Background: an optimization exercise with open tools, aiming at small area. Do not read the settings as production practice. Only simulation tests tie the RTL to the original design; equivalence was not proved. Not every run is shown, and edits may drop behaviour that the tests do not exercise.

**run.sh**
```bash
#!/bin/bash
# synth_recipe.tcl (not shown) runs the flow's synth.tcl, then flattens the netlist and writes it again
# the make line also repeats each setting of config.mk as NAME=value (left out here)
make -C /OpenROAD-flow-scripts/flow DESIGN_CONFIG=/design/flow/config.mk WORK_HOME=/design/flow/orfs CLKGATE_MAP_FILE= SYNTH_SCRIPT=/design/flow/synth_recipe.tcl finish
```
**config.mk**
```make
export PLATFORM = sky130hd
export DESIGN_NAME = vga_game_top
export DESIGN_NICKNAME = vga_game_top
export VERILOG_FILES = /design/flow/design.v
export SDC_FILE = /design/flow/constraint.sdc
export NUM_CORES = 4
export LEC_CHECK = 0
export CAP_MARGIN = 20
export CORE_MARGIN = 2
export CORE_UTILIZATION = 40
export SLEW_MARGIN = 20
```
**constraint.sdc**
```tcl
create_clock -name core_clock -period 20.0 [get_ports {clk}]
set_input_delay 4.0000 -clock core_clock [delete_from_list [all_inputs] [get_ports {clk}]]
set_output_delay 4.0000 -clock core_clock [all_outputs]
set_load 0.01 [all_outputs]
```
**design.v**
```verilog
module vga_timing(
    input         clk_50m,     
    input         rst_n,       
    output reg    hsync,       
    output reg    vsync,       
    output reg    valid,       
    output reg [10:0] xpos,    
    output reg [10:0] ypos     
);
parameter H_TOTAL = 1115;   
parameter H_SYNC  = 128;    
parameter H_BACK  = 163;    
parameter H_VALID = 800;    
parameter H_FRONT = 24;     
parameter V_TOTAL = 666;    
parameter V_SYNC  = 6;      
parameter V_BACK  = 23;     
parameter V_VALID = 600;    
parameter V_FRONT = 3;      
reg [10:0] h_cnt;
always @(posedge clk_50m or negedge rst_n) begin
    if(!rst_n) h_cnt <= 11'd0;
    else if(h_cnt == H_TOTAL - 1) h_cnt <= 11'd0;
    else h_cnt <= h_cnt + 11'd1;
end
reg [10:0] v_cnt;
always @(posedge clk_50m or negedge rst_n) begin
    if(!rst_n) v_cnt <= 11'd0;
    else if(h_cnt == H_TOTAL - 1) begin
        if(v_cnt == V_TOTAL - 1) v_cnt <= 11'd0;
        else v_cnt <= v_cnt + 11'd1;
    end
end
always @(posedge clk_50m or negedge rst_n) begin
    if(!rst_n) hsync <= 1'b1;
    else if(h_cnt < H_SYNC) hsync <= 1'b0;
    else hsync <= 1'b1;
end
always @(posedge clk_50m or negedge rst_n) begin
    if(!rst_n) vsync <= 1'b1;
    else if(v_cnt < V_SYNC) vsync <= 1'b0;
    else vsync <= 1'b1;
end
always @(posedge clk_50m or negedge rst_n) begin
    if(!rst_n) begin
        valid <= 1'b0;
        xpos  <= 11'd0;
        ypos  <= 11'd0;
    end
    else if((h_cnt >= H_SYNC + H_BACK) && (h_cnt < H_SYNC + H_BACK + H_VALID) 
         && (v_cnt >= V_SYNC + V_BACK) && (v_cnt < V_SYNC + V_BACK + V_VALID)) begin
        valid <= 1'b1;
        xpos  <= h_cnt - (H_SYNC + H_BACK);   
        ypos  <= v_cnt - (V_SYNC + V_BACK);   
    end
    else begin
        valid <= 1'b0;
        xpos  <= 11'd0;
        ypos  <= 11'd0;
    end
end
endmodule
module game_ctrl(
    input         clk_50m,
    input         rst_n,
    input  [10:0] xpos,     
    input  [10:0] ypos,     
    input         valid,    
    input  [1:0]  key,      
    output reg [11:0] rgb,  
    output reg [7:0] score  
);
parameter BOARD_W = 80;     
parameter BOARD_H = 10;     
parameter BOARD_Y = 580;    
parameter BALL_R  = 5;      
parameter POINT_W = 20;     
parameter POINT_H = 20;     
parameter BORDER_W = 5;     
parameter BORDER_MARGIN = 10;  
parameter BIN_LED_SIZE = 12;  
parameter BIN_LED_GAP = 4;   
parameter SCORE_X = 680;    
parameter SCORE_Y = 20;     
parameter SPEED_CNT_MAX = 250;  
reg [10:0] board_x;   
reg [10:0] ball_x, ball_y;
reg [2:0] ball_vx, ball_vy;
reg ball_dir_x, ball_dir_y;
reg [10:0] point_x[0:2], point_y[0:2];
reg [2:0] point_valid;   
reg [19:0] speed_cnt;
wire move_en;
reg [15:0] lfsr;   
wire feedback;
assign feedback = lfsr[15] ^ lfsr[13] ^ lfsr[12] ^ lfsr[10];   
always @(posedge clk_50m or negedge rst_n) begin
    if(!rst_n) lfsr <= 16'hACE1;   
    else lfsr <= {lfsr[14:0], feedback};   
end
always @(posedge clk_50m or negedge rst_n) begin
    if(!rst_n) speed_cnt <= 20'd0;
    else if(speed_cnt == SPEED_CNT_MAX - 1) speed_cnt <= 20'd0;
    else speed_cnt <= speed_cnt + 1'b1;
end
assign move_en = (speed_cnt == SPEED_CNT_MAX - 1);
always @(posedge clk_50m or negedge rst_n) begin
    if(!rst_n) board_x <= (800 - BOARD_W)/2;
    else if(move_en) begin
        case(key)
            2'b01:   
                if(board_x > 4) board_x <= board_x - 4'd4;  
            2'b10:   
                if(board_x < 800 - BOARD_W - 4) board_x <= board_x + 4'd4;
            default: board_x <= board_x;
        endcase
    end
end
always @(posedge clk_50m or negedge rst_n) begin
    if(!rst_n) begin
        ball_x <= 400; ball_y <= 300;
        ball_dir_x <= 1; ball_dir_y <= 1;
        ball_vx <= 2; ball_vy <= 2;
    end
    else if(move_en) begin
        if(ball_dir_x) ball_x <= ball_x + ball_vx;   
        else ball_x <= ball_x - ball_vx;             
        if(ball_dir_y) ball_y <= ball_y + ball_vy;   
        else ball_y <= ball_y - ball_vy;             
        if(ball_x <= BALL_R + ball_vx)
            ball_dir_x <= 1;  
        else if(ball_x >= 800 - BALL_R - ball_vx)
            ball_dir_x <= 0;  
        if(ball_y <= BALL_R + ball_vy)
            ball_dir_y <= 1;  
        if((ball_y + BALL_R >= BOARD_Y) && (ball_y + BALL_R <= BOARD_Y + BOARD_H + ball_vy)
           && (ball_x >= board_x - BALL_R) && (ball_x <= board_x + BOARD_W + BALL_R))
            ball_dir_y <= 0;   
        if(ball_y >= 600 - BALL_R) begin
            ball_x <= 400; ball_y <= 300;
            ball_dir_x <= 1; ball_dir_y <= 1;
        end
    end
end
integer i;
always @(posedge clk_50m or negedge rst_n) begin
    if(!rst_n) begin
        score <= 8'd0;
        point_valid <= 3'b111;
        point_x[0] <= 200; point_y[0] <= 100;
        point_x[1] <= 400; point_y[1] <= 100;
        point_x[2] <= 600; point_y[2] <= 100;
    end
    else begin
        if(move_en && ball_y >= 600 - BALL_R) begin
             score <= 8'd0;
             point_valid <= 3'b111;
             point_x[0] <= 50 + (lfsr[9:0] % 700);   
             point_y[0] <= 50 + (lfsr[5:0] % 350);   
             point_x[1] <= 50 + ((lfsr[15:6] + 200) % 700);
             point_y[1] <= 50 + ((lfsr[11:6] + 20) % 350);
             point_x[2] <= 50 + ((lfsr[7:0] + 400) % 700);
             point_y[2] <= 50 + ((lfsr[13:8] + 40) % 350);
        end
        else if(point_valid == 3'b000) begin
            point_valid <= 3'b111;   
            point_x[0] <= 50 + (lfsr[9:0] % 700);
            point_y[0] <= 50 + (lfsr[5:0] % 350);
            point_x[1] <= 50 + ((lfsr[15:6] + 200) % 700);
            point_y[1] <= 50 + ((lfsr[11:6] + 20) % 350);
            point_x[2] <= 50 + ((lfsr[7:0] + 400) % 700);
            point_y[2] <= 50 + ((lfsr[13:8] + 40) % 350);
        end
        else begin
            for( i=0; i<3; i=i+1) begin
                if(point_valid[i] && (ball_x >= point_x[i] - BALL_R) && (ball_x <= point_x[i] + POINT_W + BALL_R)
                   && (ball_y >= point_y[i] - BALL_R) && (ball_y <= point_y[i] + POINT_H + BALL_R)) begin
                    point_valid[i] <= 1'b0;   
                    score <= score + 8'd1;    
                end
            end
        end
    end
end
wire [7:0] led_on;   
wire [7:0] in_led;   
genvar j;
generate
    for(j=0; j<8; j=j+1) begin : led_gen
        wire [10:0] led_x = SCORE_X + (7-j) * (BIN_LED_SIZE + BIN_LED_GAP);
        wire [10:0] led_y = SCORE_Y;
        assign in_led[j] = (xpos >= led_x) && (xpos < led_x + BIN_LED_SIZE) &&
                          (ypos >= led_y) && (ypos < led_y + BIN_LED_SIZE);
        assign led_on[j] = score[j]; 
    end
endgenerate
wire in_any_led = |in_led;
wire [11:0] led_color = 
    (in_led[0] && led_on[0]) ? 12'hFFF :
    (in_led[1] && led_on[1]) ? 12'hFFF :
    (in_led[2] && led_on[2]) ? 12'hFFF :
    (in_led[3] && led_on[3]) ? 12'hFFF :
    (in_led[4] && led_on[4]) ? 12'hFFF :
    (in_led[5] && led_on[5]) ? 12'hFFF :
    (in_led[6] && led_on[6]) ? 12'hFFF :
    (in_led[7] && led_on[7]) ? 12'hFFF :
    (in_led[0] && !led_on[0]) ? 12'h333 :
    (in_led[1] && !led_on[1]) ? 12'h333 :
    (in_led[2] && !led_on[2]) ? 12'h333 :
    (in_led[3] && !led_on[3]) ? 12'h333 :
    (in_led[4] && !led_on[4]) ? 12'h333 :
    (in_led[5] && !led_on[5]) ? 12'h333 :
    (in_led[6] && !led_on[6]) ? 12'h333 :
    (in_led[7] && !led_on[7]) ? 12'h333 : 12'h000;
always @(posedge clk_50m or negedge rst_n) begin
    if(!rst_n) rgb <= 12'h000;   
    else if(valid) begin
        if((xpos < BORDER_W) ||                            
           (xpos >= 800 - BORDER_W) ||                     
           (ypos < BORDER_W) ||                            
           (ypos >= 600 - BORDER_W))                       
            rgb <= 12'hFFF;   
        else if(in_any_led)
            rgb <= led_color;
        else if((ypos >= BOARD_Y) && (ypos <= BOARD_Y + BOARD_H)
           && (xpos >= board_x) && (xpos <= board_x + BOARD_W))
            rgb <= 12'h00F;
        else if(((xpos > ball_x ? xpos - ball_x : ball_x - xpos)*(xpos > ball_x ? xpos - ball_x : ball_x - xpos) + 
                 (ypos > ball_y ? ypos - ball_y : ball_y - ypos)*(ypos > ball_y ? ypos - ball_y : ball_y - ypos)) <= BALL_R*BALL_R)
            rgb <= 12'hF00;
        else if((point_valid[0] && (xpos >= point_x[0]) && (xpos <= point_x[0]+POINT_W) 
                && (ypos >= point_y[0]) && (ypos <= point_y[0]+POINT_H))
             || (point_valid[1] && (xpos >= point_x[1]) && (xpos <= point_x[1]+POINT_W) 
                && (ypos >= point_y[1]) && (ypos <= point_y[1]+POINT_H))
             || (point_valid[2] && (xpos >= point_x[2]) && (xpos <= point_x[2]+POINT_W) 
                && (ypos >= point_y[2]) && (ypos <= point_y[2]+POINT_H)))
            rgb <= 12'h0F0;
        else rgb <= 12'h000;
    end
    else rgb <= 12'h000;   
end
endmodule
module vga_game_top(
    input         clk,         
    input         rst_n,       
    input         BTNL,        
    input         BTNR,        
    output        VGA_HS,      
    output        VGA_VS,      
    output [3:0]  VGA_R,       
    output [3:0]  VGA_G,       
    output [3:0]  VGA_B,       
    output [7:0]  LED          
);
wire clk_50m = clk;
wire [1:0] key;
assign key = {BTNR, BTNL};  
wire [11:0] rgb;
assign VGA_R = rgb[11:8];
assign VGA_G = rgb[7:4];
assign VGA_B = rgb[3:0];
wire [10:0] xpos, ypos;
wire        valid;
wire [7:0]  score;
assign LED = score;
vga_timing u_vga_timing(
    .clk_50m(clk_50m),
    .rst_n(rst_n),
    .hsync(VGA_HS),
    .vsync(VGA_VS),
    .valid(valid),
    .xpos(xpos),
    .ypos(ypos)
);
game_ctrl u_game_ctrl(
    .clk_50m(clk_50m),
    .rst_n(rst_n),
    .xpos(xpos),
    .ypos(ypos),
    .valid(valid),
    .key(key),
    .rgb(rgb),
    .score(score)
);
endmodule
```
==> summary.txt, run 1 <==
Layout
  • Final instance area: 42,900 um^2
  • Area Growth Syn to Fin: 6.08%
  • Finished Layout Cells: 5,803
  • Antenna diode count: 0
  • Layout cells sized above 1: 0.0406
  • Fill cells: 9,917
  • Fin nets: 5,666

Worst setup path
  • Critical Path Sink Type: flop
  • R2R Setup Slk: 5.76 ns
  • Reg2reg path depth: 37
  • Crit path buffers/inverters: 8
  • CP max stage cell: dfrtp_1
  • Family with the most delay on the worst path: adder cells
  • Reg2reg start: u_game_ctrl.ball_x[9]
  • Most frequent cell on the critical path: fa_1

Synth
  • Register area share after synthesis: 0.113
  • Ys flop type: dfrtp_1
  • Post-synthesis mux area share: 0.00828
  • Post-Synth Adder-Cell Area: 0.465
  • Main combinational cell family by area after synthesis: adder cells
  • Synth Area in XOR/XNOR: 0.0729
  • Post-synthesis cell area: 40,500 um^2
  • Library cells used by synthesis: 98
  • Syn_area_per_cell: 8.98 um^2
  • Post-synthesis register bit count: 181
  • Synthesis warning total: 4
  • Synth area leader: fa_1
  • Commonest cells in the netlist: inv_1 (847), ha_1 (611), fa_1 (559)

STA
  • RSZ-0062 raised after global routing: no
  • Finish-stage setup viols: 0
  • Setup TNS Final: 0 ns
  • Fin crit share: 0.712
  • Final hold slack: 0.423 ns

Run status
  • Outcome: timing/DRC/antenna clean

Clock network
  • Clock Tree Buf Depth: 2
  • CTS buffer count: 17
  • Worst-skew pair later-pin latency: 0.51 ns
  • Clock root buffer: clkbuf_16
  • Clock Sinks: 181

Die
  • Row count: 116
  • DIE AREA: 104,000 um^2
  • Die width: 322 um
  • Ports: 26
  • Initial Util: 0.404

Placed design
  • Port bufs: 25
  • Dpl hpwl: 97.6 mm
  • DP Cell Count: 5,771

Global route
  • Vias in the first global route: 31,500
  • First-pass GRT wire length: 185 mm
  • Largest net degree at the start of global routing: 66
  • Met3 Use GR: 0.0739

Detailed routing
  • Met2 Wirelength: 47.6 mm
  • Iteration count of the initial detailed-routing pass: 6
  • Met3 WL: 11.0 mm

Min path
  • Hold Path Origin: u_game_ctrl.lfsr[0]
run 1: kinds of logic after synthesis:
kind of cell,after synthesis
adder cells (fa/ha/maj),1170
AND/OR/NAND/NOR,1006
buffers and inverters,978
AO/OA/AOI/OAI,801
XOR/XNOR,335
flip-flops,181
multiplexers,33
other,1
run 1: registers in the layout (all words and copies together), names as in the netlist, 3 cells and up:
name,flops
u_game_ctrl.point_x,31
u_game_ctrl.speed_cnt,20
u_game_ctrl.point_y,19
u_game_ctrl.lfsr,16
u_vga_timing.h_cnt,11
u_vga_timing.v_cnt,11
u_vga_timing.xpos,11
u_vga_timing.ypos,11
u_game_ctrl.ball_x,10
u_game_ctrl.ball_y,10
u_game_ctrl.board_x,9
u_game_ctrl.score,8
u_game_ctrl.rgb,6
u_game_ctrl.point_valid,3
run 1: how the worst min path moves through the flow:
stage,cells after the start,to,slack [ns]
6_report,0,u_game_ctrl.lfsr[1],0.42
5_1_grt,0,u_game_ctrl.lfsr[1],0.43
4_1_cts,0,u_game_ctrl.lfsr[1],0.42
3_5_place_dp,0,u_game_ctrl.lfsr[1],0.41
3_3_place_gp,0,u_game_ctrl.lfsr[1],0.41
2_1_floorplan,0,u_game_ctrl.lfsr[7],0.35
run 1: worst register-to-register path, delay by kind of cell (launching register included):
family	cells	cell delay [ns]
flip-flops	1	0.93
AO/OA/AOI/OAI	9	2.77
AND/OR/NAND/NOR	7	2.17
buffers and inverters	8	1.14
adder cells (fa/ha/maj)	12	6.65
multiplexers	1	0.43
run 1: area by class of cell:
| cell class | instances | area (um^2) | area share |
|---|---|---|---|
| Multi-Input combinational cell | 3350 | 32200 | 0.750 |
| Clock buffer | 17 | 425 | 0.00991 |
| Clock inverter | 15 | 209 | 0.00487 |
| Sequential cell | 181 | 4590 | 0.107 |
| Tap cell | 1298 | 1620 | 0.0378 |
| Inverter | 867 | 3250 | 0.0758 |
| Timing Repair Buffer | 75 | 629 | 0.0147 |
Fig. 1: run 1, PDN straps and rails
Pins as bars on the die edge.
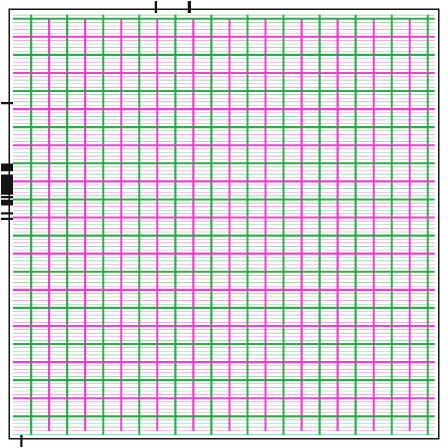
color	net
green	VSS
magenta	VDD
rows	116
met4 straps	23
signal pins	26
met1 rails	117

Fig. 2: run 1, placed cells, one color a class
Fill, decap, tap and diode cells in gray.
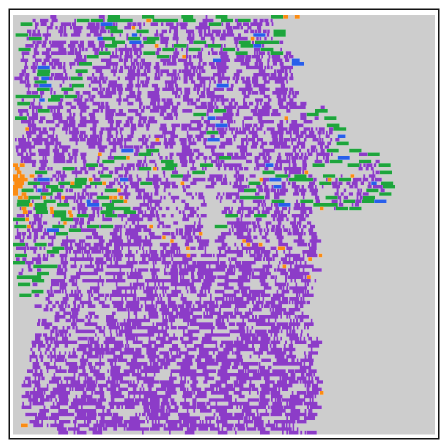
color	class	cells	share of their area
orange	remaining buffers and delay cells	75	1.5%
blue	clock drivers and dummy loads	32	1.5%
green	sequential cells	181	11%
purple	combinational and other logic	4,217	86%

Fig. 3: run 1, routed clock nets over the placement
Scale bar: 100 um.
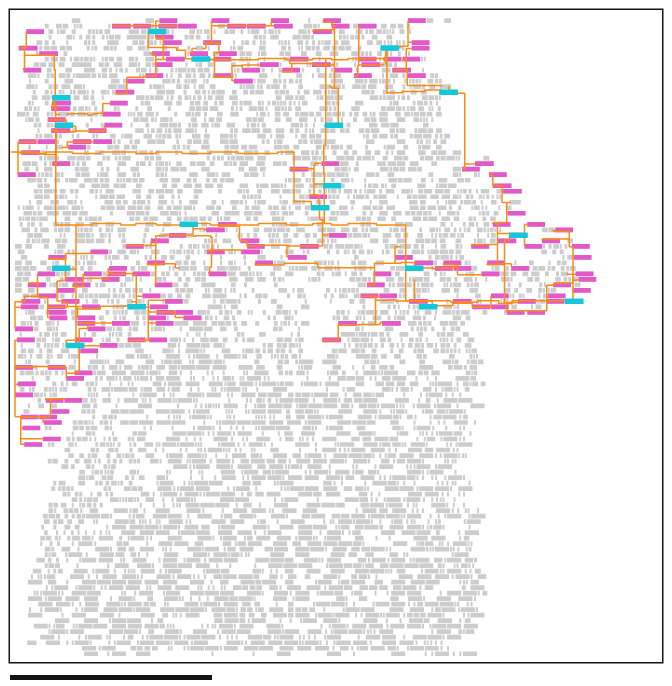
[orange] clock wires | length: 3,030 um
[magenta] flip-flops | count: 181
[cyan] clock drivers | count: 17
routed clock nets	18

## Run 2: files that changed since run 1, shown whole
==> design.v <==
module vga_timing(
    input             clk_50m,
    input             rst_n,
    output            hsync,
    output            vsync,
    output            valid,
    output reg [10:0] xpos,
    output reg [9:0]  ypos
);
wire x_end = xpos[10] & xpos[6] & xpos[4] & xpos[3] & xpos[1];    
wire y_inc = (xpos == 11'd823);                                    
wire y_end = ypos[9] & ypos[7] & ypos[4] & ypos[3] & ypos[0];     
always @(posedge clk_50m or negedge rst_n) begin
    if(!rst_n) xpos <= 11'd823;
    else if(x_end) xpos <= 11'd0;
    else xpos <= xpos + 11'd1;
end
always @(posedge clk_50m or negedge rst_n) begin
    if(!rst_n) ypos <= 10'd636;
    else if(y_inc) begin
        if(y_end) ypos <= 10'd0;
        else ypos <= ypos + 10'd1;
    end
end
assign hsync = !((xpos >= 11'd824) && (xpos <= 11'd951));
assign vsync = !((ypos >= 10'd637) && (ypos <= 10'd642));
assign valid = (xpos < 11'd800) && (ypos < 10'd600);
endmodule
module game_ctrl(
    input             clk_50m,
    input             rst_n,
    input      [10:0] xpos,
    input      [9:0]  ypos,
    input             valid,
    input      [1:0]  key,      
    output reg [2:0]  hi,       
    output reg        lo,       
    output reg [7:0]  score
);
reg [7:0] spd;
wire move_en = spd[7] & spd[6] & spd[5] & spd[4] & spd[3] & spd[0];
always @(posedge clk_50m or negedge rst_n) begin
    if(!rst_n) spd <= 8'd0;
    else if(move_en) spd <= 8'd0;
    else spd <= spd + 8'd1;
end
reg [15:0] lfsr;
wire feedback = lfsr[15] ^ lfsr[13] ^ lfsr[12] ^ lfsr[10];
always @(posedge clk_50m or negedge rst_n) begin
    if(!rst_n) lfsr <= 16'hACE1;
    else lfsr <= {lfsr[14:0], feedback};
end
reg [7:0] bd;
always @(posedge clk_50m or negedge rst_n) begin
    if(!rst_n) bd <= 8'd90;
    else if(move_en) begin
        if(key == 2'b01) begin
            if(bd != 8'd1) bd <= bd - 8'd1;
        end
        else if(key == 2'b10) begin
            if(bd < 8'd179) bd <= bd + 8'd1;
        end
    end
end
reg [8:0] bx, by;
reg dir_x, dir_y;
wire fall  = by[8] & by[5] & by[3] & by[1];               
wire pad_y = (by >= 9'd288) && (by <= 9'd293);
wire [9:0] bd2 = {1'b0, bd, 1'b0};
wire pad_x = (bd != 8'd1) && ({1'b0, bx} >= bd2 - 10'd2) && ({1'b0, bx} <= bd2 + 10'd42);
always @(posedge clk_50m or negedge rst_n) begin
    if(!rst_n) begin
        bx <= 9'd200; by <= 9'd150;
        dir_x <= 1'b1; dir_y <= 1'b1;
    end
    else if(move_en) begin
        if(fall) begin
            bx <= 9'd200; by <= 9'd150;
            dir_x <= 1'b1; dir_y <= 1'b1;
        end
        else begin
            bx <= dir_x ? bx + 9'd1 : bx - 9'd1;
            by <= dir_y ? by + 9'd1 : by - 9'd1;
            if(bx <= 9'd3) dir_x <= 1'b1;
            else if(bx >= 9'd397) dir_x <= 1'b0;
            if(pad_y && pad_x) dir_y <= 1'b0;
            else if(by <= 9'd3) dir_y <= 1'b1;
        end
    end
end
reg        p_init;      
reg [15:0] pl;          
reg [2:0]  pv;          
wire signed [11:0] BX = {2'b00, bx, 1'b0};
wire signed [11:0] BY = {2'b00, by, 1'b0};
wire signed [11:0] L0 = {2'b00, pl[9:0]};
wire signed [11:0] L1 = {2'b00, pl[15:6]};
wire signed [11:0] L2 = {4'b0000, pl[7:0]};
wire signed [11:0] M0 = {6'b000000, pl[5:0]};
wire signed [11:0] M1 = {6'b000000, pl[11:6]};
wire signed [11:0] M2 = {6'b000000, pl[13:8]};
wire ge0 = pl[9:0] >= 10'd700;      
wire lt1 = pl[15:6] < 10'd500;      
wire signed [11:0] ex0 = BX - L0, ex1 = BX - L1, ex2 = BX - L2;
wire signed [11:0] ey0 = BY - M0, ey1 = BY - M1, ey2 = BY - M2;
wire cx0 = p_init ? (bx >= 9'd98 && bx <= 9'd112) :
           ge0 ? (ex0 >= -12'sd655 && ex0 <= -12'sd625) : (ex0 >= 12'sd45 && ex0 <= 12'sd75);
wire cx1 = p_init ? (bx >= 9'd198 && bx <= 9'd212) :
           lt1 ? (ex1 >= 12'sd245 && ex1 <= 12'sd275) : (ex1 >= -12'sd455 && ex1 <= -12'sd425);
wire cx2 = p_init ? (bx >= 9'd298 && bx <= 9'd312) : (ex2 >= 12'sd445 && ex2 <= 12'sd475);
wire cyi = (by >= 9'd48 && by <= 9'd62);
wire cy0 = p_init ? cyi : (ey0 >= 12'sd45 && ey0 <= 12'sd75);
wire cy1 = p_init ? cyi : (ey1 >= 12'sd65 && ey1 <= 12'sd95);
wire cy2 = p_init ? cyi : (ey2 >= 12'sd85 && ey2 <= 12'sd115);
wire [2:0] hit = pv & {cx2 & cy2, cx1 & cy1, cx0 & cy0};
always @(posedge clk_50m or negedge rst_n) begin
    if(!rst_n) begin
        score <= 8'd0;
        pv <= 3'b111;
        p_init <= 1'b1;
    end
    else if((move_en && fall) || pv == 3'b000) begin
        if(move_en && fall) score <= 8'd0;
        pv <= 3'b111;
        p_init <= 1'b0;
    end
    else begin
        pv <= pv & ~hit;
        if(|hit) score <= score + 8'd1;
    end
end
always @(posedge clk_50m) begin
    if((move_en && fall) || pv == 3'b000) pl <= lfsr;
end
wire signed [11:0] X = {2'b00, xpos[9:0]};    
wire signed [11:0] Y = {2'b00, ypos};
wire border = (X < 12'sd5) || (X >= 12'sd795) || (Y < 12'sd5) || (Y >= 12'sd595);
wire [9:0] u = xpos[9:0] - 10'd680;
wire led_area = (Y >= 12'sd20) && (Y < 12'sd32) && (X >= 12'sd680) && (u[3:2] != 2'b11);
wire led_on = score[~u[6:4]];
wire signed [11:0] dbx = X - {2'b00, bd, 2'b00};
wire in_board = (Y >= 12'sd580) && (Y <= 12'sd590) && (dbx >= 12'sd0) && (dbx <= 12'sd80);
wire signed [11:0] ddx = X - BX, ddy = Y - BY;
wire near_x = (ddx >= -12'sd5) && (ddx <= 12'sd5);
wire near_y = (ddy >= -12'sd5) && (ddy <= 12'sd5);
wire [2:0] ax = ddx[11] ? 3'd0 - ddx[2:0] : ddx[2:0];
wire [2:0] ay = ddy[11] ? 3'd0 - ddy[2:0] : ddy[2:0];
wire [5:0] r2 = ax * ax + ay * ay;
wire in_ball = near_x && near_y && (r2 <= 6'd25);
wire signed [11:0] fx0 = X - L0, fx1 = X - L1, fx2 = X - L2;
wire signed [11:0] fy0 = Y - M0, fy1 = Y - M1, fy2 = Y - M2;
wire qx0 = p_init ? (X >= 12'sd200 && X <= 12'sd220) :
           ge0 ? (fx0 >= -12'sd650 && fx0 <= -12'sd630) : (fx0 >= 12'sd50 && fx0 <= 12'sd70);
wire qx1 = p_init ? (X >= 12'sd400 && X <= 12'sd420) :
           lt1 ? (fx1 >= 12'sd250 && fx1 <= 12'sd270) : (fx1 >= -12'sd450 && fx1 <= -12'sd430);
wire qx2 = p_init ? (X >= 12'sd600 && X <= 12'sd620) : (fx2 >= 12'sd450 && fx2 <= 12'sd470);
wire qyi = (Y >= 12'sd100 && Y <= 12'sd120);
wire qy0 = p_init ? qyi : (fy0 >= 12'sd50 && fy0 <= 12'sd70);
wire qy1 = p_init ? qyi : (fy1 >= 12'sd70 && fy1 <= 12'sd90);
wire qy2 = p_init ? qyi : (fy2 >= 12'sd90 && fy2 <= 12'sd110);
wire in_point = |(pv & {qx2 & qy2, qx1 & qy1, qx0 & qy0});
always @(posedge clk_50m or negedge rst_n) begin
    if(!rst_n) begin
        hi <= 3'b000; lo <= 1'b0;
    end
    else if(!valid) begin
        hi <= 3'b000; lo <= 1'b0;
    end
    else if(border) begin
        hi <= 3'b111; lo <= 1'b0;
    end
    else if(led_area) begin
        hi <= led_on ? 3'b111 : 3'b000; lo <= !led_on;
    end
    else if(in_board) begin
        hi <= 3'b001; lo <= 1'b0;
    end
    else if(in_ball) begin
        hi <= 3'b100; lo <= 1'b0;
    end
    else if(in_point) begin
        hi <= 3'b010; lo <= 1'b0;
    end
    else begin
        hi <= 3'b000; lo <= 1'b0;
    end
end
endmodule
module vga_game_top(
    input         clk,         
    input         rst_n,       
    input         BTNL,        
    input         BTNR,        
    output        VGA_HS,      
    output        VGA_VS,      
    output [3:0]  VGA_R,       
    output [3:0]  VGA_G,       
    output [3:0]  VGA_B,       
    output [7:0]  LED          
);
wire [1:0] key = {BTNR, BTNL};  
wire [10:0] xpos;
wire [9:0]  ypos;
wire        valid;
wire [2:0]  hi;    
wire        lo;    
wire [7:0]  score;
assign VGA_R = {hi[2], hi[2], hi[2] | lo, hi[2] | lo};
assign VGA_G = {hi[1], hi[1], hi[1] | lo, hi[1] | lo};
assign VGA_B = {hi[0], hi[0], hi[0] | lo, hi[0] | lo};
assign LED = score;
vga_timing u_vga_timing(
    .clk_50m(clk),
    .rst_n(rst_n),
    .hsync(VGA_HS),
    .vsync(VGA_VS),
    .valid(valid),
    .xpos(xpos),
    .ypos(ypos)
);
game_ctrl u_game_ctrl(
    .clk_50m(clk),
    .rst_n(rst_n),
    .xpos(xpos),
    .ypos(ypos),
    .valid(valid),
    .key(key),
    .hi(hi),
    .lo(lo),
    .score(score)
);
endmodule
Fig. 4: run 2, PDN straps and rails
Pins as bars on the die edge.
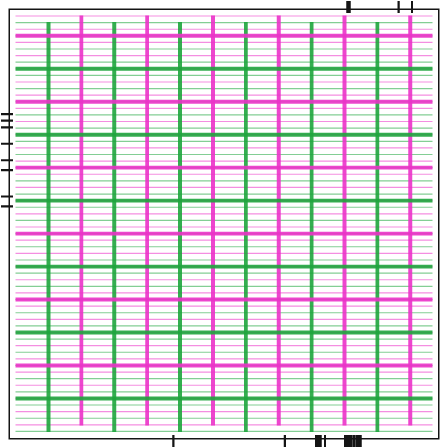
color	net
magenta	VDD
green	VSS
signal pins	26
rows	63
met5 straps	12
met4 straps	12

==> run 2 against run 1 <==
Against the previous run:
- first-iteration DRC count shrank 67%
- still clean
- highest routed layer unchanged
- hold slack lost 0.052 ns
- design area shrank 70%
- clock-buffer cell count shrank 8
- setup slack gained 7.7 ns
- routed wire length shrank 70%
- sequential share of layout area grew 11 points
- critical path depth shrank 30
- maximum frequency grew 120%
- synthesized area shrank 71%
==> summary.txt, run 2 <==
Synth
  • Synthesis warning total: 2 (-2)
  • Post-Syn Instances: 1,433
  • Syn_area_per_cell: 8.31 um^2 (-7.5%)
  • Ys flop type: dfrtp_1
  • Synth area leader: ha_1
  • Library cells used by synthesis: 86 (-12%)
  • Commonest cells in the netlist: ha_1 (153), nor2_1 (124), a21oi_1 (102)
  • Register area share after synthesis: 0.231 (+0.118)
  • Post-synthesis register bit count: 105 (-42%)
  • Post-synthesis cell area: 11,900 um^2 (-71%)

Global route
  • Met3 Use GR: 0.0269 (-0.0470)
  • First-pass GRT wire length: 56.2 mm (-70%)
  • Vias in the first global route: 10,200 (-68%)
  • Largest net degree at the start of global routing: 54 (-18%)
  • Met1 GRT Util: 0.322

Die
  • Ports: 26 (unchanged)
  • DIE AREA: 31,200 um^2 (-70%)
  • Row count: 63 (-46%)
  • Initial Util: 0.404 (about the same)
  • Die width: 177 um (-45%)

STA
  • RSZ-0062 raised after global routing: no
  • Setup TNS Final: 0 ns (unchanged)
  • Finish-stage setup viols: 0 (unchanged)
  • Fin crit share: 0.328 (-0.384)
  • Max frequency: 0.153 GHz
  • Rel. slew slack: 0.324

Layout
  • Fill cells: 2,967 (-70%)
  • Layout cells sized above 1: 0.0667 (+0.0261)
  • Fin nets: 1,602 (-72%)
  • Biggest regs: u_game_ctrl.lfsr (16), u_game_ctrl.pl (16), u_vga_timing.xpos (11)
  • Area Growth Syn to Fin: 7.92%
  • Finished Layout Cells: 1,829 (-68%)
  • Antenna diode count: 0 (unchanged)

Clock network
  • CTS tree: yes
  • Clock Sinks: 105 (-42%)
  • Clock root buffer: clkbuf_16
  • Worst-skew pair later-pin latency: 0.37 ns (-0.14 ns)
  • Clock Tree Buf Depth: 2 (unchanged)
  • CTS buffer count: 9 (-8)
  • Number of H-tree levels: 3

Run status
  • Outcome: timing/DRC/antenna clean

Detailed routing
  • 1st-iter DRT viols: 805
  • Iteration count of the initial detailed-routing pass: 6 (unchanged)

Placed design
  • Port bufs: 25 (unchanged)
  • DP Cell Count: 1,813 (-69%)
  • Dpl hpwl: 27.4 mm (-72%)

Worst setup path
  • R2R Setup Slk: 14.65 ns (+8.89 ns)
  • Critical Path Sink Type: output port
  • CP max FO: 11
Fig. 5: run 2, routed clock nets over the placement
Scale bar: 50 um.
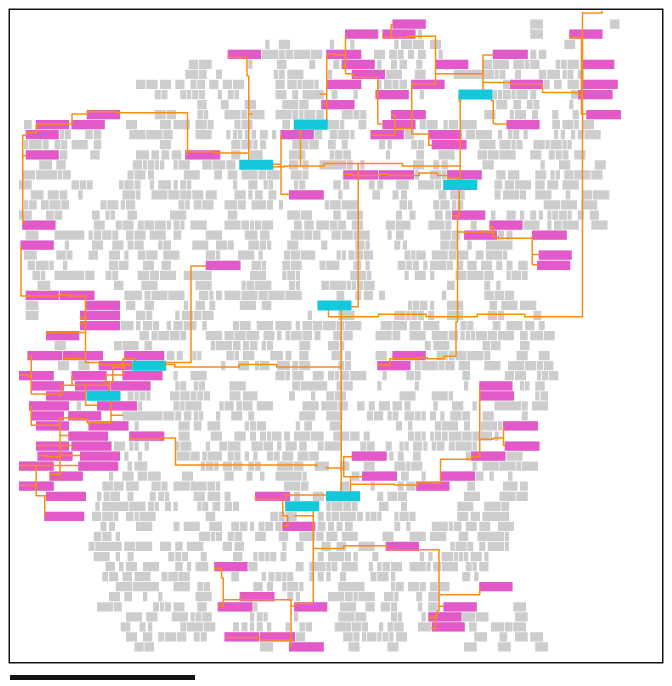

==> run 2: cell type report <==
| type | count | area, um^2 | area share |
|---|---|---|---|
| Inverter | 94 | 353 | 0.0274 |
| Clock inverter | 7 | 119 | 0.00925 |
| Multi-Input combinational cell | 1195 | 8640 | 0.672 |
| Sequential cell | 105 | 2760 | 0.214 |
| Clock buffer | 9 | 225 | 0.0175 |
| Tap cell | 390 | 488 | 0.0380 |
| Timing Repair Buffer | 29 | 278 | 0.0216 |
==> run 2: metrics by stage <==
step | instance area [um^2] | worst slack [ns] | hold WS, ns
after CTS | 12900 | 13.43 | 0.370
after detailed placement | 12500 | 13.87 | 0.358
after global routing | 12900 | 13.30 | 0.379
final | 12900 | 13.45 | 0.371
after global placement | 12500 | 13.88 | 0.358
after floorplan | 11900 | 14.53 | 0.349
==> run 2: path summary, 6_finish.rpt <==
kind                       depth (start not counted)             endpoint                  from
min reg2reg                                        0  u_game_ctrl.lfsr[6]   u_game_ctrl.lfsr[5]
min in group asynchronous                          1    u_game_ctrl.bd[0]                 rst_n
max reg2reg                                       19    u_game_ctrl.hi[2]     u_game_ctrl.bx[1]
min                                                0  u_game_ctrl.lfsr[6]   u_game_ctrl.lfsr[5]
max in group asynchronous                          2  u_game_ctrl.lfsr[9]                 rst_n
max                                                7               VGA_VS  u_vga_timing.ypos[0]
==> run 2: critical path, stage by stage (launching register included) <==
cell and delay (ns):
dfrtp_1 0.51, inv_1 0.39, ha_1 0.22, inv_1 0.05
o21ai_0 0.15, nor2_1 0.06, a21oi_1 0.20, clkdlybuf4s50_1 0.57
==> run 2: logic make-up after synthesis <==
| group | share of synthesized area |
|---|---|
| compound gates | 0.252 |
| buf+inv | 0.0447 |
| fa+ha+maj | 0.179 |
| mux | 0.0208 |
| xor+xnor | 0.0699 |
| simple gates | 0.202 |
| flops | 0.231 |
==> run 2: layer usage <==
layer / vias to the layer above / wire length [um]
met1: 5219 / 16300
li1: 5359 / -
met4: 0 / 1190
met5: - / 0
met3: 53 / 1870
met2: 340 / 15800
==> run 3: a larger rewrite; changed files in full <==
==> design.v <==
module vga_timing(
    input             clk_50m,
    input             rst_n,
    output            hsync,
    output            vsync,
    output            valid,
    output reg [10:0] xpos,
    output reg [9:0]  ypos
);
wire x_end = xpos[10] & xpos[6] & xpos[4] & xpos[3] & xpos[1];    
wire y_inc = (xpos == 11'd823);                                    
wire y_end = ypos[9] & ypos[7] & ypos[4] & ypos[3] & ypos[0];     
always @(posedge clk_50m or negedge rst_n) begin
    if(!rst_n) xpos <= 11'd823;
    else if(x_end) xpos <= 11'd0;
    else xpos <= xpos + 11'd1;
end
always @(posedge clk_50m or negedge rst_n) begin
    if(!rst_n) ypos <= 10'd636;
    else if(y_inc) begin
        if(y_end) ypos <= 10'd0;
        else ypos <= ypos + 10'd1;
    end
end
assign hsync = !((xpos >= 11'd824) && (xpos <= 11'd951));
assign vsync = !((ypos >= 10'd637) && (ypos <= 10'd642));
assign valid = (xpos < 11'd800) && (ypos < 10'd600);
endmodule
module game_ctrl(
    input             clk_50m,
    input             rst_n,
    input      [10:0] xpos,
    input      [9:0]  ypos,
    input             valid,
    input      [1:0]  key,      
    output reg [2:0]  hi,       
    output reg        lo,       
    output reg [7:0]  score
);
reg [7:0] spd;
wire move_en = spd[7] & spd[6] & spd[5] & spd[4] & spd[3] & spd[0];
always @(posedge clk_50m or negedge rst_n) begin
    if(!rst_n) spd <= 8'd0;
    else if(move_en) spd <= 8'd0;
    else spd <= spd + 8'd1;
end
reg [15:0] lfsr;
wire feedback = lfsr[15] ^ lfsr[13] ^ lfsr[12] ^ lfsr[10];
always @(posedge clk_50m or negedge rst_n) begin
    if(!rst_n) lfsr <= 16'hACE1;
    else lfsr <= {lfsr[14:0], feedback};
end
reg [7:0] bd;
always @(posedge clk_50m or negedge rst_n) begin
    if(!rst_n) bd <= 8'd90;
    else if(move_en) begin
        if(key == 2'b01) begin
            if(bd != 8'd1) bd <= bd - 8'd1;
        end
        else if(key == 2'b10) begin
            if(bd < 8'd179) bd <= bd + 8'd1;
        end
    end
end
reg [8:0] bx, by;
reg dir_x, dir_y;
wire fall  = by[8] & by[5] & by[3] & by[1];               
wire pad_y = (by >= 9'd288) && (by <= 9'd293);
wire [8:0] rb = bx - {bd, 1'b0};
wire pad_x = (bd != 8'd1) && (rb >= 9'd510 || rb <= 9'd42);
always @(posedge clk_50m or negedge rst_n) begin
    if(!rst_n) begin
        bx <= 9'd200; by <= 9'd150;
        dir_x <= 1'b1; dir_y <= 1'b1;
    end
    else if(move_en) begin
        if(fall) begin
            bx <= 9'd200; by <= 9'd150;
            dir_x <= 1'b1; dir_y <= 1'b1;
        end
        else begin
            bx <= dir_x ? bx + 9'd1 : bx - 9'd1;
            by <= dir_y ? by + 9'd1 : by - 9'd1;
            if(bx <= 9'd3) dir_x <= 1'b1;
            else if(bx >= 9'd397) dir_x <= 1'b0;
            if(pad_y && pad_x) dir_y <= 1'b0;
            else if(by <= 9'd3) dir_y <= 1'b1;
        end
    end
end
reg        p_init;      
reg [15:0] pl;          
reg [2:0]  pv;          
wire ge0 = pl[9:0] >= 10'd700;      
wire lt1 = pl[15:6] < 10'd500;      
wire [9:0] BX = {bx, 1'b0};
wire [9:0] ex0 = BX - pl[9:0];
wire [9:0] ex1 = BX - pl[15:6];
wire [9:0] ex2 = BX - {2'b00, pl[7:0]};
wire [7:0] BY = {by[6:0], 1'b0};
wire by_lo = (by[8:7] == 2'b00);
wire [7:0] ey0 = BY - {2'b00, pl[5:0]};
wire [7:0] ey1 = BY - {2'b00, pl[11:6]};
wire [7:0] ey2 = BY - {2'b00, pl[13:8]};
wire cx0 = p_init ? (bx >= 9'd98 && bx <= 9'd112) :
           ge0 ? (ex0 >= 10'd369 && ex0 <= 10'd399) : (ex0 >= 10'd45 && ex0 <= 10'd75);
wire cx1 = p_init ? (bx >= 9'd198 && bx <= 9'd212) :
           lt1 ? (ex1 >= 10'd245 && ex1 <= 10'd275) : (ex1 >= 10'd569 && ex1 <= 10'd599);
wire cx2 = p_init ? (bx >= 9'd298 && bx <= 9'd312) : (ex2 >= 10'd445 && ex2 <= 10'd475);
wire cyi = (by >= 9'd48 && by <= 9'd62);
wire cy0 = p_init ? cyi : by_lo && (ey0 >= 8'd45 && ey0 <= 8'd75);
wire cy1 = p_init ? cyi : by_lo && (ey1 >= 8'd65 && ey1 <= 8'd95);
wire cy2 = p_init ? cyi : by_lo && (ey2 >= 8'd85 && ey2 <= 8'd115);
wire [2:0] hit = pv & {cx2 & cy2, cx1 & cy1, cx0 & cy0};
always @(posedge clk_50m or negedge rst_n) begin
    if(!rst_n) begin
        score <= 8'd0;
        pv <= 3'b111;
        p_init <= 1'b1;
    end
    else if((move_en && fall) || pv == 3'b000) begin
        if(move_en && fall) score <= 8'd0;
        pv <= 3'b111;
        p_init <= 1'b0;
    end
    else begin
        pv <= pv & ~hit;
        if(|hit) score <= score + 8'd1;
    end
end
always @(posedge clk_50m) begin
    if((move_en && fall) || pv == 3'b000) pl <= lfsr;
end
wire [9:0] X = xpos[9:0];
wire [9:0] Y = ypos;
wire border = (X < 10'd5) || (X >= 10'd795) || (Y < 10'd5) || (Y >= 10'd595);
wire [9:0] u = X - 10'd680;
wire led_area = (Y >= 10'd20) && (Y < 10'd32) && (X >= 10'd680) && (u[3:2] != 2'b11);
wire led_on = score[~u[6:4]];
wire [7:0] dbx = X[9:2] - bd;
wire in_board = (Y >= 10'd580) && (Y <= 10'd590) &&
                ((dbx < 8'd20) || (dbx == 8'd20 && X[1:0] == 2'b00));
wire [8:0] sx = X[9:1] - bx;       
wire [8:0] sy = Y[9:1] - by;
wire near = (sx >= 9'd509 || sx <= 9'd2) && (sy >= 9'd509 || sy <= 9'd2);
reg round;
always @(*) begin
    case({sx[2:0], X[0]})
        4'b1010: round = 0;                          
        4'b1011, 4'b0101:                             
            round = ({sy[2:0], Y[0]} == 4'b0000);
        4'b1100, 4'b0100:                             
            round = ({sy[2:0], Y[0]} >= 4'b1101 || {sy[2:0], Y[0]} <= 4'b0011);
        default:                                      
            round = ({sy[2:0], Y[0]} >= 4'b1100 || {sy[2:0], Y[0]} <= 4'b0100);
    endcase
    if({sy[2:0], Y[0]} == 4'b1010) round = 0;        
    if({sy[2:0], Y[0]} == 4'b1011 || {sy[2:0], Y[0]} == 4'b0101)    
        round = ({sx[2:0], X[0]} == 4'b0000);
end
wire in_ball = near && round;
wire [9:0] fx0 = X - pl[9:0];
wire [9:0] fx1 = X - pl[15:6];
wire [9:0] fx2 = X - {2'b00, pl[7:0]};
wire y_lo = (Y[9:8] == 2'b00);
wire [7:0] fy0 = Y[7:0] - {2'b00, pl[5:0]};
wire [7:0] fy1 = Y[7:0] - {2'b00, pl[11:6]};
wire [7:0] fy2 = Y[7:0] - {2'b00, pl[13:8]};
wire qx0 = p_init ? (X >= 10'd200 && X <= 10'd220) :
           ge0 ? (fx0 >= 10'd374 && fx0 <= 10'd394) : (fx0 >= 10'd50 && fx0 <= 10'd70);
wire qx1 = p_init ? (X >= 10'd400 && X <= 10'd420) :
           lt1 ? (fx1 >= 10'd250 && fx1 <= 10'd270) : (fx1 >= 10'd574 && fx1 <= 10'd594);
wire qx2 = p_init ? (X >= 10'd600 && X <= 10'd620) : (fx2 >= 10'd450 && fx2 <= 10'd470);
wire qyi = (Y >= 10'd100 && Y <= 10'd120);
wire qy0 = p_init ? qyi : y_lo && (fy0 >= 8'd50 && fy0 <= 8'd70);
wire qy1 = p_init ? qyi : y_lo && (fy1 >= 8'd70 && fy1 <= 8'd90);
wire qy2 = p_init ? qyi : y_lo && (fy2 >= 8'd90 && fy2 <= 8'd110);
wire in_point = |(pv & {qx2 & qy2, qx1 & qy1, qx0 & qy0});
always @(posedge clk_50m or negedge rst_n) begin
    if(!rst_n) begin
        hi <= 3'b000; lo <= 1'b0;
    end
    else if(!valid) begin
        hi <= 3'b000; lo <= 1'b0;
    end
    else if(border) begin
        hi <= 3'b111; lo <= 1'b0;
    end
    else if(led_area) begin
        hi <= led_on ? 3'b111 : 3'b000; lo <= !led_on;
    end
    else if(in_board) begin
        hi <= 3'b001; lo <= 1'b0;
    end
    else if(in_ball) begin
        hi <= 3'b100; lo <= 1'b0;
    end
    else if(in_point) begin
        hi <= 3'b010; lo <= 1'b0;
    end
    else begin
        hi <= 3'b000; lo <= 1'b0;
    end
end
endmodule
module vga_game_top(
    input         clk,         
    input         rst_n,       
    input         BTNL,        
    input         BTNR,        
    output        VGA_HS,      
    output        VGA_VS,      
    output [3:0]  VGA_R,       
    output [3:0]  VGA_G,       
    output [3:0]  VGA_B,       
    output [7:0]  LED          
);
wire [1:0] key = {BTNR, BTNL};  
wire [10:0] xpos;
wire [9:0]  ypos;
wire        valid;
wire [2:0]  hi;    
wire        lo;    
wire [7:0]  score;
assign VGA_R = {hi[2], hi[2], hi[2] | lo, hi[2] | lo};
assign VGA_G = {hi[1], hi[1], hi[1] | lo, hi[1] | lo};
assign VGA_B = {hi[0], hi[0], hi[0] | lo, hi[0] | lo};
assign LED = score;
vga_timing u_vga_timing(
    .clk_50m(clk),
    .rst_n(rst_n),
    .hsync(VGA_HS),
    .vsync(VGA_VS),
    .valid(valid),
    .xpos(xpos),
    .ypos(ypos)
);
game_ctrl u_game_ctrl(
    .clk_50m(clk),
    .rst_n(rst_n),
    .xpos(xpos),
    .ypos(ypos),
    .valid(valid),
    .key(key),
    .hi(hi),
    .lo(lo),
    .score(score)
);
endmodule
Fig. 6: run 3, the clock network
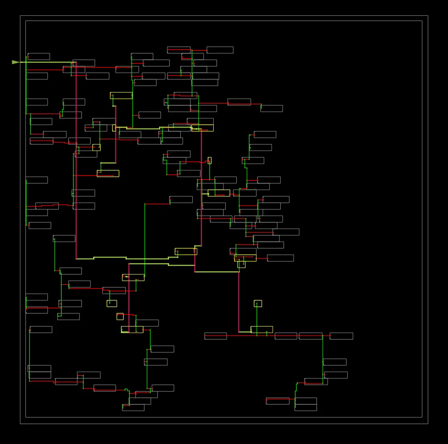
CTS buffer count: 9
Seq Cell Count: 105
Clock Sinks: 105
Final Skew: 0.0120 ns

==> run 3 against run 2 <==
Against the previous run:
- critical path depth fell by 2
- critical endpoint is now VGA_HS
- still clean
- design area fell by 6.9%
- routed wire length fell by 5.3%
- final cell count fell by 6.3%
- maximum frequency fell by 2.8%
==> summary.txt, run 3 <==
Run status
  • Outcome: timing/DRC/antenna clean

Clock network
  • Worst-skew pair later-pin latency: 0.37 ns (about the same)
  • CTS tree: yes
  • Number of H-tree levels: 3 (unchanged)
  • Clock Tree Buf Depth: 2 (unchanged)

Synth
  • Commonest cells in the netlist: ha_1 (126), nor2_1 (108), inv_1 (92)
  • Syn_area_per_cell: 8.33 um^2 (+0.22%)
  • Post-synthesis register bit count: 105 (unchanged)
  • Post-Syn Instances: 1,336 (-6.8%)
  • Synthesis warning total: 2 (unchanged)
  • Ys flop type: dfrtp_1

Worst setup path
  • Worst-path cell chain: inv_1 > nor3_1 > a21oi_1 > o211ai_1 > clkdlybuf4s50_1
  • CP max FO: 11 (unchanged)
  • CP max stage cell: dfstp_2
  • Crit path buffers/inverters: 2 (-1)
  • CP startpoint: u_vga_timing.xpos[2]
  • Critical Path Sink Type: output port
  • Max stage delay on crit path: 0.69 ns (+0.12 ns)
  • Reg2reg start: u_game_ctrl.pl[1]

STA
  • Fin crit share: 0.337 (+0.00937)
  • Rel. slew slack: 0.238 (-0.0862)
  • RSZ-0062 raised after global routing: no
  • Setup TNS Final: 0 ns (unchanged)

Layout
  • Biggest regs: u_game_ctrl.lfsr (16), u_game_ctrl.pl (16), u_vga_timing.xpos (11)
  • Antenna diode count: 0 (unchanged)
  • Area Growth Syn to Fin: 7.52%
  • Fin nets: 1,472 (-8.1%)
  • Layout cells sized above 1: 0.0719 (+0.00514)
  • Fill cells: 2,723 (-8.2%)

Global route
  • First-pass GRT wire length: 53.1 mm (-5.5%)
  • Vias in the first global route: 9,456 (-6.9%)

Min path
  • Hold Path Origin: u_game_ctrl.lfsr[5]

Die
  • Ports: 26 (unchanged)
  • Initial Util: 0.404 (about the same)
  • DIE AREA: 29,200 um^2 (-6.4%)

Detailed routing
  • 1st-iter DRT viols: 943 (+17%)
  • Iteration count of the initial detailed-routing pass: 5 (-1)

Placed design
  • Dpl hpwl: 25.6 mm (-6.7%)
Fig. 7: run 3, PDN straps and rails
Pins as bars on the die edge.
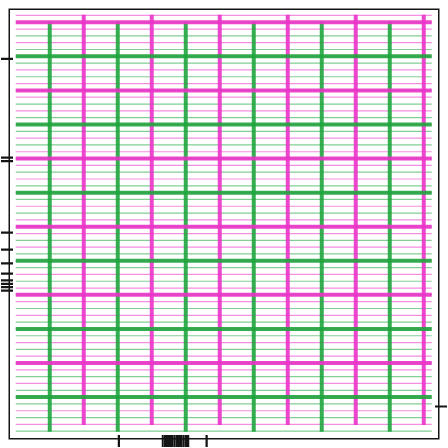
color	net
magenta	VDD
green	VSS
met5 straps	12
rows	61
met4 straps	12

## run 3: changes by cell type in the layout (fill, tap and decap cells not counted), sizes merged, moves of 11 or more
cell	before	now
xor2	29	57
nand3	38	49
a21oi	102	80
nor2	124	108
o31ai	24	11
ha	153	126
o21a	38	13
## run 3: logic make-up after synthesis
group           count (synthesis)  synth area share
fa+ha+maj                     137             0.161
mux                            18            0.0196
xor+xnor                      119            0.0936
compound gates                378             0.227
simple gates                  442             0.201
flops                         105             0.248
buf+inv                       137            0.0498
## run 3: area by class of cell
class / instances / area (um^2) / area share
Clock buffer: 10 / 229 / 0.0191
Sequential cell: 105 / 2760 / 0.230
Multi-Input combinational cell: 1094 / 7840 / 0.655
Inverter: 92 / 345 / 0.0289
Clock inverter: 6 / 48.8 / 0.00408
Tap cell: 378 / 473 / 0.0395
Timing Repair Buffer: 29 / 278 / 0.0232
## run 3: metrics by stage
stage               worst slack [ns]  area (um^2)  instances  hold WS [ns]
finish                         13.26        12000       1714         0.371
detailed placement             13.67        11700       1698         0.357
global route                   13.12        12000       1714         0.377
CTS                            13.27        12000       1714         0.373
floorplan                      14.36        11100       1336         0.349
global placement               13.79        11700       1698         0.355
## run 3: final timing paths
kind                                   endpoint  slack, ns  depth (start not counted)
max in group asynchronous     u_game_ctrl.bd[7]      15.33                          2
max reg2reg                u_game_ctrl.score[4]      15.85                         11
max                                      VGA_HS      13.26                          5
min in group asynchronous  u_vga_timing.ypos[7]       3.61                          1
min                         u_game_ctrl.lfsr[6]       0.37                          0
min reg2reg                 u_game_ctrl.lfsr[6]       0.37                          0
## run 3: metal layers
metal	part of all wire	vias up	GRT usage
li1	-	4889	-
met4	0.040	0	0.0977
met2	0.44	318	0.370
met5	0	-	0
met3	0.054	64	0.0271
met1	0.46	4765	0.329
==> inputs of run 4 (changes only) <==
==> flow/run.sh (new file) <==
#!/bin/bash
set -uo pipefail
W=$PWD
F=$W/flow
R=$W/orfs/results/$FLOW_PLATFORM/vga_game_top/base
log() { echo "[run.sh] $*" | tee -a $W/run_sh.log; }

log "standard synthesis"
bash standard.sh synth > $W/std_synth.log 2>&1 || { log "standard synth failed"; exit 1; }
cp $R/1_2_yosys.v $W/std_1_2_yosys.v

# area synthesis in its own work home
sed 's#log_cmd abc {\*}\$abc_args#log_cmd abc -script $::env(MY_ABC_SCRIPT) {*}[lrange $abc_args 2 end] -dont_use sky130_fd_sc_hd__clkinv_* -dont_use sky130_fd_sc_hd__clkinvlp_*#' \
    $FLOW_HOME/scripts/synth.tcl > $W/area_synth_core.tcl
sed "s#source \$::env(SCRIPTS_DIR)/synth.tcl#source $W/area_synth_core.tcl#" synth_recipe.tcl > $W/area_synth.tcl
sed -e "s#WORK_HOME=[^ ]*#WORK_HOME=$W/orfs_area#" -e "s#SYNTH_SCRIPT=[^ ]*#SYNTH_SCRIPT=$W/area_synth.tcl ADDER_MAP_FILE=#" \
    -e '/^if \[\[/,/^fi/d' standard.sh > $W/area.sh
use_area=0
if grep -q MY_ABC_SCRIPT $W/area_synth_core.tcl && grep -q area_synth_core $W/area_synth.tcl; then
  log "area synthesis"
  if MY_ABC_SCRIPT=$F/area.abc bash $W/area.sh synth > $W/area_synth.log 2>&1; then
    A=$W/orfs_area/results/$FLOW_PLATFORM/vga_game_top/base/1_2_yosys.v
    regs() { grep -E '^\s*sky130_fd_sc_hd__[a-z0-9]+_[0-9]+ ' "$1" | grep -E '__(df|edf|sdf|dl)' | sed -E 's/_[0-9]+ / /' | sort; }
    regs $W/std_1_2_yosys.v > $W/regs_std.txt
    regs $A > $W/regs_area.txt
    if [[ -s $W/regs_std.txt ]] && cmp -s $W/regs_std.txt $W/regs_area.txt; then
      use_area=1
    else
      log "register lists differ; keeping the standard netlist"
    fi
  else
    log "area synthesis failed; keeping the standard netlist"
  fi
fi
if [[ $use_area == 1 ]]; then
  log "using the area netlist"
  cp $A $R/1_2_yosys.v
  rm -f $R/1_synth.odb $R/1_synth.sdc
fi
# extra make settings for the layout steps, one per line
extra=()
if [[ -f $F/make_args.txt ]]; then
  while IFS= read -r line; do [[ -n "$line" && "$line" != \#* ]] && extra+=("$line"); done < $F/make_args.txt
fi
log "layout ${extra[*]:-}"
bash standard.sh "${extra[@]}" finish > $W/layout.log 2>&1 || { log "layout failed"; exit 1; }
log "done"
==> flow/area.abc (new file) <==
strash
dc2
&get -n
&deepsyn -T 60
&dch -f
&nf -R 1000
&put
==> flow/make_args.txt (new file) <==
BUFFER_PORTS_ARGS=-buffer_cell sky130_fd_sc_hd__buf_1
CTS_ARGS=-sink_clustering_enable -repair_clock_nets -dont_use_dummy_load -buf_list sky130_fd_sc_hd__clkbuf_4 -root_buf sky130_fd_sc_hd__clkbuf_8
==> standard.sh (new file) <==
#!/bin/bash
# synth_recipe.tcl (not shown) runs the flow's synth.tcl, then flattens the netlist and writes it again
# the make line also repeats each setting of config.mk as NAME=value (left out here)
make -C /OpenROAD-flow-scripts/flow DESIGN_CONFIG=/design/flow/config.mk WORK_HOME=/design/flow/orfs CLKGATE_MAP_FILE= SYNTH_SCRIPT=/design/flow/synth_recipe.tcl "${@:-finish}"
removed: run.sh
Fig. 8: run 4, the clock network
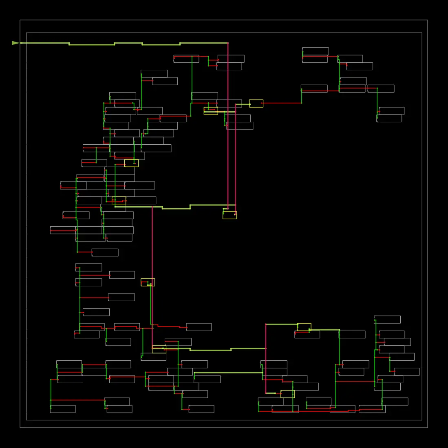
worst-skew pair later-pin latency: 0.39 ns

==> run 4 against run 3 <==
Against the previous run:
- utilization rose by 0.35 points
- clock-buffer cell count decreased by 1
- synthesized area fell by 25%
- first-iteration DRC count down 29%
- die area fell by 24%
- sequential share of layout area rose by 7.8 points
- global-route usage is 0.95 points higher
- design area decreased by 25%
- routed wire length fell by 21%
- setup slack improved by 0.38 ns
- critical path type unchanged
- highest routed layer unchanged
==> summary.txt, run 4 <==
Run status
  • Outcome: timing/DRC/antenna clean

Worst setup path
  • Max stage delay on crit path: 0.80 ns (+0.11 ns)
  • CP max FO: 22 (+11)
  • Worst-path cell chain: and2_0 > a21oi_1 > xnor2_1 > or3_1 > buf_1
  • Critical Path Sink Type: output port

Clock network
  • Number of H-tree levels: 3 (unchanged)
  • CTS tree: yes
  • Clock Tree Buf Depth: 2 (unchanged)
  • Clock Sinks: 105 (unchanged)

Synth
  • Synthesis warning total: 2 (unchanged)
  • Syn_area_per_cell: 7.79 um^2 (-6.5%)
  • Post-Syn Instances: 1,077 (-19%)

STA
  • Rel. slew slack: 0.358 (+0.120)
  • Setup TNS Final: 0 ns (unchanged)
  • Fin crit share: 0.318 (-0.0192)
  • Final Skew: 0.0203 ns (+0.00831 ns)

Layout
  • Final instance area: 8940 um^2 (-25%)
  • Biggest regs: u_game_ctrl.lfsr (16), u_game_ctrl.pl (16), u_vga_timing.xpos (11)
  • Layout cells sized above 1: 0.0478 (-0.0240)
  • Reg area: 2760 um^2 (unchanged)
  • Multi-input logic area: 5440 um^2 (-31%)
  • Antenna diode count: 0 (unchanged)

Detailed routing
  • 1st-iter DRT viols: 671 (-29%)
  • Iteration count of the initial detailed-routing pass: 7 (+2)

Die
  • Initial Util: 0.411 (+0.00665)
  • Ports: 26 (unchanged)
  • DIE AREA: 22,100 um^2 (-24%)

Placed design
  • Placed Area: 8820 um^2 (-25%)
  • Dpl hpwl: 19.4 mm (-24%)

Global route
  • Vias in the first global route: 7,808 (-17%)
  • First-pass GRT wire length: 42.1 mm (-21%)
Fig. 9: run 4, routed metal, one color a layer
Only two layers are drawn.
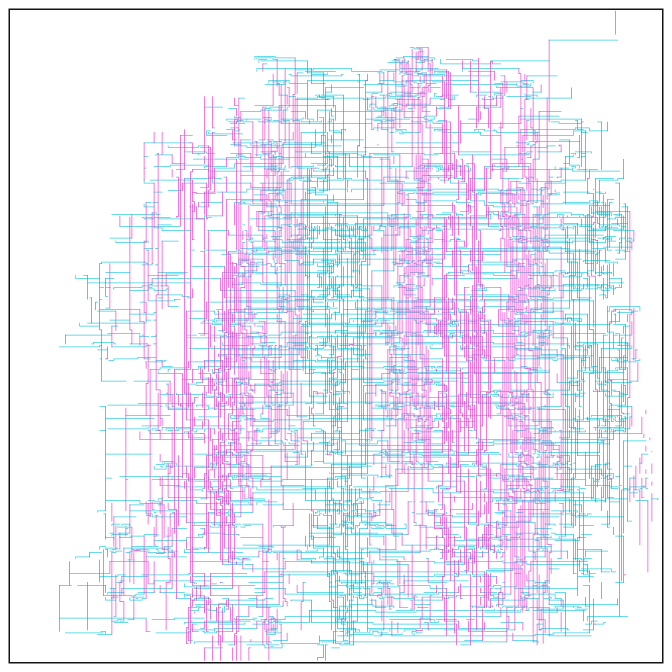
color	layer	wire length
cyan	metal 1	11,600 um
magenta	metal 2	12,000 um

run 4: routing by layer:
metal	vias up	share of wire	wire length, um	global-route usage
met1	3888	0.44	11600	0.331
li1	3981	-	-	-
met3	63	0.073	1930	0.0486
met5	-	0	0	0
met4	0	0.037	981	0.104
met2	326	0.45	12000	0.386
run 4: path summary, 6_finish.rpt:
check	startpoint	end	slack [ns]	cells past startpoint
max	u_vga_timing.xpos[4]	VGA_HS	13.65	5
min	u_game_ctrl.lfsr[5]	u_game_ctrl.lfsr[6]	0.37	0
max reg2reg	u_game_ctrl.bx[2]	u_game_ctrl.score[7]	14.94	20
min reg2reg	u_game_ctrl.lfsr[5]	u_game_ctrl.lfsr[6]	0.37	0
max in group asynchronous	rst_n	u_game_ctrl.bx[5]	15.31	2
min in group asynchronous	rst_n	u_vga_timing.xpos[10]	3.58	1
run 4: area by class of cell:
| cell class | instances | area share |
|---|---|---|
| clock buffers | 9 | 0.0138 |
| inverters | 46 | 0.0193 |
| multi-input cells | 920 | 0.608 |
| flip-flops and latches | 105 | 0.308 |
| well taps | 270 | 0.0378 |
| repair buffers | 28 | 0.0134 |
run 4: critical path: cells and delay by family (launching register included):
family,cells,cell delay [ns]
flops,1,0.80
simple gates,2,0.71
compound gates,1,0.16
xor+xnor,1,0.16
buf+inv,1,0.14
run 4: metrics by stage:
step	util	hold slack, ns	setup WS [ns]	cells
floorplan	-	0.349	14.45	1077
global placement	0.431	0.355	14.11	1369
detailed placement	0.432	0.357	14.10	1369
CTS	0.438	0.373	13.65	1378
global route	0.438	0.379	13.49	1378
finish	0.438	0.370	13.65	1378
==> inputs of run 5 (changes only) <==
==> flow/make_args.txt (replaced) <==
BUFFER_PORTS_ARGS=-buffer_cell sky130_fd_sc_hd__buf_1
CTS_ARGS=-sink_clustering_enable -repair_clock_nets -dont_use_dummy_load -buf_list sky130_fd_sc_hd__clkbuf_8 -root_buf sky130_fd_sc_hd__clkbuf_8 -sink_clustering_size 30 -sink_clustering_max_diameter 100
Fig. 10: run 5, placed cells, one color a class
Fill, decap, tap and diode cells in gray.
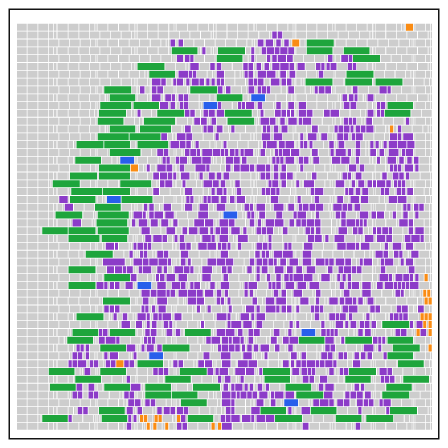
color	class	cells	share of their area
purple	combinational and other logic	966	65%
orange	remaining buffers and delay cells	28	1.4%
green	sequential cells	105	32%
blue	clock drivers	9	1.4%

==> run 5 against run 4 <==
Against the previous run:
- critical path type unchanged
- highest routed layer unchanged
- synthesized cell count stayed put
- final cell count unchanged
- non-clock buffer count stayed put
- critical endpoint unchanged
- still clean on timing, DRC and antenna
- die area is the same
- routed wire length is the same
- sequential share of layout area stayed put
- clock skew stayed put
- design area is the same
- utilization did not move
==> summary.txt, run 5 <==
Run status
  • Outcome: timing/DRC/antenna clean

Global route
  • Vias in the first global route: 7,808 (unchanged)
  • Largest net degree at the start of global routing: 61
  • First-pass GRT wire length: 42.1 mm (unchanged)
  • GRT overflow: 0

Clock network
  • Register clock-pin slew on the reported worst setup and hold paths: 0.09 ns
  • Clock Tree Buf Depth: 2 (unchanged)
  • Clock Sinks: 105 (unchanged)
  • Number of H-tree levels: 3 (unchanged)
  • Worst-skew pair later-pin latency: 0.39 ns (about the same)
  • CTS tree: yes

Synth
  • Post-Syn Instances: 1,077 (unchanged)
  • Synthesis warning total: 2 (unchanged)
  • Syn_area_per_cell: 7.79 um^2 (unchanged)

Detailed routing
  • Final WL: 26.5 mm
  • 1st-iter DRT viols: 671 (unchanged)
  • DR vias/cell: 5.99
  • Iteration count of the initial detailed-routing pass: 7 (unchanged)

Die
  • Ports: 26 (unchanged)
  • DIE AREA: 22,100 um^2 (unchanged)
  • Initial Util: 0.411 (unchanged)
  • Die width: 149 um

STA
  • Finish-stage setup viols: 0
  • Setup TNS Final: 0 ns (unchanged)
  • Fin crit share: 0.318 (unchanged)
  • Final Skew: 0.0203 ns (unchanged)
  • Worst-Margin Slew: 0.960 ns
  • Rel. slew slack: 0.358 (unchanged)
  • RSZ-0062 raised after global routing: no
  • Max frequency: 0.157 GHz

Layout
  • Layout cells sized above 1: 0.0478 (unchanged)
  • Biggest regs: u_game_ctrl.lfsr (16), u_game_ctrl.pl (16), u_vga_timing.xpos (11)
  • Antenna diode count: 0 (unchanged)
  • Leading cell type in the layout, fill and taps excluded: nand2_1

Flow run
  • Max-cap violations: 0

Worst setup path
  • Worst Path Arrival: 2.35 ns
  • CP max FO: 22 (unchanged)
  • Critical Path Sink Type: output port

Placed design
  • Port bufs: 25
  • Dpl hpwl: 19.4 mm (unchanged)
Fig. 11: run 5, PDN straps and rails
Pins as bars on the die edge.
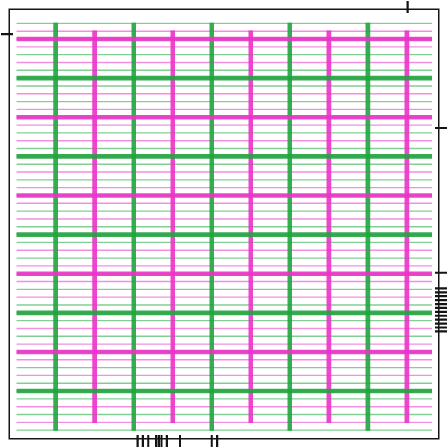
core box area: 20,400 um^2
die height: 149 um

run 5: final timing paths:
path	from	depth (start not counted)	endpoint	slack [ns]
setup / recovery	u_vga_timing.xpos[4]	5	VGA_HS	13.65
min in group asynchronous	rst_n	1	u_vga_timing.xpos[10]	3.58
max in group asynchronous	rst_n	2	u_game_ctrl.bx[5]	15.31
hold reg to reg	u_game_ctrl.lfsr[5]	0	u_game_ctrl.lfsr[6]	0.37
setup reg to reg	u_game_ctrl.bx[2]	20	u_game_ctrl.score[7]	14.94
hold / removal	u_game_ctrl.lfsr[5]	0	u_game_ctrl.lfsr[6]	0.37
run 5: metrics by stage:
step / util / cell area, um^2 / setup WS, ns / cells / hold WS [ns]
2_1_floorplan: - / 8390 / 14.45 / 1077 / 0.349
3_3_place_gp: 0.431 / 8810 / 14.11 / 1369 / 0.355
3_5_place_dp: 0.432 / 8820 / 14.10 / 1369 / 0.357
4_1_cts: 0.438 / 8940 / 13.65 / 1378 / 0.373
5_1_grt: 0.438 / 8940 / 13.49 / 1378 / 0.379
6_report: 0.438 / 8940 / 13.65 / 1378 / 0.370
run 5: area by class of cell:
type | instances | area [um^2]
inverters | 46 | 173
fillers | 2127 | 11500
flip-flops and latches | 105 | 2760
multi-input cells | 920 | 5440
clock buffers | 9 | 124
well taps | 270 | 338
repair buffers | 28 | 120
run 5: metal layers:
metal / GRT usage / up-vias / share of wire / wire length (um)
met5: 0 / - / 0 / 0
met4: 0.104 / 0 / 0.037 / 981
met3: 0.0486 / 63 / 0.073 / 1930
met2: 0.386 / 326 / 0.45 / 12000
met1: 0.331 / 3888 / 0.44 / 11600
li1: - / 3981 / - / -
run 5: critical path, stage by stage, from the launching register on:
cell and delay, ns:
dfstp_2 0.80, and2_0 0.38, a21oi_1 0.16, xnor2_1 0.16
or3_1 0.33, buf_1 0.14
==> inputs of run 6 (changes only) <==
==> flow/make_args.txt (replaced) <==
BUFFER_PORTS_ARGS=-buffer_cell sky130_fd_sc_hd__buf_1
CTS_ARGS=-sink_clustering_enable -repair_clock_nets -dont_use_dummy_load -buf_list sky130_fd_sc_hd__clkbuf_16 -root_buf sky130_fd_sc_hd__clkbuf_16 -sink_clustering_size 100 -sink_clustering_max_diameter 500
Fig. 12: run 6, the clock network
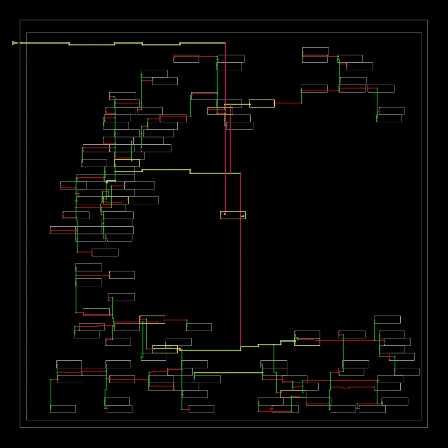
clock buffers: 9
Final Skew: 0.0128 ns
worst-skew pair later-pin latency: 0.36 ns

==> run 6 against run 5 <==
Against the previous run:
- critical path type unchanged
- register-to-register slack worse by 0.02 ns
- flip-flop and latch count stayed put
- utilization is 0.49 points higher
- global-route usage hardly changed
- synthesized cell count stayed put
- non-clock buffer count stayed put
- still clean on timing, DRC and antenna
- synthesized area stayed put
==> summary.txt, run 6 <==
Synth
  • Syn_area_per_cell: 7.79 um^2 (unchanged)
  • Synthesis warning total: 2 (unchanged)
  • Post-Syn Instances: 1,077 (unchanged)

Worst setup path
  • Reg2reg start: u_game_ctrl.bx[2]
  • Worst Path Arrival: 2.32 ns (-0.03 ns)
  • Critical Path Sink Type: output port
  • CP max FO: 22 (unchanged)
  • R2R Setup Slk: 14.92 ns (-0.02 ns)
  • Reg2reg path depth: 20 (unchanged)
  • CP startpoint: u_vga_timing.xpos[4]

Clock network
  • Clock Sinks: 105 (unchanged)
  • Number of H-tree levels: 3 (unchanged)
  • CTS tree: yes
  • Register clock-pin slew on the reported worst setup and hold paths: 0.06 ns (-0.03 ns)

Run status
  • Outcome: timing/DRC/antenna clean

Detailed routing
  • DR vias/cell: 5.98 (-0.13%)
  • 1st-iter DRT viols: 657 (-2.1%)

Layout
  • Fill cells: 2,110 (-0.80%)
  • Leading cell type in the layout, fill and taps excluded: nand2_1
  • Antenna diode count: 0 (unchanged)
  • Multi-input logic area: 5430 um^2 (about the same)
  • Finished Layout Cells: 1,378 (unchanged)
  • Layout cells sized above 1: 0.0478 (unchanged)
  • Reg area: 2760 um^2 (unchanged)
  • Biggest regs: u_game_ctrl.lfsr (16), u_game_ctrl.pl (16), u_vga_timing.xpos (11)

STA
  • Fin crit share: 0.316 (-0.00159)
  • Final WS setup: 13.68 ns (+0.0317 ns)
  • Final hold slack: 0.367 ns (-0.00302 ns)
  • Rel. slew slack: 0.224 (-0.135)
  • Max frequency: 0.158 GHz (+0.50%)
  • Setup TNS Final: 0 ns (unchanged)
  • Finish-stage setup viols: 0 (unchanged)
  • RSZ-0062 raised after global routing: no

Min path
  • Hold Path Sink: u_game_ctrl.lfsr[6]
  • Hold path depth: 0 (unchanged)

Die
  • DIE AREA: 22,100 um^2 (unchanged)
  • Die height: 149 um (unchanged)
  • Core box area: 20,400 um^2 (unchanged)
  • Initial Util: 0.411 (unchanged)
  • Ports: 26 (unchanged)
  • Die width: 149 um (unchanged)

Flow run
  • Max-cap violations: 0 (unchanged)

Placed design
  • Post-place setup slack: 14.10 ns (unchanged)
  • Port bufs: 25 (unchanged)
  • Dpl hpwl: 19.4 mm (unchanged)

Global route
  • Met3 Use GR: 0.0508 (+0.00214)
  • First-pass GRT wire length: 42.1 mm (about the same)
  • Met2 Resource Use GR: 0.388 (+0.00255)
  • Grt peak-use layer: met2
  • Largest net degree at the start of global routing: 61 (unchanged)
  • Met1 GRT Util: 0.328 (-0.00290)
  • Vias in the first global route: 7,827 (+0.24%)
  • GRT overflow: 0 (unchanged)
Fig. 13: run 6, routed metal, one color a layer
Only two layers are drawn.
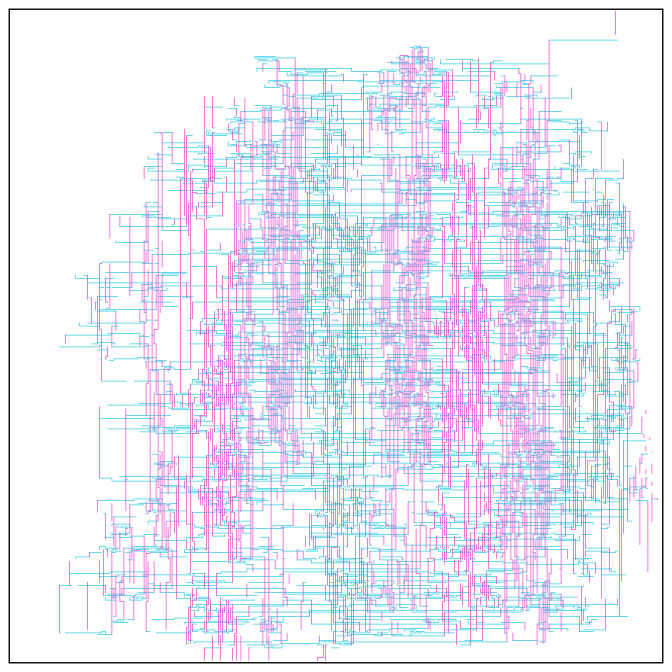
color	layer	wire length
magenta	metal 2	11,900 um
cyan	metal 1	11,700 um

run 6: how the worst max path moves through the flow:
stage	endpoint	slack, ns	depth (start not counted)
floorplan	VGA_HS	14.45	4
global placement	VGA_HS	14.11	5
detailed placement	VGA_HS	14.10	5
CTS	VGA_HS	13.70	5
global route	VGA_HS	13.55	5
finish	VGA_HS	13.68	5
run 6: final cells by class:
type,instances,area share
Sequential cell,105,0.305
Inverter,46,0.0191
Timing Repair Buffer,28,0.0133
Multi-Input combinational cell,920,0.601
Tap cell,270,0.0373
Clock buffer,9,0.0249
run 6: metal layers:
metal	up-vias	part of all wire
met4	0	0.038
met2	292	0.45
met5	-	0
li1	3987	-
met1	3910	0.44
met3	58	0.070
run 6: critical path, cell delays in order, from the launching register on:
cell and delay, ns:
dfstp_2 0.80, and2_0 0.38, a21oi_1 0.16, xnor2_1 0.16, or3_1 0.33, buf_1 0.14
run 6: stage by stage:
stage | cell area [um^2] | utilization
final | 9040 | 0.443
after global routing | 9040 | 0.443
after CTS | 9040 | 0.443
after detailed placement | 8820 | 0.432
after global placement | 8810 | 0.431
after floorplan | 8390 | -
==> inputs of run 7 (changes only) <==
--- a/flow/run.sh
+++ b/flow/run.sh
@@ -37,11 +37,6 @@
   cp $A $R/1_2_yosys.v
   rm -f $R/1_synth.odb $R/1_synth.sdc
 fi
-# extra make settings for the layout steps, one per line
-extra=()
-if [[ -f $F/make_args.txt ]]; then
-  while IFS= read -r line; do [[ -n "$line" && "$line" != \#* ]] && extra+=("$line"); done < $F/make_args.txt
-fi
-log "layout ${extra[*]:-}"
-bash standard.sh "${extra[@]}" finish > $W/layout.log 2>&1 || { log "layout failed"; exit 1; }
+log "layout"
+bash standard.sh > $W/layout.log 2>&1 || { log "layout failed"; exit 1; }
 log "done"
removed: flow/make_args.txt
Fig. 14: run 7, placed cells, one color a class
Fill, decap, tap and diode cells in gray.
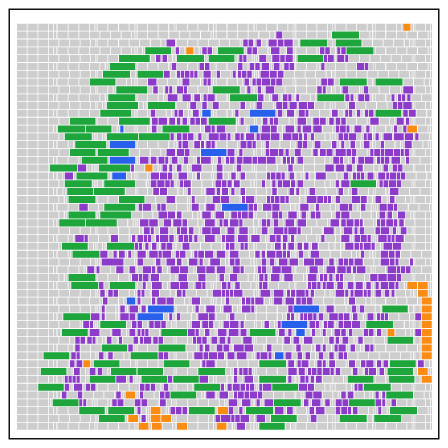
Finished Core Util: 0.453
final instance area: 9260 um^2
row count: 52
fraction of area in registers: 0.298

==> run 7 against run 6 <==
Against the previous run:
- first-iteration DRC count increased by 20%
- design area increased by 2.4%
- critical path depth unchanged
- critical path type unchanged
- clock-buffer cell count increased by 2
- die area unchanged
- synthesized area unchanged
- non-clock buffer count increased by 1
- sequential share of layout area decreased by 0.70 points
- synthesized cell count unchanged
- critical endpoint unchanged
- flip-flop and latch count unchanged
==> summary.txt, run 7 <==
STA
  • Max frequency: 0.151 GHz (-4.4%)
  • RSZ-0062 raised after global routing: no
  • Finish-stage setup viols: 0 (unchanged)
  • Setup TNS Final: 0 ns (unchanged)
  • Final Skew: 0.0123 ns (-0.000497 ns)

Synth
  • Post-Syn Instances: 1,077 (unchanged)
  • Synthesis warning total: 2 (unchanged)

Global route
  • GRT overflow: 0 (unchanged)
  • Vias in the first global route: 7,693 (-1.7%)

Run status
  • Outcome: timing/DRC/antenna clean

Clock network
  • CTS tree: yes
  • Clock Sinks: 105 (unchanged)
  • Number of H-tree levels: 3 (unchanged)

Worst setup path
  • R2R Setup Slk: 14.91 ns (about the same)
  • CP startpoint: u_vga_timing.xpos[4]
  • Reg2reg start: u_game_ctrl.bx[2]

Layout
  • Biggest regs: u_game_ctrl.lfsr (16), u_game_ctrl.pl (16), u_vga_timing.xpos (11)
  • Antenna diode count: 0 (unchanged)
  • Leading cell type in the layout, fill and taps excluded: nand2_1
  • Reg area: 2760 um^2 (unchanged)
  • Multi-input logic area: 5430 um^2 (about the same)

Placed design
  • Placed Area: 8970 um^2 (+1.7%)
  • Dpl hpwl: 19.6 mm (+1.4%)

Die
  • Die width: 149 um (unchanged)
  • Initial Util: 0.411 (unchanged)

Detailed routing
  • 1st-iter DRT viols: 791 (+20%)
  • DR vias/cell: 6.04 (+0.98%)
  • Met2 Wirelength: 11.9 mm (-0.23%)

Min path
  • Hold path depth: 0 (unchanged)

Flow run
  • Max-cap violations: 0 (unchanged)
Fig. 15: run 7, routed metal, one color a layer
Only two layers are drawn.
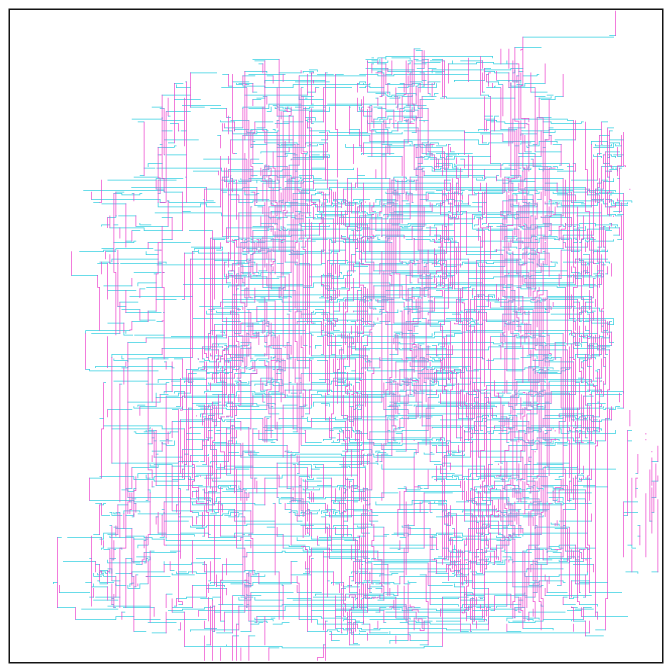
GRT Util Overall: 0.246
final WL: 26.7 mm
vias: 8,376
routed length per instance: 19.2 um

## run 7: final cells by class
type,count,area share
clock buffer,11,0.0262
clock inverter,5,0.00473
inverter,46,0.0186
multi-input combinational,920,0.586
sequential,105,0.298
tap,270,0.0365
timing repair buffer,29,0.0300
## run 7: worst max-delay path: stages, from the launching register on
cell and delay [ns]:
dfstp_2 0.76, and2_0 0.38, a21oi_1 0.16, xnor2_1 0.16
or3_1 0.32, clkdlybuf4s50_1 0.49
## run 7: layer usage
layer / GRT usage / vias to the layer above
li1: - / 3999
met1: 0.342 / 3984
met2: 0.385 / 328
met3: 0.0343 / 65
met4: 0.109 / 0
met5: 0 / -
## run 7: how the worst max path moves through the flow
stage               endpoint  slack (ns)  cells past startpoint
floorplan             VGA_HS       14.45                      4
global placement      VGA_HS       13.77                      5
detailed placement    VGA_HS       13.78                      5
CTS                   VGA_HS       13.39                      5
global route          VGA_HS       13.27                      5
finish                VGA_HS       13.39                      5
## run 7: per-stage QoR
step           cells  worst slack [ns]  hold slack (ns)
6_report        1386             13.39            0.373
5_1_grt         1386             13.27            0.384
4_1_cts         1386             13.39            0.373
3_5_place_dp    1370             13.78            0.357
3_3_place_gp    1370             13.77            0.357
2_1_floorplan   1077             14.45            0.349
==> inputs of run 8 (changes only) <==
--- a/design.v
+++ b/design.v
@@ -33,8 +33,7 @@
     input      [9:0]  ypos,
     input             valid,
     input      [1:0]  key,      
-    output reg [2:0]  hi,       
-    output reg        lo,       
+    output reg [2:0]  pix,      
     output reg [7:0]  score
 );
 reg [7:0] spd;
@@ -66,8 +65,8 @@
 reg dir_x, dir_y;
 wire fall  = by[8] & by[5] & by[3] & by[1];               
 wire pad_y = (by >= 9'd288) && (by <= 9'd293);
-wire [8:0] rb = bx - {bd, 1'b0};
-wire pad_x = (bd != 8'd1) && (rb >= 9'd510 || rb <= 9'd42);
+wire [7:0] rb = bd - bx[8:1];
+wire pad_x = (bd != 8'd1) && (rb <= 8'd1 || rb >= (bx[0] ? 8'd236 : 8'd235));
 always @(posedge clk_50m or negedge rst_n) begin
     if(!rst_n) begin
         bx <= 9'd200; by <= 9'd150;
@@ -177,30 +176,14 @@
 wire qy2 = p_init ? qyi : y_lo && (fy2 >= 8'd90 && fy2 <= 8'd110);
 wire in_point = |(pv & {qx2 & qy2, qx1 & qy1, qx0 & qy0});
 always @(posedge clk_50m or negedge rst_n) begin
-    if(!rst_n) begin
-        hi <= 3'b000; lo <= 1'b0;
-    end
-    else if(!valid) begin
-        hi <= 3'b000; lo <= 1'b0;
-    end
-    else if(border) begin
-        hi <= 3'b111; lo <= 1'b0;
-    end
-    else if(led_area) begin
-        hi <= led_on ? 3'b111 : 3'b000; lo <= !led_on;
-    end
-    else if(in_board) begin
-        hi <= 3'b001; lo <= 1'b0;
-    end
-    else if(in_ball) begin
-        hi <= 3'b100; lo <= 1'b0;
-    end
-    else if(in_point) begin
-        hi <= 3'b010; lo <= 1'b0;
-    end
-    else begin
-        hi <= 3'b000; lo <= 1'b0;
-    end
+    if(!rst_n) pix <= 3'b000;
+    else if(!valid) pix <= 3'b000;
+    else if(border) pix <= 3'b111;
+    else if(led_area) pix <= led_on ? 3'b111 : 3'b011;
+    else if(in_board) pix <= 3'b001;
+    else if(in_ball) pix <= 3'b100;
+    else if(in_point) pix <= 3'b010;
+    else pix <= 3'b000;
 end
 endmodule
 module vga_game_top(
@@ -219,12 +202,16 @@
 wire [10:0] xpos;
 wire [9:0]  ypos;
 wire        valid;
-wire [2:0]  hi;    
-wire        lo;    
+wire [2:0]  pix;   
 wire [7:0]  score;
-assign VGA_R = {hi[2], hi[2], hi[2] | lo, hi[2] | lo};
-assign VGA_G = {hi[1], hi[1], hi[1] | lo, hi[1] | lo};
-assign VGA_B = {hi[0], hi[0], hi[0] | lo, hi[0] | lo};
+wire grey = ~pix[2] & pix[1] & pix[0];
+wire r_hi = pix[2];
+wire g_hi = pix[1] & ~grey;
+wire b_hi = pix[0] & ~grey;
+wire r_lo = pix[2] | grey;
+assign VGA_R = {r_hi, r_hi, r_lo, r_lo};
+assign VGA_G = {g_hi, g_hi, pix[1], pix[1]};
+assign VGA_B = {b_hi, b_hi, pix[0], pix[0]};
 assign LED = score;
 vga_timing u_vga_timing(
     .clk_50m(clk),
@@ -242,8 +229,7 @@
     .ypos(ypos),
     .valid(valid),
     .key(key),
-    .hi(hi),
-    .lo(lo),
+    .pix(pix),
     .score(score)
 );
 endmodule
==> flow/run.sh (replaced) <==
#!/bin/bash
set -uo pipefail
W=$PWD
F=$W/flow
R=$W/orfs/results/$FLOW_PLATFORM/vga_game_top/base
log() { echo "[run.sh] $*" | tee -a $W/run_sh.log; }

log "standard synthesis"
bash standard.sh synth > $W/std_synth.log 2>&1 || { log "standard synth failed"; exit 1; }
cp $R/1_2_yosys.v $W/std_1_2_yosys.v

regs() { grep -E '^\s*sky130_fd_sc_hd__[a-z0-9]+_[0-9]+ ' "$1" | grep -E '__(df|edf|sdf|dl)' | sed -E 's/_[0-9]+ / /' | sort; }
regs $W/std_1_2_yosys.v > $W/regs_std.txt

sed 's#log_cmd abc {\*}\$abc_args#log_cmd abc -script $::env(MY_ABC_SCRIPT) {*}[lrange $abc_args 2 end] -dont_use sky130_fd_sc_hd__clkinv_* -dont_use sky130_fd_sc_hd__clkinvlp_*#' \
    $FLOW_HOME/scripts/synth.tcl > $W/area_synth_core.tcl
sed "s#source \$::env(SCRIPTS_DIR)/synth.tcl#source $W/area_synth_core.tcl#" synth_recipe.tcl > $W/area_synth.tcl
best=""; best_area=""
if grep -q MY_ABC_SCRIPT $W/area_synth_core.tcl && grep -q area_synth_core $W/area_synth.tcl; then
  pids=()
  for s in $F/s*.abc; do
    n=$(basename $s .abc)
    sed -e "s#WORK_HOME=[^ ]*#WORK_HOME=$W/orfs_$n#" -e "s#SYNTH_SCRIPT=[^ ]*#SYNTH_SCRIPT=$W/area_synth.tcl ADDER_MAP_FILE=#" \
        -e '/^if \[\[/,/^fi/d' standard.sh > $W/area_$n.sh
    log "area synthesis $n"
    MY_ABC_SCRIPT=$s bash $W/area_$n.sh synth > $W/area_synth_$n.log 2>&1 &
    pids+=($!)
  done
  for p in "${pids[@]}"; do wait $p; done
  for s in $F/s*.abc; do
    n=$(basename $s .abc)
    A=$W/orfs_$n/results/$FLOW_PLATFORM/vga_game_top/base/1_2_yosys.v
    S=$W/orfs_$n/reports/$FLOW_PLATFORM/vga_game_top/base/synth_stat.txt
    [[ -s $A && -s $S ]] || { log "$n: no netlist"; continue; }
    regs $A > $W/regs_$n.txt
    if [[ -s $W/regs_std.txt ]] && cmp -s $W/regs_std.txt $W/regs_$n.txt; then
      a=$(awk '/Chip area/ {print $NF}' $S)
      log "$n: area $a"
      if [[ -n "$a" ]] && { [[ -z "$best_area" ]] || awk -v a=$a -v b=$best_area 'BEGIN{exit !(a<b)}'; }; then
        best=$A; best_area=$a
      fi
    else
      log "$n: register lists differ; not used"
    fi
  done
fi
if [[ -n "$best" ]]; then
  log "using $best ($best_area)"
  cp $best $R/1_2_yosys.v
  rm -f $R/1_synth.odb $R/1_synth.sdc
else
  log "using the standard netlist"
fi
# extra make settings for the layout steps, one per line
extra=()
if [[ -f $F/make_args.txt ]]; then
  while IFS= read -r line; do [[ -n "$line" && "$line" != \#* ]] && extra+=("$line"); done < $F/make_args.txt
fi
log "layout ${extra[*]:-}"
bash standard.sh "${extra[@]}" finish > $W/layout.log 2>&1 || { log "layout failed"; exit 1; }
log "done"
==> flow/make_args.txt (new file) <==
BUFFER_PORTS_ARGS=-buffer_cell sky130_fd_sc_hd__buf_1
CTS_ARGS=-sink_clustering_enable -repair_clock_nets -dont_use_dummy_load -buf_list sky130_fd_sc_hd__clkbuf_8 -root_buf sky130_fd_sc_hd__clkbuf_16
==> flow/s1.abc (new file) <==
strash
dc2
&get -n
&deepsyn -T 60
&put
strash
dch
amap
topo
==> flow/s2.abc (new file) <==
strash
dc2
&get -n
&deepsyn -T 60
&put
strash
dch -f
amap -m
topo
==> flow/s3.abc (new file) <==
strash
dc2
&get -n
&deepsyn -T 60
&put
strash
dch -f
amap
topo
==> flow/s4.abc (new file) <==
strash
dc2
&get -n
&deepsyn -T 60
&dch -f
&nf -R 1000
&put
removed: flow/area.abc
Fig. 16: run 8, routed clock nets over the placement
Scale bar: 50 um.
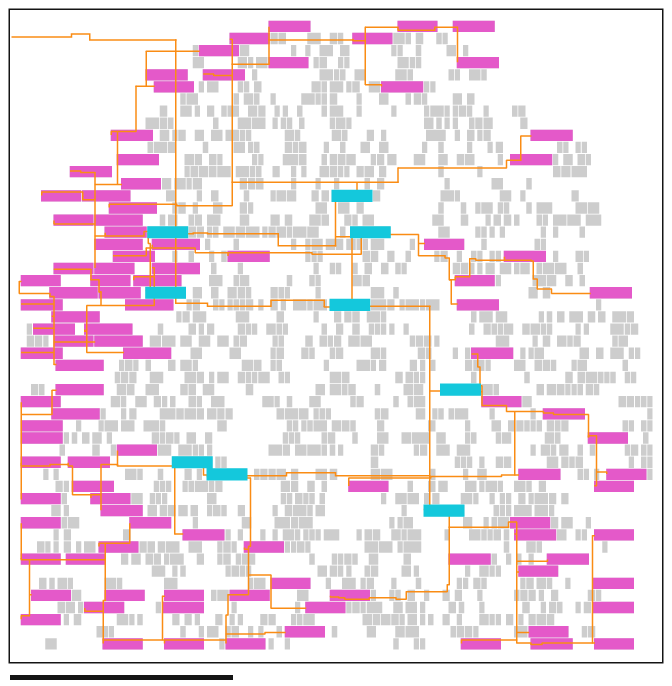
Final Skew: 0.0249 ns

==> run 8 against run 7 <==
Against the previous run:
- still clean on timing, DRC and antenna
- sequential share of layout area grew 1.4 points
- routed wire length grew 17%
- flip-flop and latch count shrank 1
- clock skew grew 0.013 ns
- setup slack gained 0.21 ns
- clock-buffer cell count shrank 2
- critical path depth grew 3
- critical path type unchanged
- critical endpoint unchanged
==> summary.txt, run 8 <==
Run status
  • Outcome: timing/DRC/antenna clean

Global route
  • GRT Util Overall: 0.291 (+0.0443)
  • Vias in the first global route: 8,552 (+11%)
  • GRT overflow: 0 (unchanged)

Die
  • Initial Util: 0.404 (-0.00667)
  • Row count: 52 (unchanged)
  • Die width: 146 um (-1.6%)

Placed design
  • Placed Area: 8530 um^2 (-4.9%)
  • DP Cell Count: 1,464 (+6.9%)
  • Dpl hpwl: 23.7 mm (+21%)

STA
  • Finish-stage setup viols: 0 (unchanged)
  • Setup TNS Final: 0 ns (unchanged)
  • RSZ-0062 raised after global routing: no
  • Max frequency: 0.156 GHz (+3.3%)

Detailed routing
  • Routed length per instance: 21.2 um (+10%)
  • 1st-iter DRT viols: 1,023 (+29%)
  • Vias: 9,118 (+8.9%)

Clock network
  • # hold bufs at CTS: 0
  • Clock Sinks: 104 (-0.95%)
  • CTS tree: yes
  • Number of H-tree levels: 3 (unchanged)
  • Register clock-pin slew on the reported worst setup and hold paths: 0.06 ns

Synth
  • Synthesis warning total: 2 (unchanged)
  • Post-Syn Instances: 1,173 (+8.9%)

Worst setup path
  • CP max stage cell: dfrtp_1
  • Max stage delay on crit path: 0.59 ns (-0.17 ns)
  • Crit path buffers/inverters: 3 (+2)
  • Worst-path cell chain: inv_1 > nor2_1 > inv_1 > nor2_1 > nor2_1 > a21oi_1 > o21ai_0 > buf_1
  • Type of element launching the critical path: flop
  • Family with the most delay on the worst path: buffers and inverters
  • Most frequent cell on the critical path: nor2_1

Layout
  • Finished Layout Cells: 1,473 (+6.3%)
  • Reg area: 2730 um^2 (-0.91%)
  • Multi-input logic area: 4780 um^2 (-12%)
  • Biggest regs: u_game_ctrl.lfsr (16), u_game_ctrl.pl (16), u_vga_timing.xpos (11)
  • Finished Core Util: 0.436 (-0.0176)
  • Leading cell type in the layout, fill and taps excluded: nor2_1
  • Fin nets: 1,209
  • Final instance area: 8760 um^2 (-5.4%)

Flow run
  • Max-cap violations: 0 (unchanged)
Fig. 17: run 8, routed metal, one color a layer
Only two layers are drawn.
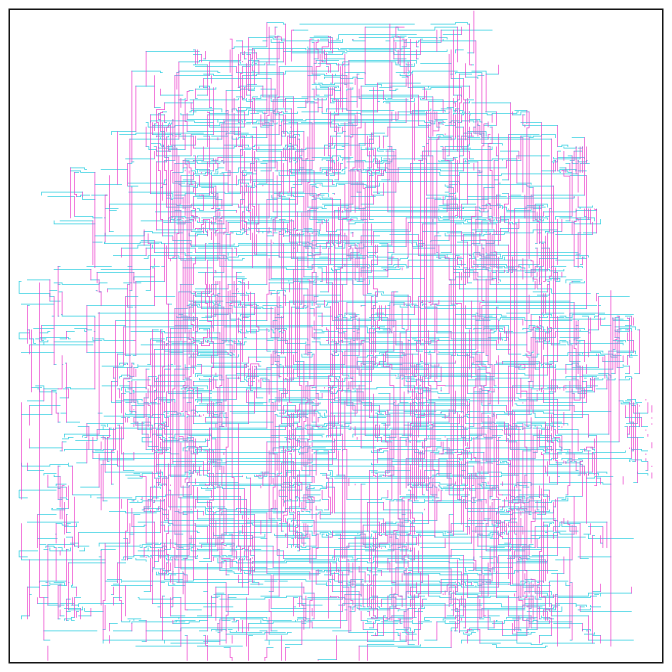
color	layer	wire length
magenta	metal 2	13,300 um
cyan	metal 1	13,700 um

-- run 8: area by class of cell --
cell class	instances	share of cell area
repair buffers	30	0.0154
flip-flops and latches	104	0.312
multi-input cells	914	0.546
inverters	146	0.0626
well taps	270	0.0386
clock buffers	9	0.0257
-- run 8: layer usage --
| layer | wire, um | vias up | part of all wire | GRT usage |
|---|---|---|---|---|
| met5 | 0 | - | 0 | 0 |
| met4 | 1530 | 0 | 0.049 | 0.136 |
| met3 | 2780 | 85 | 0.089 | 0.0528 |
| met2 | 13300 | 468 | 0.42 | 0.433 |
| met1 | 13700 | 4249 | 0.44 | 0.409 |
| li1 | - | 4316 | - | - |
-- run 8: worst paths after layout --
kind                                         to  depth (start not counted)  slack (ns)                 start
setup / recovery                         VGA_HS                          8       13.60  u_vga_timing.xpos[3]
hold / removal              u_game_ctrl.lfsr[6]                          0        0.37   u_game_ctrl.lfsr[5]
setup reg to reg           u_game_ctrl.score[7]                         23       15.10     u_game_ctrl.bx[0]
hold reg to reg             u_game_ctrl.lfsr[6]                          0        0.37   u_game_ctrl.lfsr[5]
max in group asynchronous  u_vga_timing.xpos[7]                          2       15.25                 rst_n
min in group asynchronous    u_game_ctrl.spd[3]                          1        3.63                 rst_n
-- run 8: worst reg2reg max path, cell delays in order, from the launching register on --
cell and delay [ns]:
dfrtp_1 0.50, inv_1 0.39, a21oi_1 0.13, nor2_1 0.17, nand2_1 0.10, a21oi_1 0.15, nor2_1 0.07, nand2_1 0.08
o21ai_0 0.11, nand2_1 0.11, o21ai_0 0.11, o21ai_0 0.49, a41oi_1 0.20, o41ai_1 0.61, a221oi_1 0.26, nor2_1 0.25
nand2_1 0.11, nor2_1 0.21, nand2_1 0.10, nor2_1 0.16, nand2_1 0.09, nor2_1 0.17, nor2_1 0.06, a211oi_1 0.19
-- run 8: stage by stage --
stage          hold slack, ns  setup WS, ns
2_1_floorplan           0.349         14.49
3_3_place_gp            0.357         14.14
3_5_place_dp            0.357         14.02
4_1_cts                 0.370         13.66
5_1_grt                 0.375         13.43
6_report                0.368         13.60
==> inputs of run 9 (changes only) <==
--- a/design.v
+++ b/design.v
@@ -61,7 +61,9 @@
         end
     end
 end
-reg [8:0] bx, by;
+reg [8:0] bx;
+reg [8:1] by_h;
+wire [8:0] by = {by_h, bx[0]};
 reg dir_x, dir_y;
 wire fall  = by[8] & by[5] & by[3] & by[1];               
 wire pad_y = (by >= 9'd288) && (by <= 9'd293);
@@ -69,17 +71,17 @@
 wire pad_x = (bd != 8'd1) && (rb <= 8'd1 || rb >= (bx[0] ? 8'd236 : 8'd235));
 always @(posedge clk_50m or negedge rst_n) begin
     if(!rst_n) begin
-        bx <= 9'd200; by <= 9'd150;
+        bx <= 9'd200; by_h <= 8'd75;
         dir_x <= 1'b1; dir_y <= 1'b1;
     end
     else if(move_en) begin
         if(fall) begin
-            bx <= 9'd200; by <= 9'd150;
+            bx <= 9'd200; by_h <= 8'd75;
             dir_x <= 1'b1; dir_y <= 1'b1;
         end
         else begin
             bx <= dir_x ? bx + 9'd1 : bx - 9'd1;
-            by <= dir_y ? by + 9'd1 : by - 9'd1;
+            by_h <= dir_y ? by_h + {7'd0, bx[0]} : by_h - {7'd0, ~bx[0]};
             if(bx <= 9'd3) dir_x <= 1'b1;
             else if(bx >= 9'd397) dir_x <= 1'b0;
             if(pad_y && pad_x) dir_y <= 1'b0;
--- a/flow/run.sh
+++ b/flow/run.sh
@@ -25,6 +25,8 @@
     log "area synthesis $n"
     MY_ABC_SCRIPT=$s bash $W/area_$n.sh synth > $W/area_synth_$n.log 2>&1 &
     pids+=($!)
+    # at most NUM_CORES syntheses at once
+    while (( $(jobs -rp | wc -l) >= ${NUM_CORES:-4} )); do sleep 2; done
   done
   for p in "${pids[@]}"; do wait $p; done
   for s in $F/s*.abc; do
==> flow/make_args.txt (replaced) <==
BUFFER_PORTS_ARGS=-buffer_cell sky130_fd_sc_hd__buf_1
CTS_ARGS=-sink_clustering_enable -repair_clock_nets -dont_use_dummy_load -buf_list sky130_fd_sc_hd__clkbuf_8 -root_buf sky130_fd_sc_hd__clkbuf_8
==> flow/s0.abc (new file) <==
strash
dc2
&get -n
&deepsyn -T 60
&put
strash
dch -f
amap
topo
==> flow/s1.abc (replaced) <==
strash
dc2
&get -n
&deepsyn -T 60 -S 1
&put
strash
dch -f
amap
topo
==> flow/s2.abc (replaced) <==
strash
dc2
&get -n
&deepsyn -T 60 -S 2
&put
strash
dch -f
amap
topo
==> flow/s3.abc (replaced) <==
strash
dc2
&get -n
&deepsyn -T 60 -S 3
&put
strash
dch -f
amap
topo
==> flow/s4.abc (replaced) <==
strash
dc2
&get -n
&deepsyn -T 60 -S 4
&put
strash
dch -f
amap
topo
==> flow/s5.abc (new file) <==
strash
dc2
&get -n
&deepsyn -T 60 -S 5
&put
strash
dch -f
amap
topo
==> flow/s6.abc (new file) <==
strash
dc2
&get -n
&deepsyn -T 60
&put
strash
dch
amap
topo
==> flow/s7.abc (new file) <==
strash
dc2
&get -n
&deepsyn -T 60
&put
strash
dch -f
amap -m
topo
--- a/config.mk
+++ b/config.mk
@@ -7,5 +7,5 @@
 export LEC_CHECK = 0
 export CAP_MARGIN = 20
 export CORE_MARGIN = 2
-export CORE_UTILIZATION = 40
+export CORE_UTILIZATION = 50
 export SLEW_MARGIN = 20
Fig. 18: run 9, placed cells, one color a class
Fill, decap, tap and diode cells in gray.
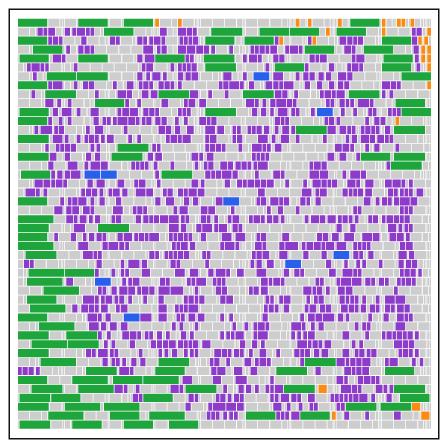
color	class	cells	share of their area
purple	combinational and other logic	1,041	64%
orange	remaining buffers and delay cells	27	1.4%
blue	clock drivers	9	1.5%
green	sequential cells	103	33%

==> run 9 against run 8 <==
Against the previous run:
- design area down 3.8%
- hold slack better by 0.0073 ns
- non-clock buffer count down 3
- register-to-register slack worse by 0.78 ns
- synthesized cell count down 1.7%
- sequential share of layout area up 0.93 points
- critical endpoint unchanged
- highest routed layer unchanged
==> summary.txt, run 9 <==
Worst setup path
  • CP max FO: 13
  • Worst-path cell chain: inv_1 > nor2_1 > inv_1 > nor2_1 > nor2_1 > a21oi_1 > o21ai_0 > buf_1
  • Reg2reg path depth: 25 (+8.7%)
  • CP max stage cell: dfrtp_1
  • Type of element launching the critical path: flop
  • Reg2reg end: u_game_ctrl.score[7]
  • Reg2reg start: u_game_ctrl.bx[0]
  • Max stage delay on crit path: 0.62 ns (+0.03 ns)
  • CP startpoint: u_vga_timing.xpos[3]
  • R2R Setup Slk: 14.32 ns (-0.78 ns)
  • Critical Path End: VGA_HS
  • Most frequent cell on the critical path: nor2_1

Synth
  • Post-Syn Instances: 1,153 (-1.7%)
  • Synthesis warning total: 2 (unchanged)

STA
  • Finish-stage setup viols: 0 (unchanged)
  • Max frequency: 0.155 GHz (-0.79%)
  • RSZ-0062 raised after global routing: no
  • Setup TNS Final: 0 ns (unchanged)

Layout
  • Leading cell type in the layout, fill and taps excluded: nor2_1
  • Commonest non-fill, non-tap cells in the layout: nor2_1 (257), inv_1 (145), o21ai_0 (123)
  • Multi-input logic area: 4670 um^2 (-2.4%)
  • Reg area: 2710 um^2 (-0.92%)
  • Biggest regs: u_game_ctrl.lfsr (16), u_game_ctrl.pl (16), u_vga_timing.xpos (11)
  • Fin nets: 1,186 (-1.9%)
  • Finished Layout Cells: 1,396 (-5.2%)

Placed design
  • Dpl hpwl: 21.2 mm (-11%)
  • DP Cell Count: 1,387 (-5.3%)

Global route
  • Met1 GRT Util: 0.508 (+0.0984)
  • First-pass GRT wire length: 44.7 mm
  • Met2 Resource Use GR: 0.498 (+0.0655)
  • Met3 Use GR: 0.0737 (+0.0209)
  • Vias in the first global route: 7,843 (-8.3%)
  • GRT Util Overall: 0.346 (+0.0558)
  • Grt peak-use layer: met1
  • GRT overflow: 0 (unchanged)

Die
  • Row count: 46 (-12%)
  • Initial Util: 0.506 (+0.102)
  • Ports: 26
  • Die width: 130 um (-11%)

Detailed routing
  • Routed length per instance: 20.6 um (-3.0%)
  • Final ANT Viol Nets: 0
  • 1st-iter DRT viols: 1,336 (+31%)
  • Vias: 8,974 (-1.6%)

Clock network
  • # hold bufs at CTS: 0 (unchanged)
  • CTS buffer count: 9
  • Register clock-pin slew on the reported worst setup and hold paths: 0.12 ns (+0.06 ns)
  • Number of H-tree levels: 3 (unchanged)
  • CTS tree: yes

Flow run
  • Max-cap violations: 0 (unchanged)

Run status
  • Outcome: timing/DRC/antenna clean
Fig. 19: run 9, the clock network
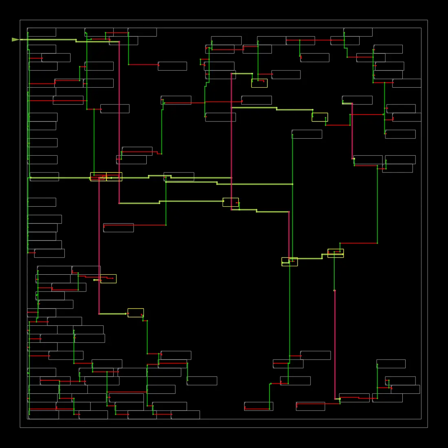
Clock Sinks: 103
worst-skew pair later-pin latency: 0.41 ns
Seq Cell Count: 103
Final Skew: 0.0338 ns

## run 9: per-layer routing
layer,routed length [um],vias up
li1,-,4254
met4,1180,0
met5,0,-
met1,12300,4110
met3,3020,84
met2,12200,526
## run 9: how the worst min path moves through the flow
stage,start,end,slack (ns),cells past startpoint
after floorplan,u_game_ctrl.lfsr[1],u_game_ctrl.lfsr[2],0.35,0
after global placement,u_game_ctrl.lfsr[2],u_game_ctrl.lfsr[3],0.36,0
after detailed placement,u_game_ctrl.lfsr[5],u_game_ctrl.lfsr[6],0.36,0
after CTS,u_game_ctrl.lfsr[5],u_game_ctrl.lfsr[6],0.38,0
after global routing,u_game_ctrl.lfsr[7],u_game_ctrl.lfsr[8],0.38,0
final,u_game_ctrl.lfsr[5],u_game_ctrl.lfsr[6],0.38,0
## run 9: critical path: cells and delay by family (launching register included)
family	cells	cell delay, ns
AND/OR/NAND/NOR	3	0.62
AO/OA/AOI/OAI	2	0.24
buffers and inverters	3	0.59
flip-flops	1	0.62
## run 9: through the flow
stage | util | hold slack [ns] | setup WS [ns] | cell area [um^2]
4_1_cts | 0.534 | 0.378 | 13.63 | 8420
5_1_grt | 0.534 | 0.377 | 13.34 | 8420
3_3_place_gp | 0.526 | 0.357 | 14.04 | 8300
6_report | 0.534 | 0.375 | 13.55 | 8420
3_5_place_dp | 0.526 | 0.357 | 13.89 | 8300
2_1_floorplan | - | 0.349 | 14.35 | 7990
## run 9: final cells by class
class | count | area share
inverters | 145 | 0.0646
repair buffers | 27 | 0.0134
flip-flops and latches | 103 | 0.321
well taps | 216 | 0.0321
multi-input cells | 896 | 0.554
clock buffers | 9 | 0.0147
==> inputs of run 10 (changes only) <==
--- a/config.mk
+++ b/config.mk
@@ -7,5 +7,5 @@
 export LEC_CHECK = 0
 export CAP_MARGIN = 20
 export CORE_MARGIN = 2
-export CORE_UTILIZATION = 50
+export CORE_UTILIZATION = 65
 export SLEW_MARGIN = 20
Fig. 20: run 10, PDN straps and rails
Pins as bars on the die edge.
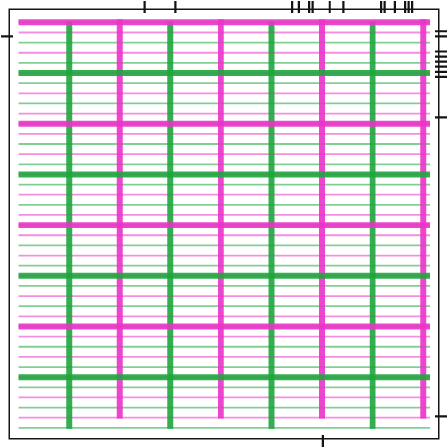
die height: 115 um
die width: 115 um
core box area: 12,000 um^2

==> run 10 against run 9 <==
Against the previous run:
- still clean
- clock skew fell by 0.016 ns
- sequential share of layout area rose by 0.33 points
- critical path type unchanged
==> summary.txt, run 10 <==
Run status
  • Outcome: timing/DRC/antenna clean

Layout
  • Final instance area: 8340 um^2 (-1.0%)
  • Leading cell type in the layout, fill and taps excluded: nor2_1
  • Multi-input logic area: 4670 um^2 (unchanged)
  • Fin nets: 1,186 (unchanged)
  • Commonest non-fill, non-tap cells in the layout: nor2_1 (257), inv_1 (145), o21ai_0 (123)
  • Reg area: 2710 um^2 (unchanged)
  • Biggest regs: u_game_ctrl.lfsr (16), u_game_ctrl.pl (16), u_vga_timing.xpos (11)

Detailed routing
  • Highest metal used: met4
  • Routed length per instance: 21.6 um (+4.9%)
  • Met2 Wirelength: 12.1 mm (-0.32%)
  • Met1 Wirelength: 10.9 mm (-12%)
  • Iteration count of the initial detailed-routing pass: 9
  • Final ANT Viol Nets: 0 (unchanged)
  • Met3 WL: 4.01 mm (+33%)

Clock network
  • Worst-skew pair later-pin latency: 0.40 ns (about the same)
  • CTS tree: yes
  • CTS buffer count: 9 (unchanged)
  • Clock Sinks: 103 (unchanged)
  • Register clock-pin slew on the reported worst setup and hold paths: 0.09 ns (-0.03 ns)
  • Number of H-tree levels: 3 (unchanged)
  • # hold bufs at CTS: 0 (unchanged)

Die
  • Initial Util: 0.665 (+0.158)
  • Row count: 40 (-13%)

STA
  • RSZ-0062 raised after global routing: no
  • Max frequency: 0.154 GHz (-0.90%)
  • Final Skew: 0.0177 ns (-0.0160 ns)
  • Finish-stage setup viols: 0 (unchanged)

Worst setup path
  • CP max FO: 13 (unchanged)

Flow run
  • Max-cap violations: 0 (unchanged)

Global route
  • GRT overflow: 0 (unchanged)
  • Vias in the first global route: 8,288 (+5.7%)
  • First-pass GRT wire length: 44.5 mm (-0.32%)

Synth
  • Post-Syn Instances: 1,153 (unchanged)
  • Synthesis warning total: 2 (unchanged)

Placed design
  • Placed Area: 8210 um^2 (-1.0%)
  • Dpl hpwl: 20.8 mm (-1.6%)
Fig. 21: run 10, routed metal, one color a layer
Only two layers are drawn.
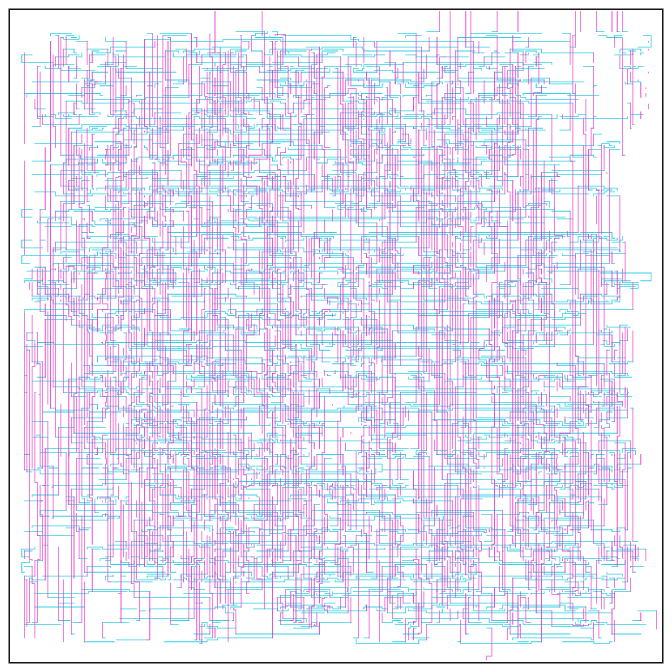
vias: 9,402
final WL: 28.6 mm

-- run 10: cell counts in the layout (fill, tap and decap cells not counted) --
Identical to the previous run, type by type.
-- run 10: final timing paths --
check	start	endpoint	slack (ns)	cells after the start
worst max-delay path	u_vga_timing.xpos[3]	VGA_HS	13.49	8
worst min-delay path	u_game_ctrl.lfsr[5]	u_game_ctrl.lfsr[6]	0.37	0
worst max register to register	u_game_ctrl.bx[0]	u_game_ctrl.score[7]	14.45	29
worst min register to register	u_game_ctrl.lfsr[5]	u_game_ctrl.lfsr[6]	0.37	0
max in group asynchronous	rst_n	u_vga_timing.xpos[3]	15.29	2
min in group asynchronous	rst_n	u_game_ctrl.pix[1]	3.52	1
-- run 10: through the flow --
step           std cells  utilization
2_1_floorplan       1153            -
3_3_place_gp        1318        0.684
3_5_place_dp        1318        0.684
4_1_cts             1327        0.694
5_1_grt             1327        0.694
6_report            1327        0.694
-- run 10: critical path, stage by stage (launching register included) --
cell	delay [ns]
dfrtp_1	0.63
inv_1	0.27
nor2_1	0.38
inv_1	0.17
nor2_1	0.17
nor2_1	0.08
a21oi_1	0.16
o21ai_0	0.10
buf_1	0.15
-- run 10: routing by layer --
layer  track usage  vias up
li1              -     4247
met1         0.626     4228
met2         0.653      773
met3        0.0912      154
met4         0.206        0
met5             0        -
-- run 10: final cells by class --
class,count,share of cell area
Clock buffer,9,0.0149
Inverter,145,0.0653
Multi-Input combinational cell,896,0.560
Sequential cell,103,0.324
Tap cell,147,0.0221
Timing Repair Buffer,27,0.0135

==> gallery <==
Placed cells, one color a class.
Fill, decap, tap and diode cells in gray.
Plate I
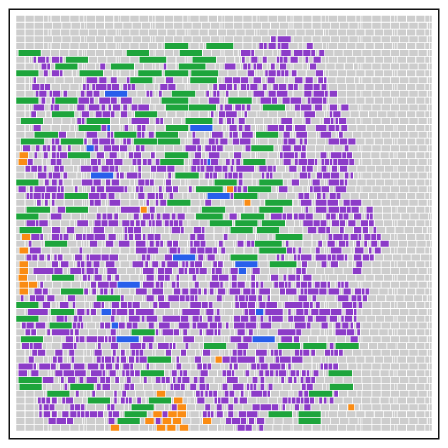
Plate II
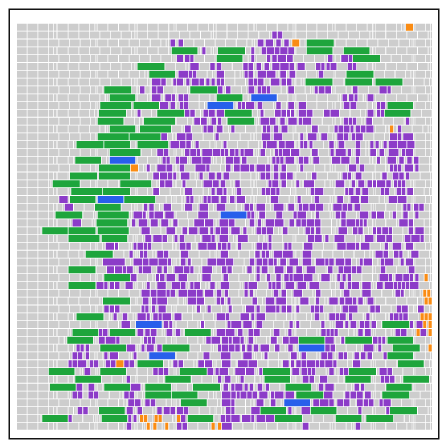
Plate III
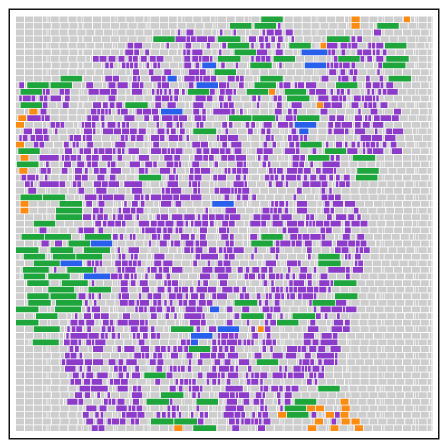
Plate IV
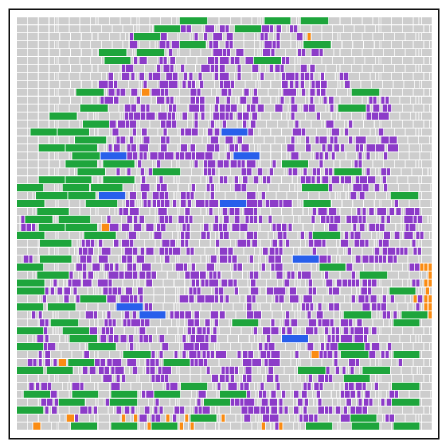
Plate V
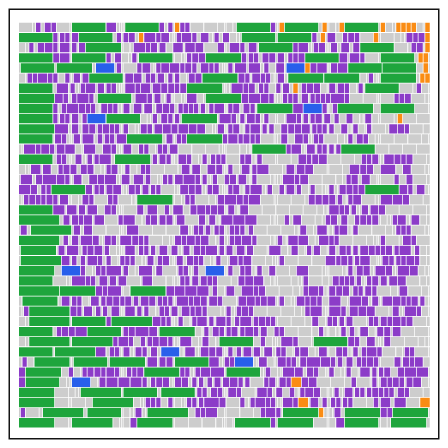
Plate I comes from run 3.
Plate II comes from run 6.
Plate V comes from run 10.
Plate IV comes from run 8.
Plate III comes from run 2.
The one with the highest utilization is Plate V.


==> gallery <==
Routed clock nets over the placement.
panel A
Scale bar: 50 um.
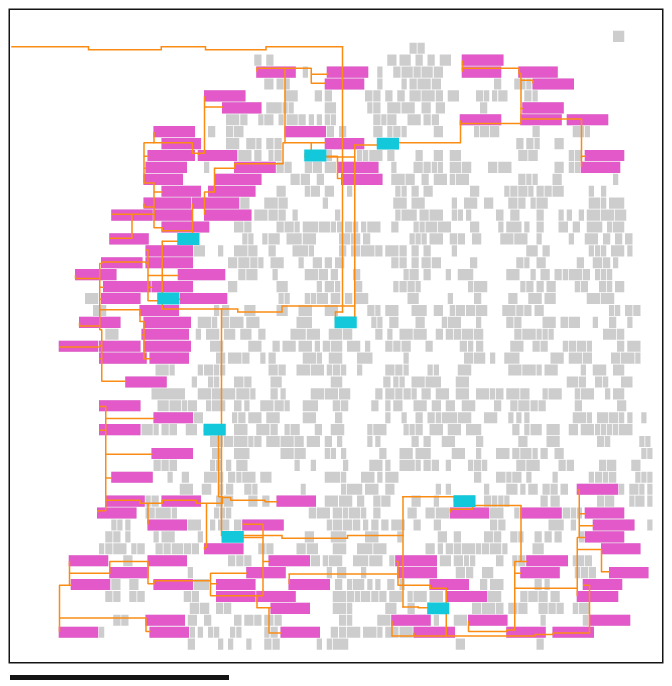
panel B
Scale bar: 20 um.
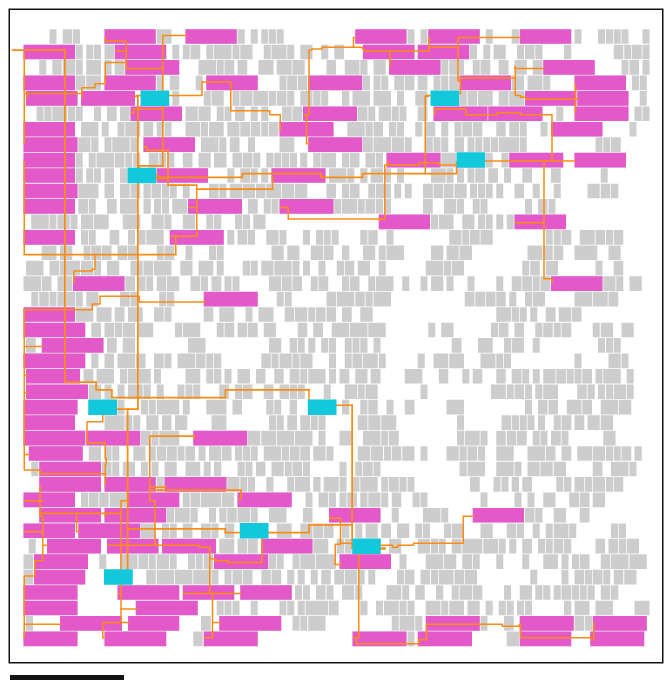
panel C
Scale bar: 50 um.
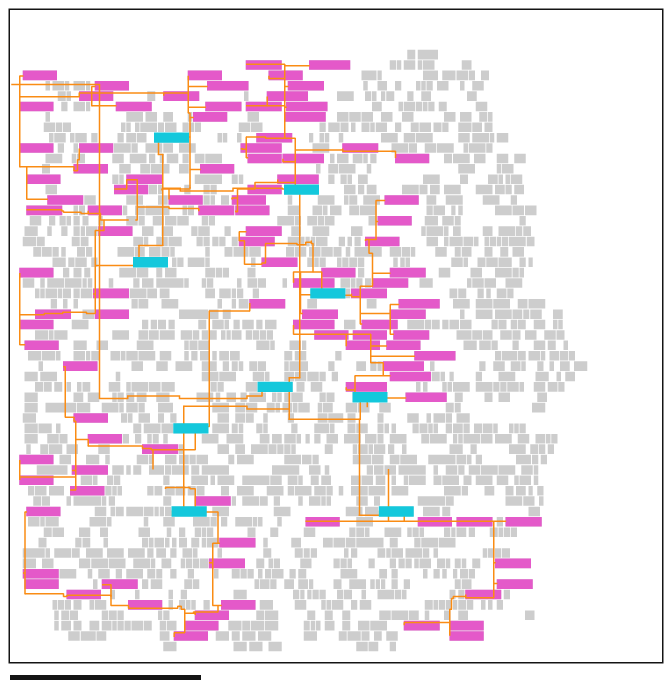
The one with the largest die is panel C.
| picture | from |
|---|---|
| panel A | run 5 |
| panel C | run 3 |
| panel B | run 10 |

[what the ideal ports hide]
In the flow no input, the clock included, has a driving cell. The finished layouts below were timed again as built, in two steps.
Step 1: set_driving_cell puts a clkbuf_16 on clk and a buf_2 on each other input, an assumption about the parent block.
Step 2 also shifts input and output timing later by t, the mid clock arrival at the registers, as if the neighbouring blocks saw the same clock.
a / b / c = ideal ports / drivers / drivers and shift; a / b = the first two.
run	shift t [ns]	slack for setup (ns)	slew at the worst register clock pin (ns)	pins driven straight from the clock port
run 1	0.559	5.760 / 5.760 / 5.760	0.09 / 0.09	1
run 2	0.416	13.450 / 13.399 / 13.815	0.09 / 0.09	1
run 3	0.410	13.262 / 13.212 / 13.622	0.08 / 0.08	1
run 4	0.421	13.647 / 13.608 / 14.029	0.10 / 0.10	1
run 5	0.421	13.647 / 13.608 / 14.029	0.10 / 0.10	1
run 6	0.392	13.679 / 13.635 / 14.026	0.07 / 0.07	1
run 7	0.394	13.388 / 13.344 / 13.737	0.08 / 0.08	1
run 8	0.399	13.601 / 13.553 / 13.953	0.08 / 0.08	1
run 9	0.434	13.550 / 13.509 / 13.861	0.12 / 0.12	1
run 10	0.432	13.491 / 13.449 / 13.881	0.10 / 0.10	1
After both steps setup and hold are still met in every run listed.
